Source: an optimization exercise on an open RTL-to-GDS flow (aim: small area). Production flows keep margins and buffers that such runs may drop.
Function was checked by simulation only, so behaviour that the tests miss may differ from the original.
Not every run is shown, and edits may drop behaviour that the tests do not exercise.
Power is estimated from default activity; no workload was simulated.

### The metal 1 layer, run 1

Drawn at 1.5 px/um. Supply wires on this layer in grey.
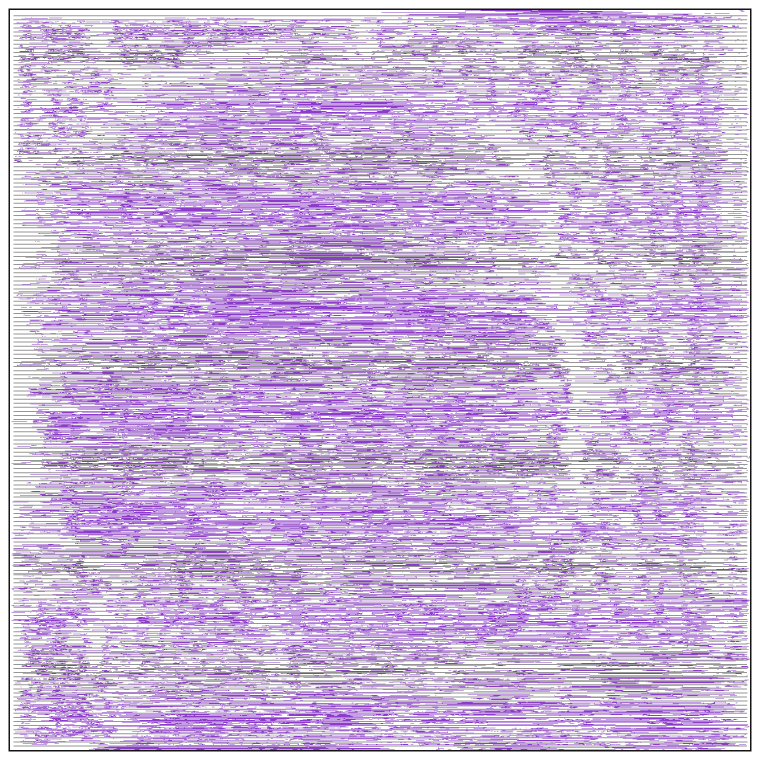
### Met2 routing, run 1

Drawn at 1 px/um.
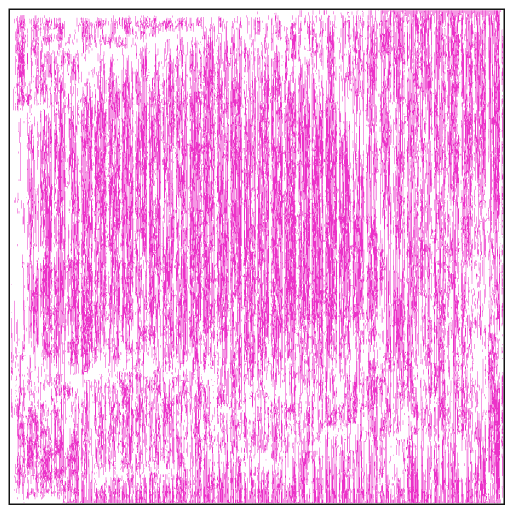
### Met3 routing, run 1

Drawn at 1 px/um.
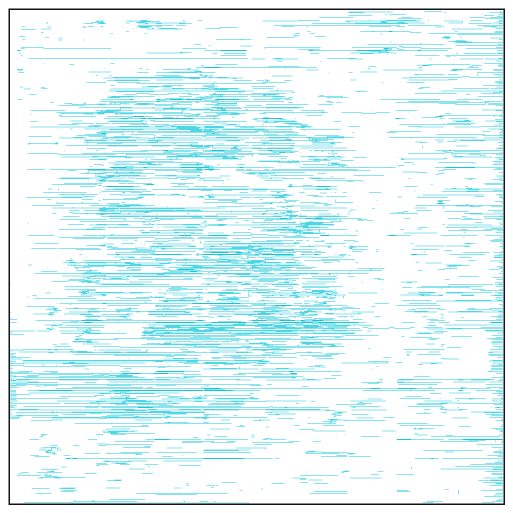
==> design.v <==
module UART_RX
#(parameter CLKS_PER_BIT)
(
    input clk,
	input rst_n,
	input rx_uart,
	output [7:0] rx_byte,
	output rx_valid
);
    enum {idle, start_bit, data_bits, stop_bit} curr_state;
    logic rx_bit;
    logic rx_bit_q;
    int clk_counter;
    int bit_index;
    logic [7:0] curr_data;
    logic rx_valid_q;
    assign rx_byte = curr_data;
    assign rx_valid = rx_valid_q;
    always_ff @(posedge clk or negedge rst_n) begin
        if(!rst_n) begin
            rx_bit <= 0;
            rx_bit_q <= 0;
        end else begin
            rx_bit <= rx_uart;
            rx_bit_q <= rx_bit;
        end
    end
    always_ff @(posedge clk or negedge rst_n) begin
        if(!rst_n) begin
            clk_counter <= '0;
            bit_index <= '0;
            curr_data <= '0;
            curr_state <= idle;
            rx_valid_q <= 0;
        end else begin
            clk_counter <= clk_counter;
            bit_index <= bit_index;
            curr_data <= curr_data;
            curr_state <= curr_state;
            rx_valid_q <= rx_valid_q;
            case(curr_state)
                idle: begin
                    rx_valid_q <= 0;
                    clk_counter <= '0;
                    bit_index <= '0;
                    if(rx_bit_q == 0)
                        curr_state <= start_bit;
                    else
                        curr_state <= idle;
                end
                start_bit: begin
                    if(clk_counter == (CLKS_PER_BIT-1)/2) begin
                        if(rx_bit_q == 0) begin
                            clk_counter <= '0;
                            curr_state <= data_bits;
                        end else begin
                            curr_state <= idle;
                        end
                    end else begin
                        clk_counter <= clk_counter + 1;
                        curr_state <= start_bit;
                    end
                end
                data_bits: begin
                    if(clk_counter < CLKS_PER_BIT-1) begin
                        clk_counter <= clk_counter + 1;
                        curr_state <= data_bits;
                    end else begin
                        clk_counter <= '0;
                        curr_data[bit_index] <= rx_bit_q;
                        if(bit_index < 7) begin
                            bit_index <= bit_index + 1;
                            curr_state <= data_bits;
                        end else begin
                            bit_index <= '0;
                            curr_state <= stop_bit;
                        end
                    end
                end
                stop_bit: begin
                    if(clk_counter < CLKS_PER_BIT - 1) begin
                        clk_counter <= clk_counter + 1;
                        curr_state <= stop_bit;
                    end else begin
                        rx_valid_q <= 1;
                        clk_counter <= '0;
                        curr_state <= idle;
                    end
                end
                default: curr_state <= idle;
            endcase
        end
    end
endmodule
module UART_TX
#(parameter CLKS_PER_BIT)
(
	input clk,
	input rst_n,
	input [7:0] tx_byte,
	input tx_valid,
	output tx_ready,
	output tx_uart,
	output tx_done
);
	enum {idle, start_bit, data_bits, stop_bit} curr_state;
	int clk_counter;
	int bit_index;
	logic [7:0] curr_data;
	logic tx_done_q;
	logic tx_ready_q;
	logic tx_uart_q;
	assign tx_ready = tx_ready_q;
	assign tx_done = tx_done_q;
	assign tx_uart = tx_uart_q;
	always_ff @(posedge clk or negedge rst_n) begin
		if(!rst_n) begin
			clk_counter <= '0;
			bit_index <= '0;
			curr_data <= '0;
			tx_done_q <= '0;
			tx_ready_q <= '0;
			tx_uart_q <= 1'b1;
			curr_state <= idle;
		end else begin
		    clk_counter <= clk_counter;
			bit_index <= bit_index;
			curr_data <= curr_data;
			tx_done_q <= tx_done_q;
			tx_ready_q <= tx_ready_q;
			tx_uart_q <= tx_uart_q;
			curr_state <= curr_state;
			case(curr_state)
				idle: begin
					tx_ready_q <= 1;
					tx_uart_q <= 1;
					tx_done_q <= 0;
					clk_counter <= 0;
					bit_index <= 0;
					if(tx_valid) begin
						curr_data <= tx_byte;
						curr_state <= start_bit;
						tx_ready_q <= 0;
					end else begin
						curr_state <= idle;
					end
				end
				start_bit: begin
					tx_ready_q <= 0;
					tx_uart_q <= 0;
					if(clk_counter < CLKS_PER_BIT-1) begin
						clk_counter <= clk_counter + 1;
						curr_state <= start_bit;
					end else begin
						clk_counter <= 0;
						curr_state <= data_bits;
					end
				end
				data_bits: begin
					tx_uart_q <= curr_data[bit_index];
					if(clk_counter < CLKS_PER_BIT-1) begin
						clk_counter <= clk_counter + 1;
						curr_state <= data_bits;
					end else begin
						clk_counter <= 0;
						if(bit_index < 7) begin
							bit_index <= bit_index + 1;
							curr_state <= data_bits;
						end else begin
							bit_index <= '0;
							curr_state <= stop_bit;
						end
					end
				end
				stop_bit: begin
					tx_uart_q <= 1;
					if(clk_counter < CLKS_PER_BIT-1) begin
						clk_counter <= clk_counter + 1;
						curr_state <= stop_bit;
					end else begin
						tx_done_q <= 1;
						clk_counter <= '0;
						curr_state <= idle;
						tx_ready_q <= 1;
					end
				end
				default: begin
					curr_state <= idle;
				end
			endcase
		end
	end
endmodule
module serial_interface(
    input clk,
    input rst_n,
    input rx_uart,
    output [7:0] rx_byte,
    output rx_valid,
    output tx_uart,
    input [7:0] tx_byte,
    input tx_valid,
    output tx_ready
);
    UART_RX #(
        .CLKS_PER_BIT(16)
    ) pkt_rx (
        .clk(clk),
        .rst_n(rst_n),
        .rx_uart(rx_uart),
        .rx_byte(rx_byte),
        .rx_valid(rx_valid)
    );
    UART_TX #(
        .CLKS_PER_BIT(16)
    ) pkt_tx (
        .clk(clk),
        .rst_n(rst_n),
        .tx_byte(tx_byte),
        .tx_valid(tx_valid),
        .tx_uart(tx_uart),
        .tx_ready(tx_ready)
    );
endmodule
module rv_fifo #(
  	parameter DATA_WIDTH = 8,
  	parameter FIFO_DEPTH = 16
) (
  	input clk,
  	input rst_n,
  	input [DATA_WIDTH-1:0] in_data,
  	input in_val,
  	output in_rdy,
  	output [DATA_WIDTH-1:0] out_data,
  	output out_val,
  	input out_rdy,
  	output [$clog2(FIFO_DEPTH):0] data_count,
  	output empty,
  	output full
);
	logic [DATA_WIDTH-1:0] mem [FIFO_DEPTH-1:0];
  	logic [$clog2(FIFO_DEPTH)-1:0] rd_ptr;
  	logic [$clog2(FIFO_DEPTH)-1:0] wr_ptr;
	logic in_xact;
	logic out_xact;
	logic [$clog2(FIFO_DEPTH):0] count_q;
	assign in_xact = in_val & in_rdy;
	assign out_xact = out_val & out_rdy;
  	assign out_data = mem[rd_ptr];
	assign empty = rd_ptr == wr_ptr;
	assign full = wr_ptr == rd_ptr - 1;
	assign out_val = !empty;
	assign in_rdy = !full;
	assign data_count = count_q;
  	always_ff @(posedge clk or negedge rst_n) begin
  	  	if(!rst_n) begin
  	  	  	rd_ptr <= '0;
  	  	  	wr_ptr <= '0;
			count_q <= '0;
	    end else begin
	        mem[wr_ptr] = in_data;
            if(in_xact && out_xact) begin
                rd_ptr <= rd_ptr + 1;
                wr_ptr <= wr_ptr + 1;
                count_q <= count_q;
            end else if(in_xact) begin
                rd_ptr <= rd_ptr;
                wr_ptr <= wr_ptr + 1;
                count_q <= count_q + 1;
            end else if(out_xact) begin
                rd_ptr <= rd_ptr + 1;
                wr_ptr <= wr_ptr;
                count_q <= count_q - 1;
            end else begin
                rd_ptr <= rd_ptr;
                wr_ptr <= wr_ptr;
                count_q <= count_q;
            end
        end
  	end
endmodule
module ctrl_logic #(
parameter DATA_WIDTH = 128
)(
    input clk,
    input rst_n,
    input [7:0] rx_data,
    input rx_valid,
    output logic rx_ready,
    output logic [7:0] tx_data,
    output logic tx_valid,
    input tx_ready,
    output logic [0:0] we,
    output logic [11:0] addr,
    output logic [511:0] dout,
    input [511:0] din
);
    enum {init, valid_pw, bad_pw, idle, get_data, set_data, tx_mem_data, output_done, wait_for_address, load_data, set_count, get_count} next_state, curr_state;
    logic [5:0] byte_counter;
    logic [5:0] byte_counter_d;
    logic [511:0] write_reg;
    logic [1:0] data_type;
    always_ff @(posedge clk or negedge rst_n) begin
        if(!rst_n) begin
            curr_state <= idle;
            byte_counter <= '0;
            write_reg <= 0;
            data_type <= 0;
            we <= 0;
            tx_valid <= 0;
            addr <= 0;
        end else begin
            curr_state <= curr_state;
            byte_counter <= byte_counter;
            tx_data <= '0;
            tx_valid <= 0;
            rx_ready <= 1;
            write_reg <= write_reg;
            data_type <= data_type;
            case (curr_state)
                idle: begin  
                    tx_valid <= 0;
                    we <= 0;
                    if(rx_valid == 1)
                        data_type <= rx_data[1:0];
                        if(rx_data[7] && rx_valid)  
                            if(rx_data[6:0] == 7'h7F)  
                                curr_state <= get_count;
                            else
                                curr_state <= get_data;  
                        else if(!rx_data[7] && rx_valid)  
                            if(rx_data[6:0] == 7'h7F)  
                                curr_state <= set_count;
                            else
                                curr_state <= set_data;  
                    else
                        curr_state <= idle;
                    byte_counter <= 0;
                end
                get_count: begin
                    tx_valid <= 0;
                    byte_counter <= 6'h00;
                    if(rx_valid) begin
                        addr <= 12'h000;  
                        curr_state <= wait_for_address;  
                    end
                end
                get_data: begin
                    tx_valid <= 0;
                    byte_counter <= 6'h00;
                    if(rx_valid) begin
                        addr <= {2'b00, rx_data+1, data_type};  
                        curr_state <= wait_for_address;  
                    end
                end
                wait_for_address: begin
                    byte_counter <= byte_counter + 1;
                    if(byte_counter == 6'h01) begin 
                        curr_state <= tx_mem_data;
                        byte_counter <= 6'h00;
                    end
                end
                tx_mem_data: begin
                    byte_counter <= byte_counter + 1;
                    tx_data <= din[byte_counter*8 +: 8];
                    tx_valid <= 1;
                    if(byte_counter == 6'h3F)  
                        curr_state <= idle;
                    else
                        curr_state <= tx_mem_data;
                end
                set_count: begin
                    tx_valid <= 0;
                    byte_counter <= 6'h3F;
                    if(rx_valid) begin
                        addr <= 12'h000;
                        curr_state <= load_data;
                        write_reg <= 0;
                    end
                end
                set_data: begin
                    tx_valid <= 0;
                    byte_counter <= 6'h3F;
                    if(rx_valid) begin
                        addr <= {2'b00, rx_data+1, data_type};  
                        curr_state <= load_data;
                        write_reg <= 0;
                    end
                end
                load_data: begin
                    if(rx_valid) begin
                        write_reg[byte_counter*8 +: 8] <= rx_data;
                        byte_counter <= byte_counter - 1; 
                        if(byte_counter == 6'h00) begin  
                            we <= 1;
                            dout[511:8] <= write_reg[511:8];
                            dout[7:0] <= rx_data;  
                            curr_state <= output_done;
                        end else begin
                            we <= 0;
                            curr_state <= load_data;
                        end
                    end
                end
                output_done: begin
                    byte_counter <= byte_counter + 1;
                    we <= 0;
                    if(byte_counter == 6'b000000) begin
                        addr <= 0;
                        tx_data <= 8'h65;  
                        tx_valid <= 1;
                        curr_state <= output_done;
                    end else if(byte_counter == 6'b000001) begin
                        we <= 0;
                        tx_data <= 8'h6e;  
                        tx_valid <= 1;
                        curr_state <= output_done;
                    end else if(byte_counter == 6'b000010) begin
                        tx_data <= 8'h6f;  
                        tx_valid <= 1;
                        curr_state <= output_done;
                    end else if(byte_counter == 6'b000011) begin
                        tx_data <= 8'h44;  
                        tx_valid <= 1;
                        curr_state <= idle;
                    end
                end
                default: curr_state <= idle;
            endcase
        end
    end
endmodule
module keylimepi_fpga_top (
    input clk,
    input rst,
    input uart_rx,
    output uart_tx,
    output pw_we,
    output [11:0] pw_addr,
    output [511:0] pw_wdata,
    input [511:0] pw_rdata
);
    logic [7:0] rx_byte;
    logic rx_valid;
    logic [7:0] tx_byte;
    logic tx_valid;
    logic tx_ready;
    logic [7:0] rx_fifo_out;
    logic rx_fifo_val;
    logic rx_fifo_rdy;
    logic [7:0] tx_fifo_in;
    logic tx_fifo_val;
    logic tx_fifo_rdy;
    logic [0:0] wea;
    logic [11:0] addra;
    logic [511:0] dina;
    logic [511:0] douta;
    assign pw_we = wea;
    assign pw_addr = addra;
    assign pw_wdata = douta;  
    assign dina = pw_rdata;
    ctrl_logic #(
  	    .DATA_WIDTH(8)
    ) u_ctrl_logic (
        .clk(clk),
        .rst_n(~rst),
        .rx_data(rx_fifo_out),
        .rx_valid(rx_fifo_val),
        .rx_ready(rx_fifo_rdy),
        .tx_data(tx_fifo_in),
        .tx_valid(tx_fifo_val),
        .tx_ready(tx_fifo_rdy),
        .we(wea),
        .addr(addra),
        .din(dina),
        .dout(douta)
    );
    rv_fifo #(
  	    .DATA_WIDTH(8),
  	    .FIFO_DEPTH(16)
    ) rx_fifo (
        .clk(clk),
        .rst_n(~rst),
        .in_data(rx_byte),
        .in_val(rx_valid),
        .in_rdy(),
        .out_data(rx_fifo_out),
        .out_val(rx_fifo_val),
        .out_rdy(rx_fifo_rdy),
        .data_count(),
        .empty(),
        .full()
    );
    rv_fifo #(
  	    .DATA_WIDTH(8),
  	    .FIFO_DEPTH(128)
    ) tx_fifo (
        .clk(clk),
        .rst_n(~rst),
        .in_data(tx_fifo_in),
        .in_val(tx_fifo_val),
        .in_rdy(tx_fifo_rdy),
        .out_data(tx_byte),
        .out_val(tx_valid),
        .out_rdy(tx_ready),
        .data_count(),
        .empty(),
        .full()
    );
    serial_interface u_serial_if (
        .clk(clk),
        .rst_n(~rst),
        .rx_uart(uart_rx),
        .rx_byte(rx_byte),
        .rx_valid(rx_valid),
        .tx_uart(uart_tx),
        .tx_byte(tx_byte),
        .tx_valid(tx_valid),
        .tx_ready(tx_ready)
    );
endmodule
==> run.sh <==
#!/bin/bash
# synth_recipe.tcl (not shown) runs the flow's synth.tcl, then flattens the netlist and writes it again
# the make line also repeats each setting of config.mk as NAME=value (left out here)
make -C /OpenROAD-flow-scripts/flow DESIGN_CONFIG=/design/flow/config.mk WORK_HOME=/design/flow/orfs CLKGATE_MAP_FILE= SYNTH_SCRIPT=/design/flow/synth_recipe.tcl finish
==> config.mk <==
export PLATFORM = sky130hd
export DESIGN_NAME = keylimepi_fpga_top
export DESIGN_NICKNAME = keylimepi_fpga_top
export VERILOG_FILES = /design/flow/design.v
export SDC_FILE = /design/flow/constraint.sdc
export NUM_CORES = 4
export LEC_CHECK = 0
export CAP_MARGIN = 20
export CORE_MARGIN = 2
export CORE_UTILIZATION = 40
export SLEW_MARGIN = 20
==> constraint.sdc <==
create_clock -name core_clock -period 10.0 [get_ports {clk}]
set_input_delay 2.0000 -clock core_clock [delete_from_list [all_inputs] [get_ports {clk}]]
set_output_delay 2.0000 -clock core_clock [all_outputs]
set_load 0.01 [all_outputs]
==> flow_summary_export.csv, run 1 <==
group,metric,value,unit
clock_tree,cts_setup_buffers,0,
clock_tree,tritoncts,"yes",
cells_and_area,nets,8295,
critical_path,cp_data_arrival_time,6.55,ns
synth,ys_ff_latch,2376,
synth,ys_warn_count,7,
run_status,outcome,"finished clean",
timing,final_max_slew_viol_count,0,
worst_hold_path,hold_start,"u_serial_if.pkt_rx.rx_bit",
global_routing,grt_pass1_vias,66800,
critical_path,required,10.52,ns
timing,hold_viol_final,0,
route,initialDrtViolationCount,12100,
placement,place_inst,10600,
clock_tree,cts_buffer_depth,4,
floorplanning,fp.dieH,493,um
cells_and_area,largest_reg_flops,1024,
synth,syn-num-nets,7012,
global_routing,grt_use_total,39.4,%
critical_path,rr_startpoint,"tx_fifo.wr_ptr[0]",
timing,skew,0.105,ns
global_routing,globalRoute.busiestLayer,"met2",
cells_and_area,syn_to_final_growth,26.5,%
route,post_drt_wl_per_cell,44.0,um
global_routing,met2_usage,55.6,%
floorplanning,io_pins,1041,
placement,place_area,112000,um2
floorplanning,dieArea,243000,um2
timing,final-setup-viol-count,0,
power,power_leakage,44.4,nW
critical_path,endpoint_kind,"flop",
clock_tree,hold_buffers,0,
timing,relSlewSlack,11.2,%
clock_tree,clock-sinks,2376,
route,drt_wl_total,490000,um
global_routing,antenna_found_initial,65,
critical_path,critical_path_class,"reg -> reg",
synth,netlist_area,95800,um2
critical_path,critical-path-top-delay-family,"simple AND/OR/NAND/NOR gates",
cells_and_area,fin_util,50.9,%
power,finalPower,0.0351,W
synth,yosysSeqAreaShare,70.8,%
timing,min_period,6.03,ns
synth,synth-async-reset-ratio,29.6,%
worst_hold_path,worstHoldPathType,"reg -> reg",
cells_and_area,stdcell_count,11100,
critical_path,worstPathMaxFanout,29,
clock_tree,clk_latency,0.99,ns
route,ant_nets,0,
global_routing,grt_max_degree,169,
placement,post-place-ws,3.68,ns
critical_path,cp_cell_sequence,"inv_1, ha_1, buf_4, nor2_2, o32a_1, o211ai_1, or4b_1, nor4_2, nand2_1, a21oi_1",
synth,ys_types,104,
route,num_vias,72500,
synth,synth-edff-count,1672,
clock_tree,htree_levels,5,
power,peakVddDrop,0.274,mV
global_routing,grt_pass1_wl,640000,um
clock_tree,path_clk_slew,0.06,ns
synth,synth_area_per_cell,14.8,um2
critical_path,worstSetupStartpointType,"flop",
critical_path,max_stage_delay,1.20,ns
timing,period_share,60.3,%
placement,port-buffer-count,1039,
critical_path,path_buf_inv,2,
timing,setup_ws,3.97,ns
global_routing,grt.met1_usage,55.0,%
floorplanning,start_util,40.2,%
floorplanning,core-area,238000,um2
clock_tree,cts_buffers,278,
cells_and_area,final_cell_mix,"edfxtp_1 (1,672), clkdlybuf4s50_1 (1,039), dfrtp_1 (695), a22o_1 (526), a22oi_1 (456)",
timing,fmax,166,MHz
timing,fin_setup_tns,0,ns
clock_tree,clockRootBuffer,"clkbuf_16",
critical_path,cpMaxStageDelayCell,"a21oi_1",
cells_and_area,fin_area,121000,um2
global_routing,use_met3,12.1,%
synth,synth_flop_cell,"edfxtp_1",
route,vias_per_cell,6.51,
clock_tree,cts_resized,0,
timing,max_slew.worst_pin.slew,1.33,ns
timing,holdWs,0.364,ns
cells_and_area,drive_above_1_share,14.5,%
placement,place.gp.congestion,1.05,
cells_and_area,final_common_cell,"edfxtp_1",
route,drc,0,
synth,syn_inst,6462,
timing,rsz0062_at_grt,"false",
placement,hpwl,358000,um
power,power_density,289,nW/um2
floorplanning,rows,179,
floorplanning,fp.dieW,493,um
critical_path,cp-startpoint,"tx_fifo.wr_ptr[0]",
global_routing,gr-total-overflow,0,
route,dr.pass1.iters,7,
flow_run,cap_viol_max_count,0,
-- 'The metal 1 layer' (at the start) --
nets with wire on the layer	7,858
longest straight run	144 um
main direction	horizontal

-- 'Met2 routing' (at the start) --
wire length on this layer	205 mm
share of all routed wire	42%
main direction	vertical

-- 'Met3 routing' (at the start) --
longest straight run	435 um
wire length on this layer	58.6 mm
share of all routed wire	12%

## run 1: cell usage after synthesis (all sizes together) (15+ instances only)
cell / instances / area [um2]
a211oi: 23 / 173
a21oi: 174 / 878
a221oi: 15 / 131
a222oi: 33 / 330
a22o: 526 / 4610
a22oi: 456 / 3420
a31oi: 29 / 188
and2: 25 / 156
and3: 57 / 357
buf: 131 / 628
clkbuf: 221 / 831
dfrtp: 701 / 17500
edfxtp: 1672 / 50200
ha: 35 / 438
inv: 52 / 195
mux2: 23 / 259
mux4: 173 / 3900
nand2: 403 / 1520
nand2b: 38 / 238
nand3: 138 / 696
nand4: 96 / 607
nor2: 376 / 1410
nor2b: 25 / 156
nor3: 204 / 1040
nor4: 93 / 667
o211ai: 15 / 113
o21ai: 308 / 1540
o31ai: 16 / 120
or2: 23 / 144
or3: 23 / 149
xnor2: 60 / 526
xor2: 52 / 455
## run 1: path summary, 6_finish.rpt
check / endpoint / slack, ns / cells after the start
max: tx_fifo.mem[102][0] / 3.97 / 10
min: u_serial_if.pkt_rx.rx_bit_q / 0.36 / 0
max reg2reg: tx_fifo.mem[102][0] / 3.97 / 10
min reg2reg: u_serial_if.pkt_rx.rx_bit_q / 0.36 / 0
max in group asynchronous: u_ctrl_logic.write_reg[79] / 4.91 / 6
min in group asynchronous: tx_fifo.wr_ptr[6] / 2.02 / 3
## run 1: logic make-up after synthesis
family	share of synthesized area, %
AO/OA/AOI/OAI	13.3
XOR/XNOR	1.02
adder cells (fa/ha/maj)	0.457
buffers and inverters	1.73
flip-flops	70.8
multiplexers	4.46
other	0.00391
AND/OR/NAND/NOR	8.23
## run 1: area by class of cell
type,instances,area (um2)
Antenna cell,23,57.6
Clock buffer,357,7540
Clock inverter,126,1420
Fill cell,19800,117000
Inverter,54,206
Multi-Input combinational cell,3680,27200
Sequential cell,2376,67800
Tap cell,3167,3960
Timing Repair Buffer,1355,12900
## run 1: power by group
part           switching (W)  internal (W)  leakage [nW]
Clock                0.00413       0.00605          4.38
Combinational        0.00820       0.00259          14.6
Sequential           0.00109        0.0130          25.4
## run 1: per-layer routing
layer | part of all wire [%] | vias up
li1 | - | 28400
met1 | 40 | 38000
met2 | 42 | 5231
met3 | 12 | 888
met4 | 5.9 | 28
met5 | 0.037 | -
--- run 2 (changed files replaced; the others as in run 1) ---
==> design.v <==
module keylimepi_fpga_top (
    input clk,
    input rst,
    input uart_rx,
    output uart_tx,
    output pw_we,
    output [11:0] pw_addr,
    output [511:0] pw_wdata,
    input [511:0] pw_rdata
);
    localparam [2:0] S_RXI = 3'd0,   
                     S_RXS = 3'd1,   
                     S_RXD = 3'd2,   
                     S_RXP = 3'd3,   
                     S_WW  = 3'd4,   
                     S_TXS = 3'd5,   
                     S_TXD = 3'd6,   
                     S_TXP = 3'd7;   
    localparam [31:0] DONE_MSG = 32'h446f6e65;
    logic [2:0] st;
    logic [3:0] cnt;        
    logic [9:0] n;          
    logic [8:0] q;          
    logic rx_s1, rx_s2;     
    logic pend, pv;         
    logic rd;               
    logic cf;               
    logic cy;               
    logic [10:0] addr;
    logic we_q;
    logic tx_q;
    logic [511:0] ring;
    wire tick   = &cnt;
    wire sample = tick && st == S_RXD;
    wire txbit  = tick && st == S_TXD;
    wire ins    = pv && &q[3:0];
    wire cy_in  = (n[3:0] == 4'd8) ? 1'b1 : cy;
    logic [511:0] rdata_rot;
    logic [31:0] msg_rot;
    always_comb begin
        for (int k = 0; k < 512; k++) rdata_rot[k] = pw_rdata[(k - 16) & 511];
        for (int k = 0; k < 32; k++) msg_rot[k] = DONE_MSG[(k - 16) & 31];
    end
    wire tx_data_bit = rd ? rdata_rot[n[8:0]] : msg_rot[n[4:0]];
    wire tx_last = rd ? (n == 10'd527) : (n == 10'd559);
    always_ff @(posedge clk or posedge rst) begin
        if (rst) begin
            st <= S_RXI;
            cnt <= 4'd8;
            n <= '0;
            q <= '0;
            rx_s1 <= 1'b1;
            rx_s2 <= 1'b1;
            pv <= 1'b0;
            we_q <= 1'b0;
            tx_q <= 1'b1;
        end else begin
            rx_s1 <= uart_rx;
            rx_s2 <= rx_s1;
            we_q <= 1'b0;
            case (st)
                S_RXI: cnt <= 4'd8;
                S_WW:  cnt <= 4'd0;
                default: cnt <= cnt + 4'd1;
            endcase
            if (!(sample || txbit)) q <= q + 9'd1;
            if (sample || txbit) n <= n + 10'd1;
            if (sample) pv <= 1'b1;
            else if (ins) pv <= 1'b0;
            case (st)
                S_RXI: if (!rx_s2) st <= S_RXS;
                S_RXS: if (tick) st <= rx_s2 ? S_RXI : S_RXD;
                S_RXD: if (tick && n[2:0] == 3'd7) st <= S_RXP;
                S_RXP: if (tick) begin
                    if (n == 10'd16) st <= rd ? S_TXS : S_RXI;
                    else if (n == 10'd528) st <= S_WW;
                    else st <= S_RXI;
                end
                S_WW: if (q == 9'd496) begin
                    we_q <= 1'b1;
                    st <= S_TXS;
                end
                S_TXS: if (tick) st <= S_TXD;
                S_TXD: if (tick) begin
                    if (tx_last) begin
                        st <= S_RXI;
                        n <= '0;
                    end else if (n[2:0] == 3'd7) st <= S_TXP;
                end
                S_TXP: if (tick) st <= S_TXS;
            endcase
            tx_q <= (st == S_TXS) ? 1'b0 : (st == S_TXD) ? tx_data_bit : 1'b1;
        end
    end
    always_ff @(posedge clk) begin
        pend <= sample ? rx_s2 : pend;
        if (sample && n[9:4] == 6'd0) begin
            case (n[3:0])
                4'd0: begin addr[0] <= rx_s2; cf <= rx_s2; end
                4'd1: begin addr[1] <= rx_s2; cf <= cf & rx_s2; end
                4'd2, 4'd3, 4'd4, 4'd5, 4'd6: cf <= cf & rx_s2;
                4'd7: begin
                    rd <= rx_s2;
                    if (cf) addr[1:0] <= 2'b00;
                end
                default: begin
                    addr[9:2] <= {(rx_s2 ^ cy_in) & ~cf, addr[9:3]};
                    cy <= rx_s2 & cy_in;
                    if (n[3:0] == 4'd15) addr[10] <= rx_s2 & cy_in & ~cf;
                end
            endcase
        end
    end
    genvar gp;
    generate
        for (gp = 0; gp < 512; gp++) begin : g_ring
            if (gp % 16 == 0) begin : g_ins
                wire here = ins && q[8:4] == 5'((gp / 16 + 31) % 32);
                always_ff @(posedge clk) ring[gp] <= here ? pend : ring[(gp + 511) % 512];
            end else begin : g_shift
                always_ff @(posedge clk) ring[gp] <= ring[gp - 1];
            end
        end
    endgenerate
    genvar gi, gb;
    generate
        for (gi = 0; gi < 64; gi++) begin : g_byte
            for (gb = 0; gb < 8; gb++) begin : g_bit
                assign pw_wdata[504 - 8*gi + gb] = ring[(1024 - (16 + 8*gi + gb)) % 512];
            end
        end
    endgenerate
    assign pw_we = we_q;
    assign pw_addr = {1'b0, addr};
    assign uart_tx = tx_q;
endmodule
==> run 2 against run 1 <==
Area after synthesis shrank 82%. The run now fails in I/O pin placement. Synthesized cell count shrank 82%.
==> flow_summary_export.csv, run 2 <==
group,metric,value,unit
run_status,lastStage,"I/O pin placement",
synth,ys_top_cells_by_area,"dfxtp_1 (59%), mux4_2 (15%), dfrtp_1 (3.9%), edfxtp_1 (2.6%), mux2_2 (2.2%)",
synth,ys_types,60,
synth,synth-edff-count,15,
floorplanning,rows,76,
synth,syn_inst,1156,
synth,synth_flop_cell,"dfxtp_1",
floorplanning,fp.dieH,212,um
run_status,outcome,"did not finish",
run_status,error_line,"[ERROR PPL-0024] Number of IO pins (1041) exceeds maximum number of available positions (760). Increase the die perimeter from 846.66um to 1415.76um.",
synth,syn-num-nets,1681,
floorplanning,start_util,40.3,%
synth,yosysMostFrequentCell,"dfxtp_1",
synth,yosys.area.top_type_share,59.4,%
floorplanning,fp.dieW,212,um
synth,synth_top_area_cell,"dfxtp_1",
synth,ys_ff_latch,558,
synth,netlist_area,17300,um2
synth,ys_warn_count,1,
synth,synth_common_cells,"dfxtp_1 (512), mux4_2 (117), nand2_1 (55)",
synth,synth_area_per_cell,14.9,um2
synth,yosysSeqAreaShare,66.6,%
synth,synth-async-reset-ratio,5.56,%
-- run 2: cell count changes after synthesis, sizes merged, moves of 116 or more --
cell | before | now
nand2 | 403 | 55
dfxtp | 0 | 512
clkbuf | 221 | 35
nor2 | 376 | 47
o21ai | 308 | 16
dfrtp | 701 | 27
a21oi | 174 | 13
nor3 | 204 | 16
edfxtp | 1672 | 15
nand3 | 138 | 22
a22oi | 456 | 33
a22o | 526 | 3
-- run 2: kinds of logic after synthesis --
kind of cell / Yosys count / synth area share [%]
buffers and inverters: 74 / 2.10
AND/OR/NAND/NOR: 201 / 5.66
other: 1 / 0.0217
adder cells (fa/ha/maj): 10 / 0.725
flip-flops: 558 / 66.6
XOR/XNOR: 14 / 0.711
AO/OA/AOI/OAI: 121 / 4.95
multiplexers: 177 / 19.3
--- run 3 (diff from run 2) ---
--- a/design.v
+++ b/design.v
@@ -42,5 +42,20 @@
         for (int k = 0; k < 32; k++) msg_rot[k] = DONE_MSG[(k - 16) & 31];
     end
-    wire tx_data_bit = rd ? rdata_rot[n[8:0]] : msg_rot[n[4:0]];
+    wire [7:0] sel0 = 8'b1 << n[2:0];
+    wire [7:0] sel1 = 8'b1 << n[5:3];
+    wire [7:0] sel2 = 8'b1 << n[8:6];
+    wire [63:0] rmux1;
+    wire [7:0] rmux2;
+    genvar gm;
+    generate
+        for (gm = 0; gm < 64; gm++) begin : g_rmux1
+            assign rmux1[gm] = |(rdata_rot[8*gm +: 8] & sel0);
+        end
+        for (gm = 0; gm < 8; gm++) begin : g_rmux2
+            assign rmux2[gm] = |(rmux1[8*gm +: 8] & sel1);
+        end
+    endgenerate
+    wire rd_bit = |(rmux2 & sel2);
+    wire tx_data_bit = rd ? rd_bit : msg_rot[n[4:0]];
     wire tx_last = rd ? (n == 10'd527) : (n == 10'd559);
     always_ff @(posedge clk or posedge rst) begin
--- a/config.mk
+++ b/config.mk
@@ -7,5 +7,5 @@
 export LEC_CHECK = 0
 export CAP_MARGIN = 20
-export CORE_MARGIN = 2
-export CORE_UTILIZATION = 40
+export CORE_AREA = 2.5 2.5 367.5 367.5
+export DIE_AREA = 0 0 370 370
 export SLEW_MARGIN = 20
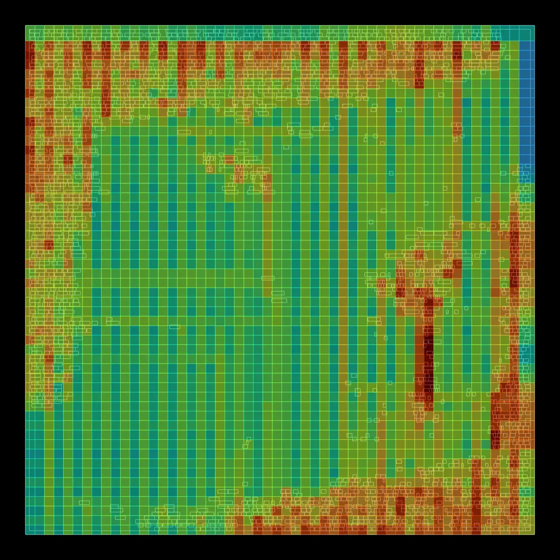
*Track usage over the die, run 3*
GRT Total Usage: 14.4%
Final Util: 23.3%

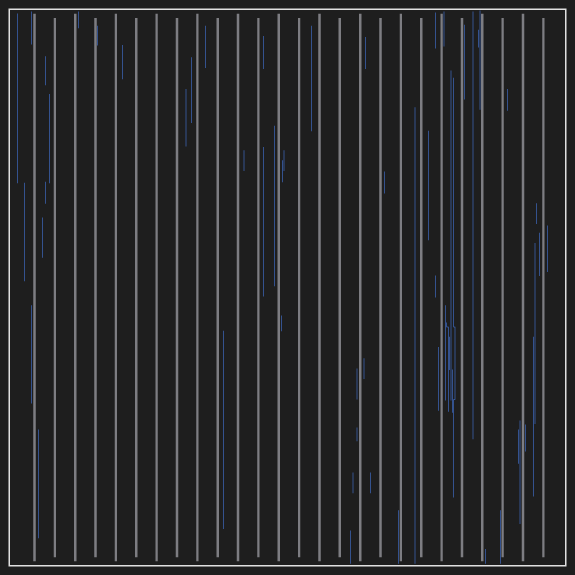
*M4 wires, run 3*
Drawn at 1.5 px/um. Supply wires on this layer in grey.
wire length on this layer	3,290 um
nets with wire on the layer	42
main direction	vertical

==> run 3 against run 2 <==
The run now finishes clean. Area after synthesis shrank 5.2%. Synthesized cell count up 9.1%.
==> flow_summary_export.csv, run 3 <==
group,metric,value,unit
route,initialDrtViolationCount,1634,
power,peakVddDrop,0.190,mV
floorplanning,rows,134,
route,dr.pass1.iters,10,
synth,syn_inst,1261,
timing,fin_setup_tns,0,ns
global_routing,grt_max_degree,64,
timing,final_max_slew_viol_count,0,
clock_tree,path_clk_slew,0.06,ns
clock_tree,htree_levels,2,
clock_tree,hold_buffers,0,
timing,setup_ws,5.63,ns
clock_tree,cts_buffers,59,
synth,ys_ff_latch,558,
critical_path,critical_path_class,"reg -> reg",
timing,rsz0062_at_grt,"false",
synth,yosys.area.top_type_share,62.7,%
flow_run,cap_viol_max_count,0,
critical_path,endpoint_kind,"flop",
worst_hold_path,worstHoldPathType,"reg -> reg",
power,finalPower,0.00559,W
synth,syn-num-nets,1786,
critical_path,path_buf_inv,2,
critical_path,critical-path-top-delay-family,"compound AO/OA/AOI/OAI gates",
critical_path,required,10.56,ns
timing,period_share,43.7,%
cells_and_area,largest_reg_flops,512,
synth,synth-async-reset-ratio,5.56,%
global_routing,antenna_found_initial,23,
clock_tree,clk_latency,0.66,ns
placement,post-place-ws,4.92,ns
floorplanning,core-area,133000,um2
placement,place.gp.congestion,0.896,
synth,netlist_area,16400,um2
clock_tree,tritoncts,"yes",
synth,ys_top_cells_by_area,"dfxtp_1 (63%), a222oi_1 (8.1%), dfrtp_1 (4.1%), mux2_2 (3.1%), edfxtp_1 (2.8%)",
cells_and_area,nets,2816,
timing,min_period,4.37,ns
power,power_density,181,nW/um2
synth,yosysMostFrequentCell,"dfxtp_1",
synth,synth_common_cells,"dfxtp_1 (512), a222oi_1 (132), clkbuf_1 (70)",
clock_tree,cts_setup_buffers,0,
synth,synth_area_per_cell,13.0,um2
synth,ys_types,61,
floorplanning,fp.dieH,370,um
route,vias_per_cell,3.80,
timing,hold_viol_final,0,
route,drt_wl_total,106000,um
placement,hpwl,85300,um
critical_path,cp_cell_sequence,"buf_4, and2_2, buf_4, a22oi_1, a41o_1, a31oi_1, nor4_1, o221a_2, a41oi_1",
critical_path,ff2ff_path_depth,9,
cells_and_area,final_cell_mix,"clkdlybuf4s50_1 (1,039), dfxtp_1 (512), a222oi_1 (132), clkbuf_16 (60), nor2_1 (59)",
critical_path,crit_cells,9,
floorplanning,io_pins,1041,
timing,max_slew.worst_pin.slew,1.22,ns
cells_and_area,drive_above_1_share,8.17,%
power,power_leakage,11.0,nW
critical_path,max_stage_delay,0.65,ns
synth,yosysSeqAreaShare,70.2,%
global_routing,gr-total-overflow,0,
cells_and_area,final_common_cell,"clkdlybuf4s50_1",
floorplanning,dieArea,137000,um2
synth,synth-edff-count,15,
run_status,outcome,"finished clean",
clock_tree,clockRootBuffer,"clkbuf_16",
synth,synth_flop_cell,"dfxtp_1",
global_routing,grt_pass1_wl,137000,um
critical_path,crit_top_cell,"buf_4",
critical_path,cpMaxStageDelayCell,"dfrtp_4",
timing,final-setup-viol-count,0,
critical_path,worstPathMaxFanout,52,
cells_and_area,syn_to_final_growth,89.2,%
route,num_vias,15600,
synth,ys_warn_count,1,
clock_tree,cts_buffer_depth,3,
route,ant_nets,0,
global_routing,grt_pass1_vias,16000,
synth,synth_top_area_cell,"dfxtp_1",
placement,port-buffer-count,1039,
floorplanning,start_util,12.3,%
floorplanning,fp.dieW,370,um
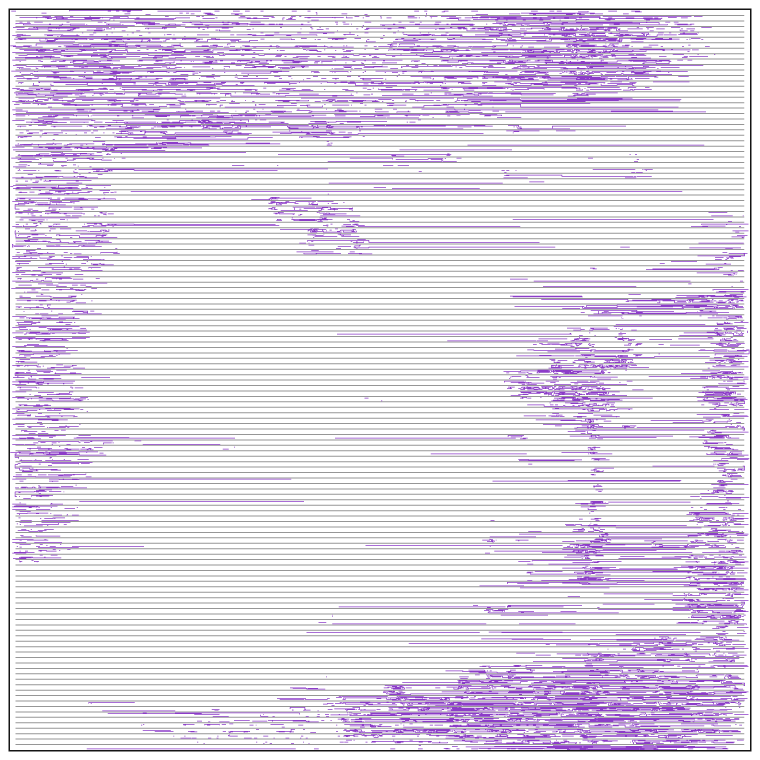
*The metal 1 layer, run 3*
Drawn at 2 px/um. Supply wires on this layer in grey.
main direction	horizontal
nets with wire on the layer	2,590
wire length on this layer	40.7 mm
longest straight run	276 um

==> run 3: changes by cell type after synthesis, moves of 12 or more <==
cell / before / now
a222oi_1: 0 / 132
mux4_2: 117 / 0
clkbuf_1: 35 / 70
mux2_2: 33 / 45
mux2i_1: 24 / 5
nor2_1: 47 / 59
a21oi_1: 13 / 35
buf_1: 1 / 17
==> run 3: worst paths after layout <==
check                       endpoint      start
setup / recovery                tx_q       n[2]
hold / removal             ring[451]  ring[450]
setup reg to reg                tx_q       n[2]
hold reg to reg            ring[451]  ring[450]
max in group asynchronous       n[2]        rst
min in group asynchronous       q[1]        rst
==> run 3: area by class of cell <==
| class | instances | area (um2) |
|---|---|---|
| Timing Repair Buffer | 1064 | 10600 |
| Clock inverter | 21 | 284 |
| Fill cell | 14200 | 102000 |
| Antenna cell | 12 | 30.0 |
| Multi-Input combinational cell | 598 | 4530 |
| Inverter | 10 | 37.5 |
| Sequential cell | 558 | 11500 |
| Tap cell | 1768 | 2210 |
| Clock buffer | 86 | 1780 |
==> run 3: kinds of logic after synthesis <==
logic type                 Yosys count  share of synthesized area [%]
AOI/OAI and AO/OA                  314                           16.2
xor gates and xnor gates            17                          0.910
adders and majority gates           10                          0.765
buffers and inverters              105                           2.56
DFF                                558                           70.2
muxes                               50                           3.40
other                                1                         0.0229
and+or+nand+nor                    206                           6.00
==> run 3: where the power goes <==
part           total, W  internal, W  leakage [nW]  switching, W
registers       0.00232      0.00227          4.65     0.0000505
clock network   0.00229      0.00130          1.01      0.000987
logic          0.000983     0.000458          5.33      0.000525
total           0.00559      0.00403          11.0       0.00156
==> run 3: metal layers <==
layer | track usage [%] | up-vias | routed length, um
li1 | - | 6869 | -
met1 | 16.7 | 7781 | 40700
met2 | 25.8 | 861 | 53700
met3 | 3.68 | 136 | 7960
met4 | 4.64 | 0 | 3290
met5 | 0 | - | 0
==> run 3: per-stage QoR <==
step | std cells | util (%) | cell area (um2)
final | 4117 | 23.3 | 30900
after global routing | 4111 | 23.3 | 30900
after CTS | 4104 | 23.3 | 30900
after detailed placement | 3997 | 21.7 | 28800
after global placement | 3996 | 21.7 | 28800
after floorplan | 1261 | - | 16400
--- run 4 (diff from run 3) ---
==> flow/run.sh (new file) <==
#!/bin/bash
# The standard layout (standard.sh, unchanged synthesis), except that the
# port buffers are the smallest buffer, sky130_fd_sc_hd__buf_1, instead of the
# weakest-drive buffer buffer_ports picks by default (a 10 um2 delay buffer).
# Every tool's output goes to the ORFS logs under orfs/logs; make's own output
# goes to standard.log here.
set -euo pipefail
bash standard.sh "BUFFER_PORTS_ARGS=-buffer_cell sky130_fd_sc_hd__buf_1" finish > standard.log 2>&1
==> standard.sh (new file) <==
#!/bin/bash
# synth_recipe.tcl (not shown) runs the flow's synth.tcl, then flattens the netlist and writes it again
# the make line also repeats each setting of config.mk as NAME=value (left out here)
make -C /OpenROAD-flow-scripts/flow DESIGN_CONFIG=/design/flow/config.mk WORK_HOME=/design/flow/orfs CLKGATE_MAP_FILE= SYNTH_SCRIPT=/design/flow/synth_recipe.tcl "${@:-finish}"
removed: run.sh
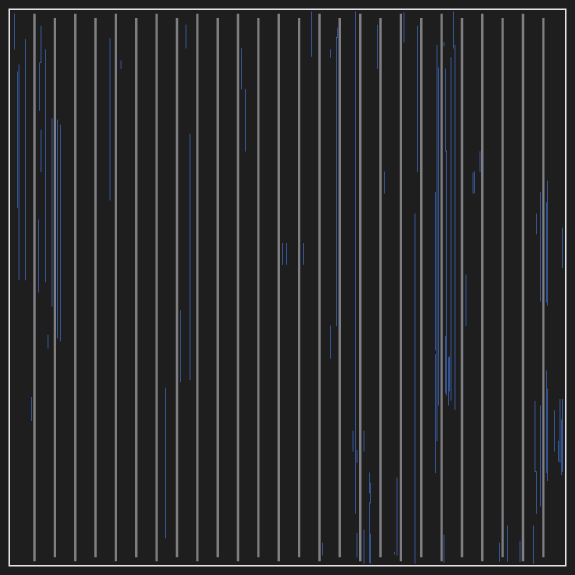
*M4 wires, run 4*
Drawn at 1.5 px/um. Supply wires on this layer in grey.
main direction	vertical
longest straight run	335 um
nets with wire on the layer	68
share of all routed wire	5.3%
wire length on this layer	5,260 um

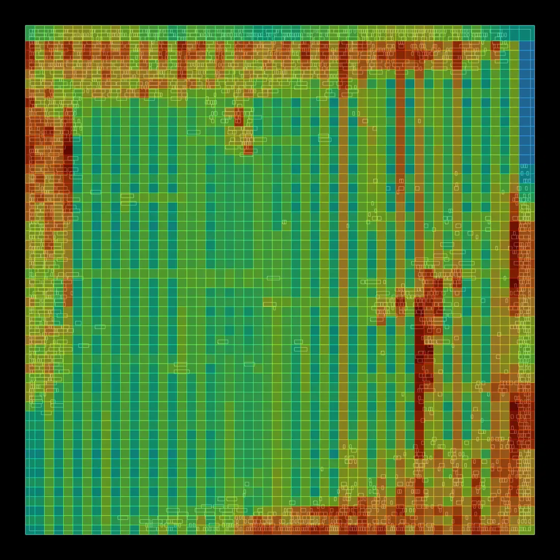
*Track usage over the die, run 4*
met3 Use GR: 3.23%
Most Crowded Layer GR: met2
GRT Total Usage: 13.5%

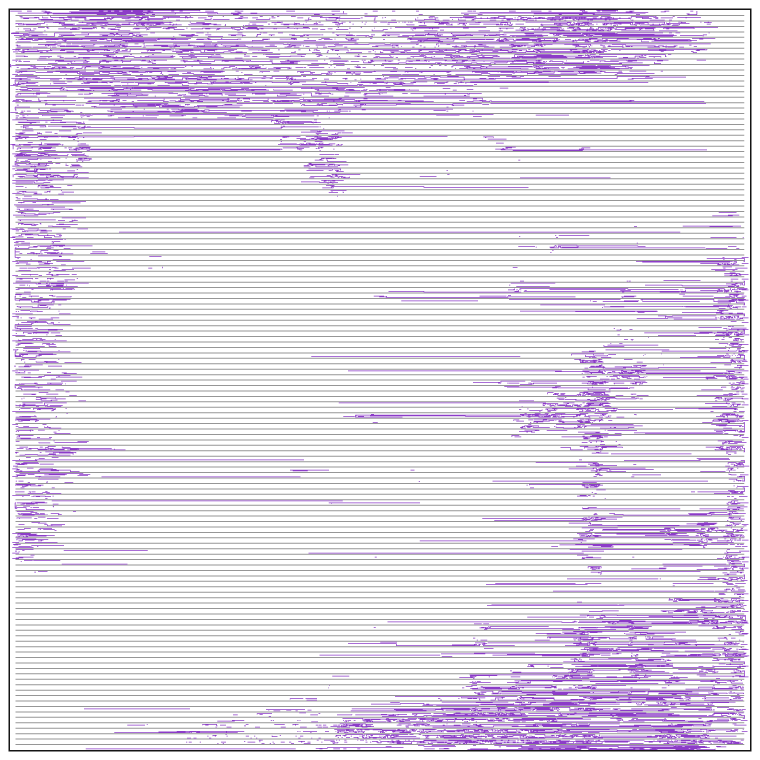
*The metal 1 layer, run 4*
Drawn at 2 px/um. Supply wires on this layer in grey.
met1 Use GR: 15.6%
WL final: 99,500 um
Vias: 16,000

==> run 4 against run 3 <==
Total power fell by 3.7%. Die area did not move. Wire length fell by 5.8%. Utilization fell by 5.0 points. Sequential share of layout area rose by 10 points. Worst hold slack got worse by 0.0088 ns. Clock power fell by 3%. Critical path depth rose by 2. Combinational power fell by 13%. Flip-flop and latch count did not move. Non-clock buffer count did not move. Critical endpoint unchanged. Largest cell class unchanged. Largest power group unchanged. Highest routed layer is now met5.
==> flow_summary_export.csv, run 4 <==
group,metric,value,unit
run_status,outcome,"finished clean",
clock_tree,clk_latency,0.67,ns
clock_tree,clockRootBuffer,"clkbuf_16",
synth,syn_inst,1261,
synth,synth_common_cells,"dfxtp_1 (512), a222oi_1 (132), clkbuf_1 (70)",
clock_tree,path_clk_slew,0.08,ns
placement,place.gp.congestion,0.924,
power,top_power_group,"sequential cells",
global_routing,grt_max_degree,66,
critical_path,reg2reg_to,"tx_q",
power,power_leakage,8.37,nW
worst_hold_path,worstHoldPathType,"reg -> reg",
critical_path,worstPathMaxFanout,65,
cells_and_area,nets,2812,
worst_hold_path,hold_path_end,"ring[388]",
synth,synth-async-reset-ratio,5.56,%
power,power_density,221,nW/um2
floorplanning,rows,134,
timing,hold_viol_final,0,
synth,yosysSeqAreaShare,70.2,%
placement,post-place-ws,5.18,ns
floorplanning,fp.dieW,370,um
floorplanning,dieArea,137000,um2
timing,min_period,4.22,ns
floorplanning,core-area,133000,um2
power,peakVddDrop,0.160,mV
timing,period_share,42.2,%
synth,synth_flop_cell,"dfxtp_1",
placement,port-buffer-count,1039,
power,power.switching,0.00155,W
cells_and_area,largest_reg_flops,512,
power,pwr-share-comb,15.9,%
power,sequentialPowerShare,43.1,%
critical_path,rr_startpoint,"n[0]",
route,ant_nets,0,
power,p_int,0.00383,W
synth,synth_area_per_cell,13.0,um2
global_routing,grt_pass1_vias,15300,
global_routing,gr-total-overflow,0,
synth,synth_top_area_cell,"dfxtp_1",
synth,syn-num-nets,1786,
timing,setup_ws,5.78,ns
critical_path,critical_path_class,"reg -> reg",
clock_tree,cts_buffers,55,
synth,netlist_area,16400,um2
clock_tree,htree_levels,2,
critical_path,endpoint_kind,"flop",
clock_tree,cts_buffer_depth,3,
global_routing,met2_usage,23.2,%
timing,max_slew.worst_pin.slew,1.28,ns
power,pg_clk,0.00221,W
cells_and_area,syn_to_final_growth,48.8,%
timing,rsz0062_at_grt,"false",
flow_run,cap_viol_max_count,0,
synth,synth-edff-count,15,
clock_tree,tritoncts,"yes",
power,swShare,28.9,%
floorplanning,io_pins,1041,
[run 4: cells by family (layout without fill, tap and decap cells)]
group,after synthesis,count (layout),synth area share (%)
muxes,50,50,3.40
and+or+nand+nor,206,206,6.00
other,1,9,0.0229
AOI/OAI and AO/OA,314,314,16.2
DFF,558,558,70.2
adders and majority gates,10,10,0.765
buffers and inverters,105,1178,2.56
xor gates and xnor gates,17,17,0.910
[run 4: routing by layer]
metal | share of wire (%) | routed length, um | up-vias
li1 | - | - | 6849
met1 | 38 | 37900 | 7875
met2 | 49 | 48300 | 1046
met3 | 8.1 | 8050 | 178
met4 | 5.3 | 5260 | 4
met5 | 0.021 | 21 | -
[run 4: worst max path at each step]
stage	startpoint	end	slack (ns)
CTS	n[0]	tx_q	5.65
detailed placement	pw_rdata[400]	tx_q	5.18
finish	n[0]	tx_q	5.78
global placement	pw_rdata[400]	tx_q	5.19
global route	n[0]	tx_q	5.46
floorplan	pw_rdata[412]	tx_q	6.42
[run 4: critical path: stages (launching register included)]
cell	delay (ns)
dfrtp_1	0.45
inv_1	0.21
ha_4	0.39
buf_4	0.45
buf_4	0.66
nor2b_1	0.83
a222oi_1	0.15
a21oi_1	0.19
nor2_1	0.08
a41oi_1	0.27
o21ai_0	0.22
a41oi_1	0.22
[run 4: area by class of cell]
| cell class | count | area [um2] | share of cell area [%] |
|---|---|---|---|
| antenna | 8 | 20.0 | 0.0823 |
| clock buffer | 72 | 1560 | 6.41 |
| clock inverter | 32 | 403 | 1.66 |
| inverter | 10 | 37.5 | 0.154 |
| multi-input combinational | 598 | 4530 | 18.6 |
| sequential | 558 | 11500 | 47.2 |
| tap | 1768 | 2210 | 9.09 |
| timing repair buffer | 1064 | 4090 | 16.8 |
[run 4: stage by stage]
| stage | hold WS [ns] | cells | total power [W] | util [%] | instance area (um2) |
|---|---|---|---|---|---|
| 2_1_floorplan | 0.345 | 1261 | 0.00284 | - | 16400 |
| 3_3_place_gp | 0.331 | 3998 | 0.00321 | 16.8 | 22400 |
| 3_5_place_dp | 0.334 | 3998 | 0.00322 | 16.8 | 22400 |
| 4_1_cts | 0.319 | 4102 | 0.00546 | 18.3 | 24300 |
| 5_1_grt | 0.328 | 4106 | 0.00560 | 18.3 | 24300 |
| 6_report | 0.327 | 4110 | 0.00538 | 18.3 | 24300 |
--- run 5 (diff from run 4) ---
--- a/design.v
+++ b/design.v
@@ -23,5 +23,6 @@
     logic [8:0] q;          
     logic rx_s1, rx_s2;     
-    logic pend, pv;         
+    logic pend_a, pend_b;   
+    logic pv_a, pv_b;       
     logic rd;               
     logic cf;               
@@ -34,5 +35,8 @@
     wire sample = tick && st == S_RXD;
     wire txbit  = tick && st == S_TXD;
-    wire ins    = pv && &q[3:0];
+    wire ins_a  = pv_a && q[4:0] == 5'd31;
+    wire ins_b  = pv_b && q[4:0] == 5'd30;
+    wire ins    = ins_a || ins_b;
+    wire pend   = q[0] ? pend_a : pend_b;
     wire cy_in  = (n[3:0] == 4'd8) ? 1'b1 : cy;
     logic [511:0] rdata_rot;
@@ -62,15 +66,12 @@
         if (rst) begin
             st <= S_RXI;
-            cnt <= 4'd8;
+            cnt <= 4'd0;
             n <= '0;
             q <= '0;
-            rx_s1 <= 1'b1;
-            rx_s2 <= 1'b1;
-            pv <= 1'b0;
+            pv_a <= 1'b0;
+            pv_b <= 1'b0;
             we_q <= 1'b0;
             tx_q <= 1'b1;
         end else begin
-            rx_s1 <= uart_rx;
-            rx_s2 <= rx_s1;
             we_q <= 1'b0;
             case (st)
@@ -81,6 +82,11 @@
             if (!(sample || txbit)) q <= q + 9'd1;
             if (sample || txbit) n <= n + 10'd1;
-            if (sample) pv <= 1'b1;
-            else if (ins) pv <= 1'b0;
+            if (sample) begin
+                pv_a <= 1'b1;
+                pv_b <= pv_a && !ins_a;
+            end else begin
+                if (ins_a) pv_a <= 1'b0;
+                if (ins_b) pv_b <= 1'b0;
+            end
             case (st)
                 S_RXI: if (!rx_s2) st <= S_RXS;
@@ -92,5 +98,5 @@
                     else st <= S_RXI;
                 end
-                S_WW: if (q == 9'd496) begin
+                S_WW: if (q == 9'd496 && !pv_a && !pv_b) begin
                     we_q <= 1'b1;
                     st <= S_TXS;
@@ -109,5 +115,10 @@
     end
     always_ff @(posedge clk) begin
-        pend <= sample ? rx_s2 : pend;
+        rx_s1 <= uart_rx;
+        rx_s2 <= rx_s1;
+        if (sample) begin
+            pend_a <= rx_s2;
+            pend_b <= pend_a;
+        end
         if (sample && n[9:4] == 6'd0) begin
             case (n[3:0])
@@ -130,6 +141,6 @@
     generate
         for (gp = 0; gp < 512; gp++) begin : g_ring
-            if (gp % 16 == 0) begin : g_ins
-                wire here = ins && q[8:4] == 5'((gp / 16 + 31) % 32);
+            if (gp % 32 == 0) begin : g_ins
+                wire here = ins && q[8:5] == 4'((gp / 32 + 15) % 16);
                 always_ff @(posedge clk) ring[gp] <= here ? pend : ring[(gp + 511) % 512];
             end else begin : g_shift
==> flow/run.sh (replaced) <==
#!/bin/bash
# The standard layout (standard.sh, unchanged synthesis), with:
# - port buffers of the smallest buffer, sky130_fd_sc_hd__buf_1, instead of the
#   weakest-drive buffer buffer_ports picks by default (a 10 um2 delay buffer);
# - a clock tree of clkbuf_4 cells over clusters of at most 10 flip-flops, and
#   no dummy loads (CTS otherwise adds clkbuf_16 cells and dummy inverters);
# - power recovery after global routing, which downsizes gates off the
#   critical path.
# Every tool's output goes to the ORFS logs under orfs/logs; make's own output
# goes to standard.log here.
set -euo pipefail
bash standard.sh \
  "BUFFER_PORTS_ARGS=-buffer_cell sky130_fd_sc_hd__buf_1" \
  "CTS_ARGS=-sink_clustering_enable -repair_clock_nets -dont_use_dummy_load -buf_list sky130_fd_sc_hd__clkbuf_4 -sink_clustering_size 10 -sink_clustering_max_diameter 40" \
  "RECOVER_POWER=100" \
  finish > standard.log 2>&1
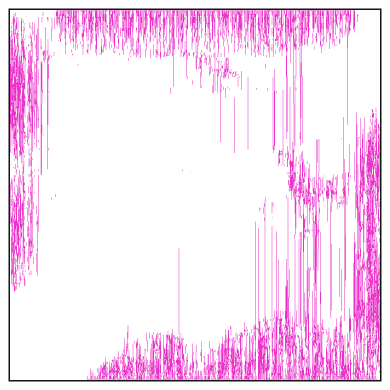
*Met2 routing, run 5*
Drawn at 1 px/um.
share of all routed wire	47%
nets with wire on the layer	2,639
longest straight run	141 um
main direction	vertical

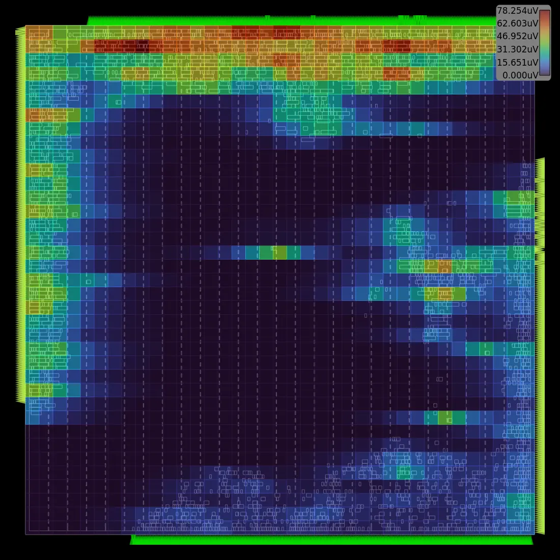
*IR drop over the die, run 5*
internal power component: 0.00286 W
Power Dens Cells: 173 nW/um2

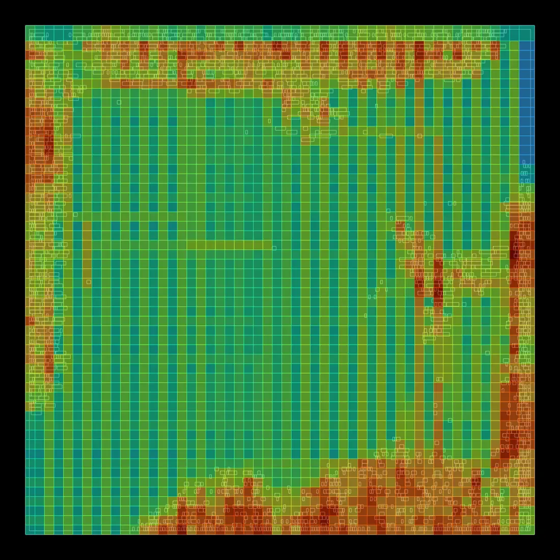
*Track usage over the die, run 5*
GRT Total Usage: 12.3%
met1 Use GR: 15.1%
Final Util: 17.3%
GRT met2 Usage: 20.2%
met3 Use GR: 3.90%

==> run 5 against run 4 <==
The layout now fails its checks (capacitance limit, slew limit). Combinational power decreased by about 30%. Worst setup slack got worse by 1.3 ns. Area after synthesis increased by 0.99%. Global-route usage shrank 1.3 points. Critical path type unchanged. Critical endpoint unchanged. Final cell count hardly changed. Clock skew increased by 0.079 ns. Non-clock buffer count fell by 4. Utilization fell by 1.0 points. Total power decreased by 26%. Register-to-register slack got worse by 1.3 ns. Highest routed layer is now met4. Critical path depth decreased by 3. Largest cell class unchanged.
==> flow_summary_export.csv, run 5 <==
group,metric,value,unit
synth,ys_warn_count,1,
timing,setup_ws,4.50,ns
global_routing,grt_pass1_vias,15600,
clock_tree,cts_buffers,77,
placement,hpwl,73300,um
placement,post-place-ws,5.65,ns
clock_tree,tritoncts,"yes",
synth,synth_top_area_cell,"dfxtp_1",
cells_and_area,final_cell_mix,"buf_1 (1,035), dfxtp_1 (514), clkbuf_4 (77), nand2_1 (55), a222oi_1 (53)",
cells_and_area,fin_area,23000,um2
floorplanning,fp.dieW,370,um
critical_path,cp-startpoint,"n[2]",
run_status,outcome,"complete, but fails checks",
clock_tree,clk_latency,0.92,ns
route,dr.pass1.iters,9,
route,drc,0,
critical_path,cpMaxStageDelayCell,"dfrtp_1",
worst_hold_path,hold_start,"ring[316]",
power,clockPowerShare,26.7,%
floorplanning,start_util,12.4,%
floorplanning,core-area,133000,um2
critical_path,cp_cell_sequence,"inv_1, clkbuf_1, a221oi_1, o21ai_0, a2111oi_0, a311oi_1, nor2_1, a41oi_1",
synth,synth_flop_cell,"dfxtp_1",
timing,rsz0062_at_grt,"false",
route,drt_wl_total,89900,um
placement,place.gp.congestion,0.974,
timing,relSlewSlack,-59.8,%
synth,netlist_area,16500,um2
cells_and_area,final_common_cell,"buf_1",
timing,final_max_slew_viol_count,119,
critical_path,critical_path_class,"reg -> reg",
timing,min_period,5.50,ns
route,initialDrtViolationCount,1539,
clock_tree,path_clk_slew,0.10,ns
timing,final-setup-viol-count,0,
clock_tree,hold_buffers,0,
synth,synth-edff-count,16,
synth,yosysMostFrequentCell,"dfxtp_1",
global_routing,grt_max_degree,53,
clock_tree,cts_resized,0,
synth,yosysSeqAreaShare,69.7,%
worst_hold_path,worstHoldPathType,"reg -> reg",
clock_tree,cts_buffer_depth,3,
global_routing,grt_pass1_wl,118000,um
clock_tree,clock-sinks,560,
power,power.switching,0.00111,W
clock_tree,clockRootBuffer,"clkbuf_4",
cells_and_area,nets,2853,
route,num_vias,15800,
clock_tree,cts_setup_buffers,0,
floorplanning,rows,134,
power,swShare,28.0,%
cells_and_area,drive_above_1_share,5.90,%
critical_path,worstPathMaxFanout,52,
synth,synth_common_cells,"dfxtp_1 (514), nand2_1 (55), a222oi_1 (53)",
critical_path,rr_startpoint,"n[2]",
placement,port-buffer-count,1039,
power,finalPower,0.00397,W
timing,max_slew.worst_pin.slew,2.40,ns
clock_tree,htree_levels,3,
timing,fin_setup_tns,0,ns
global_routing,gr-total-overflow,0,
floorplanning,fp.dieH,370,um
route,vias_per_cell,3.84,
timing,fmax,182,MHz
global_routing,antenna_found_initial,28,
floorplanning,dieArea,137000,um2
synth,ys_types,67,
synth,syn_inst,1272,
placement,place_area,22400,um2
run_status,so.violations,"capacitance limit, slew limit",
floorplanning,io_pins,1041,
synth,synth-async-reset-ratio,5.36,%
cells_and_area,largest_reg_flops,512,
power,power_leakage,7.65,nW
synth,synth_area_per_cell,13.0,um2
power,peakVddDrop,0.115,mV
route,post_drt_wl_per_cell,21.9,um
synth,syn-num-nets,1799,
critical_path,required,10.75,ns
synth,ys_ff_latch,560,
power,pwr-share-comb,15.0,%
timing,hold_viol_final,0,
timing,period_share,55.0,%
critical_path,max_stage_delay,1.77,ns
synth,yosys.area.top_type_share,62.3,%
timing,skew,0.146,ns
cells_and_area,syn_to_final_growth,39.2,%
power,sequentialPowerShare,58.3,%
route,ant_nets,0,
critical_path,worstSetupStartpointType,"flop",
flow_run,cap_viol_max_count,3,
critical_path,cp_data_arrival_time,6.25,ns
synth,ys_top_cells_by_area,"dfxtp_1 (62%), dfrtp_1 (4.4%), a222oi_1 (3.2%), edfxtp_1 (2.9%), mux2i_1 (2.5%)",
critical_path,endpoint_kind,"flop",
-- run 5: critical path: cells and delay by family, from the launching register on --
kind | cells | cell delay, ns
compound gates | 5 | 2.18
buf+inv | 2 | 1.18
simple gates | 1 | 0.16
flops | 1 | 1.77
-- run 5: area by class of cell --
class	count	area [um2]
Tap cell	1768	2210
Timing Repair Buffer	1060	4050
Inverter	14	52.6
Multi-Input combinational cell	613	4560
Antenna cell	14	35.0
Clock buffer	77	578
Fill cell	15000	110000
Sequential cell	560	11500
-- run 5: path summary, 6_finish.rpt --
kind	depth (start not counted)	slack (ns)	end
setup / recovery	8	4.50	tx_q
hold / removal	0	0.20	ring[317]
min in group asynchronous	3	1.79	q[3]
setup reg to reg	8	4.50	tx_q
max in group asynchronous	3	6.99	n[7]
hold reg to reg	0	0.20	ring[317]
-- run 5: power by group through the flow --
stage | clock network, W | registers (W) | logic, W
global placement | 0 | 0.00236 | 0.000587
CTS | 0.00111 | 0.00231 | 0.000592
global route | 0.00119 | 0.00232 | 0.000642
finish | 0.00106 | 0.00231 | 0.000597
detailed placement | 0 | 0.00236 | 0.000589
floorplan | 0 | 0.00235 | 0.000337
-- run 5: kinds of logic (layout without fill, tap and decap cells) --
group	after synthesis	after routing	synth area share, %
DFF	560	560	69.7
AOI/OAI and AO/OA	333	333	15.5
and+or+nand+nor	174	174	5.10
buffers and inverters	99	1151	2.89
muxes	77	77	5.01
xor gates and xnor gates	16	16	0.848
adders and majority gates	12	12	0.909
other	1	15	0.0227
-- run 5: metrics by stage --
step	hold WS (ns)	std cells
final	0.203	4106
after global routing	0.173	4100
after CTS	0.187	4092
after detailed placement	0.318	4015
after global placement	0.317	4015
after floorplan	0.310	1272
-- run 5: metal layers --
metal,share of wire [%],global-route usage (%),routed length (um)
met1,40,15.1,36400
met2,47,20.2,42100
met3,10,3.90,8950
met5,0,0,0
met4,2.8,3.94,2500
--- run 6 (diff from run 5) ---
==> flow/run.sh (replaced) <==
#!/bin/bash
# The standard layout (standard.sh, unchanged synthesis), with:
# - port buffers of the smallest buffer, sky130_fd_sc_hd__buf_1, instead of the
#   weakest-drive buffer buffer_ports picks by default (a 10 um2 delay buffer);
# - a clock tree of clkbuf_4 cells over clusters of at most 10 flip-flops, and
#   no dummy loads (CTS otherwise adds clkbuf_16 cells and dummy inverters).
# Every tool's output goes to the ORFS logs under orfs/logs; make's own output
# goes to standard.log here.
set -euo pipefail
bash standard.sh \
  "BUFFER_PORTS_ARGS=-buffer_cell sky130_fd_sc_hd__buf_1" \
  "CTS_ARGS=-sink_clustering_enable -repair_clock_nets -dont_use_dummy_load -buf_list sky130_fd_sc_hd__clkbuf_4 -sink_clustering_size 10 -sink_clustering_max_diameter 40" \
  finish > standard.log 2>&1
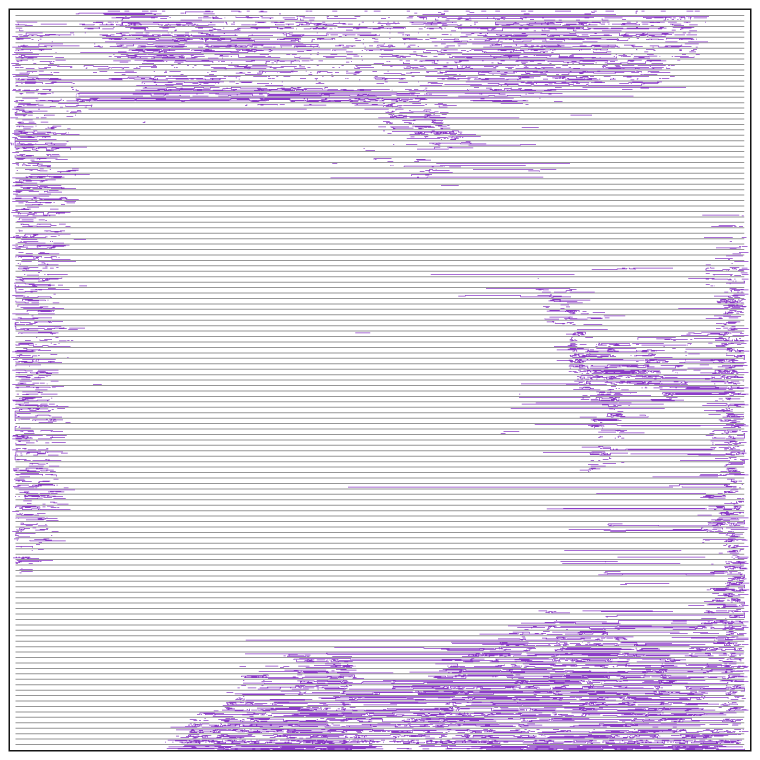
*The metal 1 layer, run 6*
Drawn at 2 px/um. Supply wires on this layer in grey.
Vias: 15,800
WL final: 89,900 um

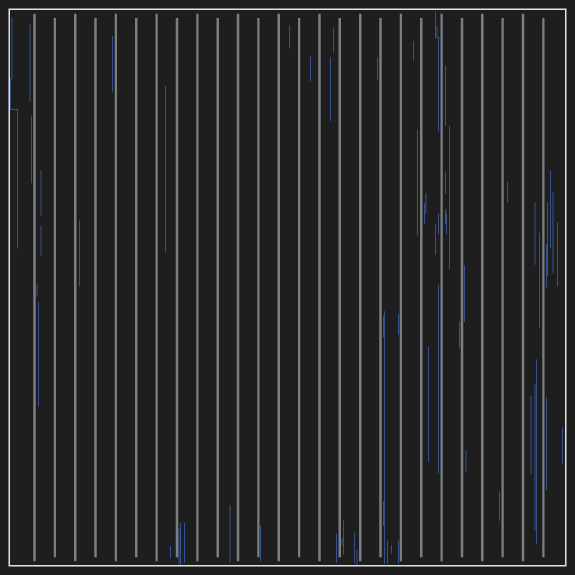
*M4 wires, run 6*
Drawn at 1.5 px/um. Supply wires on this layer in grey.
share of all routed wire	2.8%
nets with wire on the layer	50
wire length on this layer	2,540 um
longest straight run	168 um
main direction	vertical

==> run 6 against run 5 <==
The run now finishes clean. Total power about the same. Combinational power barely moved. Worst hold slack gained 0.0014 ns. First-iteration DRC count rose by 1.4%. Utilization about the same. Sequential power barely moved. Clock skew is 0.0013 ns lower. Final area barely moved. Critical path type unchanged. Highest routed layer unchanged.
==> flow_summary_export.csv, run 6 <==
group,metric,value,unit
timing,rsz0062_at_grt,"false",
critical_path,critical_path_class,"reg -> reg",
critical_path,max_stage_delay,0.88,ns
clock_tree,clk_latency,0.92,ns
cells_and_area,largest_reg_flops,512,
route,post_drt_wl_per_cell,21.9,um
clock_tree,cts_buffers,77,
worst_hold_path,worstHoldPathType,"reg -> reg",
clock_tree,htree_levels,3,
critical_path,reg2reg_to,"tx_q",
synth,yosys.area.top_type_share,62.3,%
cells_and_area,nets,2853,
synth,syn-num-nets,1799,
floorplanning,fp.dieH,370,um
synth,yosysSeqAreaShare,69.7,%
critical_path,endpoint_kind,"flop",
timing,fmax,245,MHz
synth,synth_area_per_cell,13.0,um2
route,vias_per_cell,3.85,
floorplanning,rows,134,
worst_hold_path,hold_path_end,"ring[317]",
clock_tree,cts_setup_buffers,0,
placement,hpwl,73300,um
power,power_density,172,nW/um2
run_status,outcome,"finished clean",
synth,ys_ff_latch,560,
synth,synthAdderAreaFrac,0.909,%
synth,synth_top_family_by_area,"compound AO/OA/AOI/OAI gates",
synth,synth-async-reset-ratio,5.36,%
floorplanning,start_util,12.4,%
global_routing,grt_max_degree,53,
critical_path,cp_cell_sequence,"buf_4, buf_4, mux2i_1, o22ai_1, nand3b_1, a32oi_1, o211ai_1, nand4_1, a41oi_1",
floorplanning,io_pins,1041,
critical_path,cp_data_arrival_time,4.84,ns
floorplanning,core-area,133000,um2
floorplanning,dieArea,137000,um2
global_routing,antenna_found_initial,28,
global_routing,grt_use_total,12.3,%
cells_and_area,fin_util,17.3,%
critical_path,ff2ff_path_depth,9,
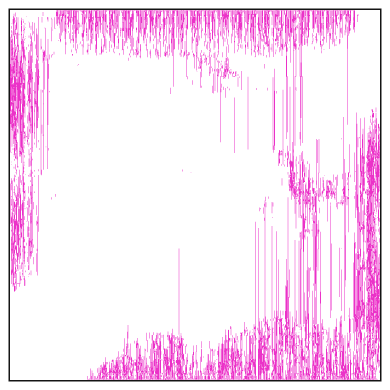
*Met2 routing, run 6*
Drawn at 1 px/um.
share of all routed wire	47%
nets with wire on the layer	2,642
longest straight run	141 um
wire length on this layer	42.0 mm
main direction	vertical

==> run 6: worst max path at each step <==
| stage | start | to | slack (ns) | depth (start not counted) |
|---|---|---|---|---|
| after floorplan | pw_rdata[37] | tx_q | 6.57 | 6 |
| after global placement | pw_rdata[344] | tx_q | 5.61 | 8 |
| after detailed placement | pw_rdata[344] | tx_q | 5.65 | 8 |
| after CTS | addr[9] | pw_addr[9] | 5.98 | 1 |
| after global routing | n[2] | tx_q | 5.70 | 8 |
| final | n[2] | tx_q | 5.92 | 9 |
==> run 6: kinds of logic (layout without fill, tap and decap cells) <==
group / count (synthesis) / after routing
DFF: 560 / 560
buffers and inverters: 99 / 1151
other: 1 / 16
AOI/OAI and AO/OA: 333 / 333
and+or+nand+nor: 174 / 174
xor gates and xnor gates: 16 / 16
adders and majority gates: 12 / 12
muxes: 77 / 77
==> run 6: per-layer routing <==
layer	share of wire [%]	routed length [um]	GRT usage [%]
met5	0	0	0
met4	2.8	2540	3.94
met3	10	9070	3.90
met2	47	42000	20.2
met1	40	36300	15.1
==> run 6: layout make-up <==
class | count | area (um2)
fill | 15000 | 110000
antenna | 15 | 37.5
tap | 1768 | 2210
clock buffer | 77 | 578
timing repair buffer | 1060 | 4060
inverter | 14 | 52.6
sequential | 560 | 11500
multi-input combinational | 613 | 4560
==> run 6: stage by stage <==
step | cells | total power, W | worst slack (ns) | area, um2 | hold slack (ns)
after CTS | 4092 | 0.00401 | 5.98 | 23000 | 0.187
after floorplan | 1272 | 0.00269 | 6.57 | 16500 | 0.310
after global placement | 4015 | 0.00295 | 5.61 | 22400 | 0.317
after global routing | 4100 | 0.00415 | 5.70 | 23000 | 0.173
after detailed placement | 4015 | 0.00295 | 5.65 | 22400 | 0.318
final | 4107 | 0.00397 | 5.92 | 23000 | 0.205
==> run 6: power groups by stage <==
stage | Sequential [W] | Combinational [W] | Clock (W)
after detailed placement | 0.00236 | 0.000589 | 0
after CTS | 0.00231 | 0.000592 | 0.00111
after global routing | 0.00232 | 0.000642 | 0.00119
after floorplan | 0.00235 | 0.000337 | 0
final | 0.00231 | 0.000598 | 0.00106
after global placement | 0.00236 | 0.000587 | 0
--- run 7 (diff from run 6) ---
--- a/design.v
+++ b/design.v
@@ -46,19 +46,11 @@
         for (int k = 0; k < 32; k++) msg_rot[k] = DONE_MSG[(k - 16) & 31];
     end
-    wire [7:0] sel0 = 8'b1 << n[2:0];
-    wire [7:0] sel1 = 8'b1 << n[5:3];
-    wire [7:0] sel2 = 8'b1 << n[8:6];
-    wire [63:0] rmux1;
-    wire [7:0] rmux2;
+    wire [3:0] sel0 = 4'b1 << n[1:0];
+    wire [127:0] rmux1;
     genvar gm;
-    generate
-        for (gm = 0; gm < 64; gm++) begin : g_rmux1
-            assign rmux1[gm] = |(rdata_rot[8*gm +: 8] & sel0);
-        end
-        for (gm = 0; gm < 8; gm++) begin : g_rmux2
-            assign rmux2[gm] = |(rmux1[8*gm +: 8] & sel1);
-        end
-    endgenerate
-    wire rd_bit = |(rmux2 & sel2);
+    generate for (gm = 0; gm < 128; gm++) begin : g_rmux1
+        assign rmux1[gm] = |(rdata_rot[4*gm +: 4] & sel0);
+    end endgenerate
+    wire rd_bit = rmux1[n[8:2]];
     wire tx_data_bit = rd ? rd_bit : msg_rot[n[4:0]];
     wire tx_last = rd ? (n == 10'd527) : (n == 10'd559);
@@ -66,5 +58,4 @@
         if (rst) begin
             st <= S_RXI;
-            cnt <= 4'd0;
             n <= '0;
             q <= '0;
@@ -75,9 +66,4 @@
         end else begin
             we_q <= 1'b0;
-            case (st)
-                S_RXI: cnt <= 4'd8;
-                S_WW:  cnt <= 4'd0;
-                default: cnt <= cnt + 4'd1;
-            endcase
             if (!(sample || txbit)) q <= q + 9'd1;
             if (sample || txbit) n <= n + 10'd1;
@@ -115,4 +101,9 @@
     end
     always_ff @(posedge clk) begin
+        case (st)
+            S_RXI: cnt <= 4'd8;
+            S_WW:  cnt <= 4'd0;
+            default: cnt <= cnt + 4'd1;
+        endcase
         rx_s1 <= uart_rx;
         rx_s2 <= rx_s1;
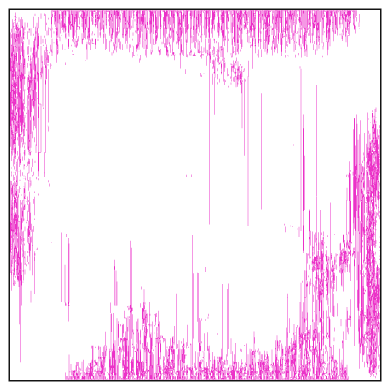
*Met2 routing, run 7*
Drawn at 1 px/um.
nets with wire on the layer	2,621
main direction	vertical
longest straight run	173 um
share of all routed wire	46%

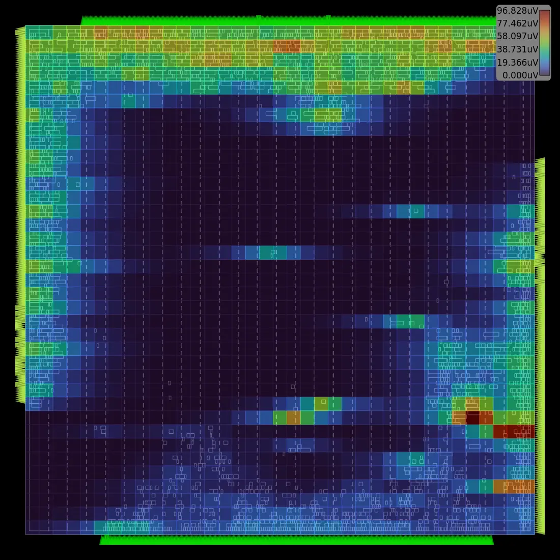
*IR drop over the die, run 7*
Power Dens Cells: 198 nW/um2
internal power component: 0.00304 W

==> run 7 against run 6 <==
Synthesized cell count is 1.3% higher. Combinational power grew 86%. Die area stayed put. Critical endpoint unchanged. Critical path depth grew 2. Still clean. Largest power group unchanged. Worst hold slack improved by 0.064 ns. Final area decreased by 0.83%. Non-clock buffer count is the same.
==> flow_summary_export.csv, run 7 <==
group,metric,value,unit
floorplanning,fp.dieW,370,um
worst_hold_path,whs_path_depth,0,
clock_tree,clk_latency,0.87,ns
floorplanning,core-area,133000,um2
clock_tree,cts_resized,0,
cells_and_area,num-fill-cells,14900,
power,power_leakage,7.77,nW
route,ant_nets,0,
clock_tree,cts_buffers,78,
global_routing,grt_pass1_vias,15300,
critical_path,cp_cell_sequence,"inv_1, ha_4, buf_4, buf_4, a22oi_1, a21oi_1, nor4_1, a211oi_1, o211a_1, a2111oi_2, o31ai_1",
cells_and_area,largest_reg_flops,512,
critical_path,max_stage_delay,0.70,ns
route,initialDrtViolationCount,961,
worst_hold_path,hold_start,"ring[97]",
global_routing,grt_pass1_wl,113000,um
cells_and_area,regArea,11500,um2
timing,relSlewSlack,33.1,%
worst_hold_path,worstHoldPathType,"reg -> reg",
synth,ys_top_cells_by_area,"dfxtp_1 (63%), a22oi_1 (7.4%), dfrtp_1 (3.8%), edfxtp_1 (2.9%), a21oi_1 (2.8%)",
power,clockPowerShare,23.8,%
timing,fmax,212,MHz
timing,rsz0062_at_grt,"false",
critical_path,worstPathMaxFanout,66,
timing,final_max_slew_viol_count,0,
synth,synth_area_per_cell,12.7,um2
power,swShare,32.7,%
critical_path,endpoint_kind,"flop",
timing,min_period,4.72,ns
synth,synth-edff-count,16,
clock_tree,hold_buffers,0,
synth,netlist_area,16400,um2
power,sequentialPowerShare,51.6,%
synth,syn-num-nets,1814,
critical_path,cp_data_arrival_time,5.45,ns
critical_path,ff2ff_path_depth,11,
cells_and_area,nets,2862,
global_routing,antenna_found_initial,16,
synth,synth_top_area_cell,"dfxtp_1",
route,drt_wl_total,84900,um
placement,place.gp.congestion,0.964,
floorplanning,dieArea,137000,um2
synth,yosysMostFrequentCell,"dfxtp_1",
global_routing,gr-total-overflow,0,
placement,post-place-ws,4.90,ns
timing,skew,0.103,ns
cells_and_area,drive_above_1_share,6.04,%
synth,yosys.area.top_type_share,63.3,%
placement,port-buffer-count,1039,
clock_tree,cts_buffer_depth,3,
timing,fin_setup_tns,0,ns
timing,hold_viol_final,0,
critical_path,critical_path_class,"reg -> reg",
global_routing,grt_max_degree,67,
clock_tree,clockRootBuffer,"clkbuf_4",
worst_hold_path,hold_path_end,"ring[98]",
floorplanning,fp.dieH,370,um
power,peakVddDrop,0.116,mV
critical_path,crit_top_cell,"buf_4",
run_status,outcome,"finished clean",
synth,synth_common_cells,"dfxtp_1 (518), a22oi_1 (161), a21oi_1 (93)",
critical_path,reg2reg_to,"tx_q",
timing,max_slew.worst_pin.slew,0.994,ns
cells_and_area,syn_to_final_growth,39.3,%
synth,yosysSeqAreaShare,70.2,%
placement,hpwl,68800,um
floorplanning,start_util,12.3,%
floorplanning,rows,134,
timing,setup_ws,5.28,ns
global_routing,grt_use_total,11.6,%
power,power.switching,0.00148,W
clock_tree,htree_levels,3,
clock_tree,tritoncts,"yes",
route,dr.pass1.iters,5,
synth,synth-async-reset-ratio,4.64,%
power,pwr-share-comb,24.6,%
timing,holdWs,0.268,ns
cells_and_area,multiInputGateArea,4400,um2
route,post_drt_wl_per_cell,20.7,um
clock_tree,cts_setup_buffers,0,
floorplanning,io_pins,1041,
critical_path,cpMaxStageDelayCell,"a21oi_1",
route,vias_per_cell,3.76,
synth,syn_inst,1288,
route,num_vias,15400,
synth,synth_flop_cell,"dfxtp_1",
synth,ys_ff_latch,560,
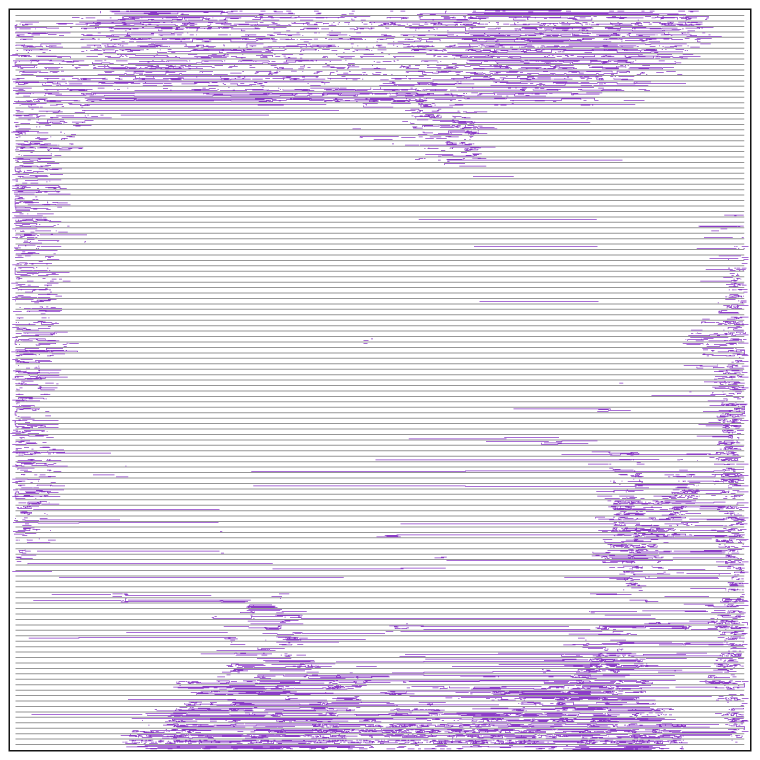
*The metal 1 layer, run 7*
Drawn at 2 px/um. Supply wires on this layer in grey.
longest straight run	177 um
nets with wire on the layer	2,574
main direction	horizontal

## run 7: worst max-delay path, delay by kind of cell, from the launching register on
family                     cells  cell delay [ns]
and+or+nand+nor                1             0.32
AOI/OAI and AO/OA              6             1.88
buffers and inverters          3             1.37
adders and majority gates      1             0.43
DFF                            1             0.48
## run 7: worst max-delay path by stage
stage | slack (ns) | end | start | depth (start not counted)
after CTS | 4.99 | tx_q | n[0] | 11
after global routing | 4.87 | tx_q | n[0] | 11
final | 5.28 | tx_q | n[0] | 11
after global placement | 4.95 | tx_q | pw_rdata[257] | 8
after floorplan | 6.39 | tx_q | pw_rdata[361] | 7
after detailed placement | 4.90 | tx_q | pw_rdata[257] | 8
## run 7: power by group through the flow
stage	clock network (W)	logic, W	registers [W]
2_1_floorplan	0	0.000713	0.00236
3_3_place_gp	0	0.00111	0.00238
3_5_place_dp	0	0.00111	0.00238
4_1_cts	0.00113	0.00112	0.00233
5_1_grt	0.00121	0.00120	0.00234
6_report	0.00107	0.00111	0.00233
## run 7: metrics by stage
step	cells	total power (W)	cell area, um2	utilization (%)
2_1_floorplan	1288	0.00307	16400	-
3_3_place_gp	4023	0.00349	22200	16.7
3_5_place_dp	4023	0.00349	22200	16.7
4_1_cts	4101	0.00457	22800	17.2
5_1_grt	4107	0.00475	22800	17.2
6_report	4111	0.00451	22800	17.2
## run 7: logic make-up after synthesis
logic type      synth area share [%]
flops                           70.2
compound gates                  18.4
simple gates                    4.89
buf+inv                         3.36
mux                             1.57
xor+xnor                       0.748
fa+ha+maj                      0.840
other cells                   0.0229
## run 7: layer usage
metal  global-route usage (%)  vias up  wire length [um]
met5                        0        -                91
met1                     14.5     7536             35500
met3                     3.76      132              7370
met2                     18.9      888             39400
li1                         -     6869                 -
met4                     4.15       14              2540
## run 7: final cells by class
cell class                 instances  share of cell area [%]
multi-input combinational        622                    19.3
tap                             1768                    9.69
timing repair buffer            1060                    17.8
antenna                            9                  0.0986
clock buffer                      78                    2.56
inverter                          14                   0.230
sequential                       560                    50.4
--- run 8 (diff from run 7) ---
--- a/design.v
+++ b/design.v
@@ -47,10 +47,17 @@
     end
     wire [3:0] sel0 = 4'b1 << n[1:0];
+    wire [3:0] sel1 = 4'b1 << n[3:2];
     wire [127:0] rmux1;
+    wire [31:0] rmux2;
     genvar gm;
-    generate for (gm = 0; gm < 128; gm++) begin : g_rmux1
-        assign rmux1[gm] = |(rdata_rot[4*gm +: 4] & sel0);
-    end endgenerate
-    wire rd_bit = rmux1[n[8:2]];
+    generate
+        for (gm = 0; gm < 128; gm++) begin : g_rmux1
+            assign rmux1[gm] = |(rdata_rot[4*gm +: 4] & sel0);
+        end
+        for (gm = 0; gm < 32; gm++) begin : g_rmux2
+            assign rmux2[gm] = |(rmux1[4*gm +: 4] & sel1);
+        end
+    endgenerate
+    wire rd_bit = rmux2[n[8:4]];
     wire tx_data_bit = rd ? rd_bit : msg_rot[n[4:0]];
     wire tx_last = rd ? (n == 10'd527) : (n == 10'd559);
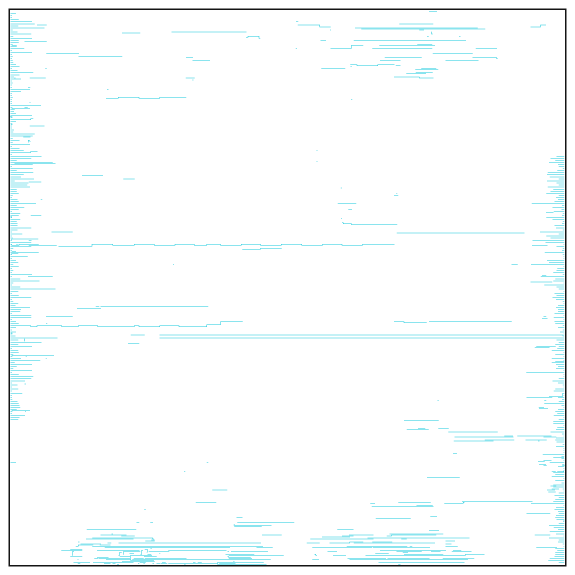
*Met3 routing, run 8*
Drawn at 1.5 px/um.
Vias: 15,300
met3 Use GR: 3.69%
WL final: 84,700 um

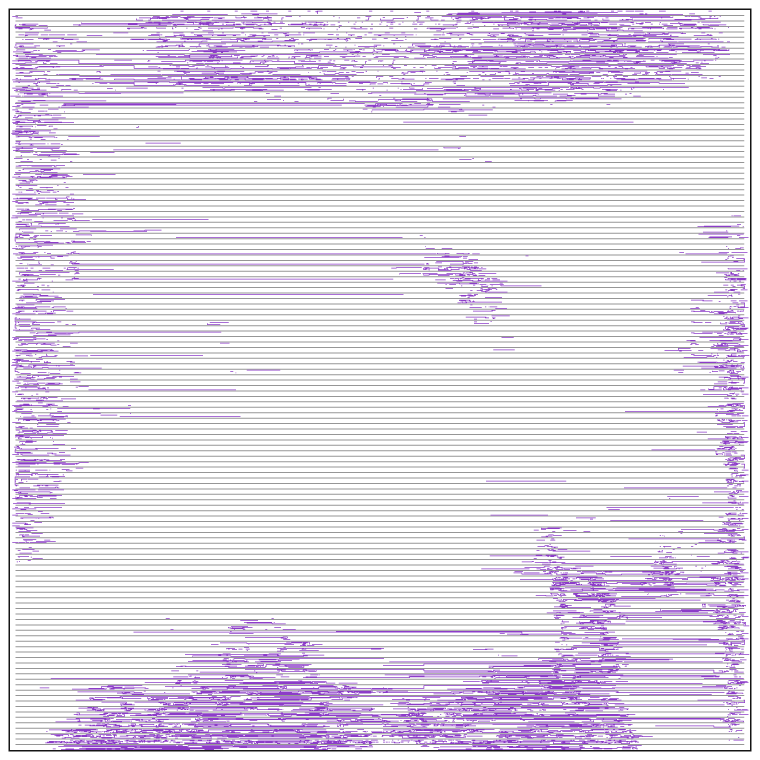
*The metal 1 layer, run 8*
Drawn at 2 px/um. Supply wires on this layer in grey.
nets with wire on the layer	2,562
share of all routed wire	41%
wire length on this layer	35.0 mm

==> run 8 against run 7 <==
Still clean on timing, DRC and antenna. Critical path depth did not move. Wire length fell by 0.24%. Global-route usage fell by 0.14 points. Largest cell class unchanged. Largest power group unchanged.
==> flow_summary_export.csv, run 8 <==
group,metric,value,unit
run_status,outcome,"finished clean",
placement,post-place-ws,5.39,ns
route,met3_length,7430,um
timing,rsz0062_at_grt,"false",
cells_and_area,regArea,11500,um2
clock_tree,htree_levels,3,
timing,setup_ws,5.29,ns
power,power_leakage,7.55,nW
timing,relSlewSlack,33.2,%
route,dr.pass1.iters,5,
critical_path,max_stage_delay,0.71,ns
floorplanning,dieArea,137000,um2
route,ant_nets,0,
route,drc,0,
timing,period_share,47.1,%
synth,syn-num-nets,1807,
cells_and_area,final_common_cell,"buf_1",
synth,synth_flop_cell,"dfxtp_1",
critical_path,worstPathMaxFanout,67,
floorplanning,core-area,133000,um2
synth,syn_inst,1281,
floorplanning,fp.dieH,370,um
synth,synth_common_cells,"dfxtp_1 (518), a22oi_1 (183), a21oi_1 (95)",
timing,final-setup-viol-count,0,
cells_and_area,largest_reg_flops,512,
global_routing,grt_use_total,11.5,%
critical_path,cpMaxStageDelayCell,"ha_4",
worst_hold_path,worstHoldPathType,"reg -> reg",
timing,final_max_slew_viol_count,0,
synth,ys_warn_count,1,
route,met2WireLength,39800,um
timing,skew,0.101,ns
timing,fin_setup_tns,0,ns
route,vias_per_cell,3.74,
timing,min_period,4.71,ns
timing,max_slew.worst_pin.slew,0.995,ns
clock_tree,cts_buffer_depth,3,
clock_tree,cts_setup_buffers,0,
route,top_layer,"met5",
floorplanning,io_pins,1041,
critical_path,rr_startpoint,"n[0]",
critical_path,critical-path-top-delay-family,"compound AO/OA/AOI/OAI gates",
synth,yosysSeqAreaShare,70.3,%
critical_path,cp-startpoint,"n[0]",
synth,yosys.area.top_type_share,63.4,%
cells_and_area,nets,2852,
critical_path,crit_cells,11,
synth,netlist_area,16400,um2
power,peakVddDrop,0.113,mV
critical_path,cp_data_arrival_time,5.45,ns
route,wl_met1,35000,um
placement,place_inst,4013,
cells_and_area,drive_above_1_share,5.72,%
cells_and_area,multiInputGateArea,4380,um2
floorplanning,start_util,12.3,%
cells_and_area,syn_to_final_growth,39.3,%
cells_and_area,stdcell_count,4105,
synth,ys_top_cells_by_area,"dfxtp_1 (63%), a22oi_1 (8.4%), dfrtp_1 (3.8%), edfxtp_1 (2.9%), a21oi_1 (2.9%)",
synth,ys_ff_latch,560,
global_routing,grt_max_degree,74,
cells_and_area,final_cell_mix,"buf_1 (1,039), dfxtp_1 (518), a22oi_1 (183), a21oi_1 (95), clkbuf_4 (79)",
placement,hpwl,68900,um
critical_path,ff2ff_path_depth,11,
power,power_density,193,nW/um2
critical_path,rrSetupSlack,5.29,ns
clock_tree,clock-sinks,560,
critical_path,crit_path_end,"tx_q",
synth,synth-edff-count,16,
floorplanning,fp.dieW,370,um
critical_path,worstSetupStartpointType,"flop",
global_routing,grt_pass1_vias,15300,
placement,place.gp.congestion,0.999,
critical_path,reg2reg_to,"tx_q",
timing,fmax,212,MHz
critical_path,cp_cell_sequence,"inv_1, ha_4, buf_4, a22o_1, a221oi_1, o22ai_1, nor3_1, or4_1, a221oi_1, a311oi_1, o311ai_1",
clock_tree,cts_resized,0,
clock_tree,clockRootBuffer,"clkbuf_4",
clock_tree,hold_buffers,0,
synth,synth_area_per_cell,12.8,um2
synth,synth_top_area_cell,"dfxtp_1",
clock_tree,path_clk_slew,0.10,ns
synth,yosysMostFrequentCell,"dfxtp_1",
critical_path,crit_top_cell,"a221oi_1",
global_routing,grt_pass1_wl,112000,um
synth,synth-async-reset-ratio,4.64,%
placement,port-buffer-count,1039,
global_routing,gr-total-overflow,0,
critical_path,required,10.74,ns
global_routing,antenna_found_initial,12,
clock_tree,cts_buffers,79,
route,initialDrtViolationCount,990,
cells_and_area,num-fill-cells,15000,
timing,hold_viol_final,0,
critical_path,endpoint_kind,"flop",
floorplanning,rows,134,
clock_tree,clk_latency,0.88,ns
flow_run,cap_viol_max_count,0,
synth,ys_types,65,
critical_path,critical_path_class,"reg -> reg",
clock_tree,tritoncts,"yes",
critical_path,path_buf_inv,2,
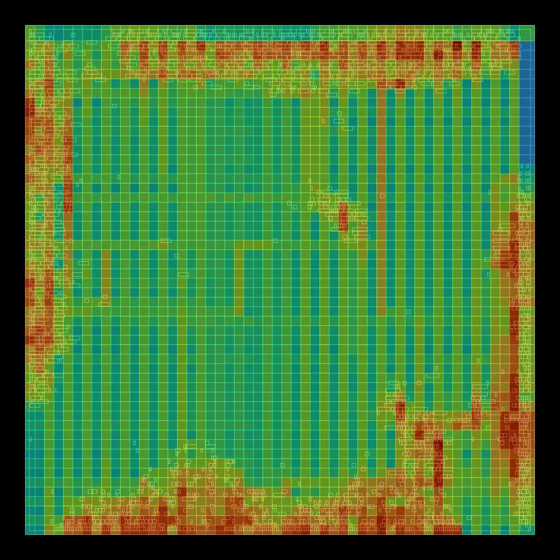
*Track usage over the die, run 8*
met1 Use GR: 14.2%
DR WL/cell: 20.6 um
GRT met2 Usage: 18.8%
Final Util: 17.2%

## run 8: cell types whose count changed after synthesis, sizes merged, moves of 7 or more
cell,change
a22oi,+18
nor2,-14
nand2,+11
a22o,-9
a221oi,-7
buf,+7
clkbuf,-7
## run 8: kinds of logic (layout without fill, tap and decap cells)
kind of cell | count (synthesis) | after routing | share of synthesized area (%)
AO/OA/AOI/OAI | 414 | 414 | 18.0
adder cells (fa/ha/maj) | 11 | 11 | 0.841
flip-flops | 560 | 560 | 70.3
multiplexers | 22 | 22 | 1.71
buffers and inverters | 102 | 1145 | 3.30
XOR/XNOR | 15 | 15 | 0.803
other | 1 | 14 | 0.0229
AND/OR/NAND/NOR | 156 | 156 | 5.06
## run 8: through the flow
stage          utilization (%)  hold WS [ns]  power [W]  area (um2)
6_report                  17.2         0.277    0.00439       22800
5_1_grt                   17.1         0.249    0.00463       22800
4_1_cts                   17.1         0.213    0.00445       22800
3_5_place_dp              16.7         0.319    0.00336       22200
3_3_place_gp              16.7         0.318    0.00335       22200
2_1_floorplan                -         0.310    0.00303       16400
## run 8: how the worst min path moves through the flow
stage | from | endpoint | slack [ns] | cells past startpoint
2_1_floorplan | rx_s1 | rx_s2 | 0.31 | 0
3_3_place_gp | rx_s1 | rx_s2 | 0.32 | 0
3_5_place_dp | rx_s1 | rx_s2 | 0.32 | 0
4_1_cts | ring[451] | ring[452] | 0.21 | 0
5_1_grt | ring[47] | ring[48] | 0.25 | 0
6_report | ring[451] | ring[452] | 0.28 | 0
## run 8: where the power goes
part           leakage [nW]  internal (W)  switching [W]
clock                 0.364      0.000361       0.000709
combinational          2.53      0.000373       0.000625
sequential             4.65       0.00228      0.0000508
## run 8: worst register-to-register path: stages, from the launching register on
cell and delay (ns):
dfrtp_1 0.49, inv_1 0.22, ha_4 0.71, buf_4 0.73, a22o_1 0.36, a221oi_1 0.06, o22ai_1 0.24, nor3_1 0.12
or4_1 0.61, a221oi_1 0.67, a311oi_1 0.11, o311ai_1 0.33
## run 8: final cells by class
type,count,area share (%)
diodes,13,0.143
clock buffers,79,2.60
inverters,10,0.165
multi-input cells,619,19.2
flip-flops and latches,560,50.5
well taps,1768,9.71
repair buffers,1056,17.7
## run 8: routing by layer
layer  global-route usage (%)  vias to the layer above
met2                     18.8                      860
met1                     14.2                     7532
met4                     3.92                        4
met5                        0                        -
li1                         -                     6830
met3                     3.69                      117

==> static timing again, ports no longer ideal <==
In the flow no input, the clock included, has a driving cell. The finished layouts below were timed again as built, in two steps. Step 1 (the two cells are an assumption about what drives the block):
set clk [get_ports {clk}]
set_driving_cell -lib_cell sky130_fd_sc_hd__clkbuf_16 $clk
set_driving_cell -lib_cell sky130_fd_sc_hd__buf_2 [delete_from_list [all_inputs] $clk]
Step 2, shift: input delay + t, output delay - t, t = (earliest + latest rising clock arrival at the registers) / 2. This alone moves slack from input paths to output paths. Three values: ideal ports, drivers, drivers and shift; two values: the first two.
run | t, ns | setup WS [ns] | worst setup path at the end
run 1 | 1.037 | 3.974 / 3.974 / 3.305 | input to register
run 3 | 0.725 | 5.630 / 5.630 / 5.066 | input to register
run 4 | 0.717 | 5.780 / 5.780 / 5.379 | input to register
run 5 | 0.923 | 4.503 / 4.503 / 4.503 | register to register
run 6 | 0.924 | 5.918 / 5.918 / 5.621 | input to register
run 7 | 0.903 | 5.280 / 5.280 / 5.062 | input to register
run 8 | 0.881 | 5.293 / 5.293 / 5.293 | register to register
The setup slack of run 1, which loses most, moves by 0.000 ns with the drivers and by -0.669 ns with both steps.
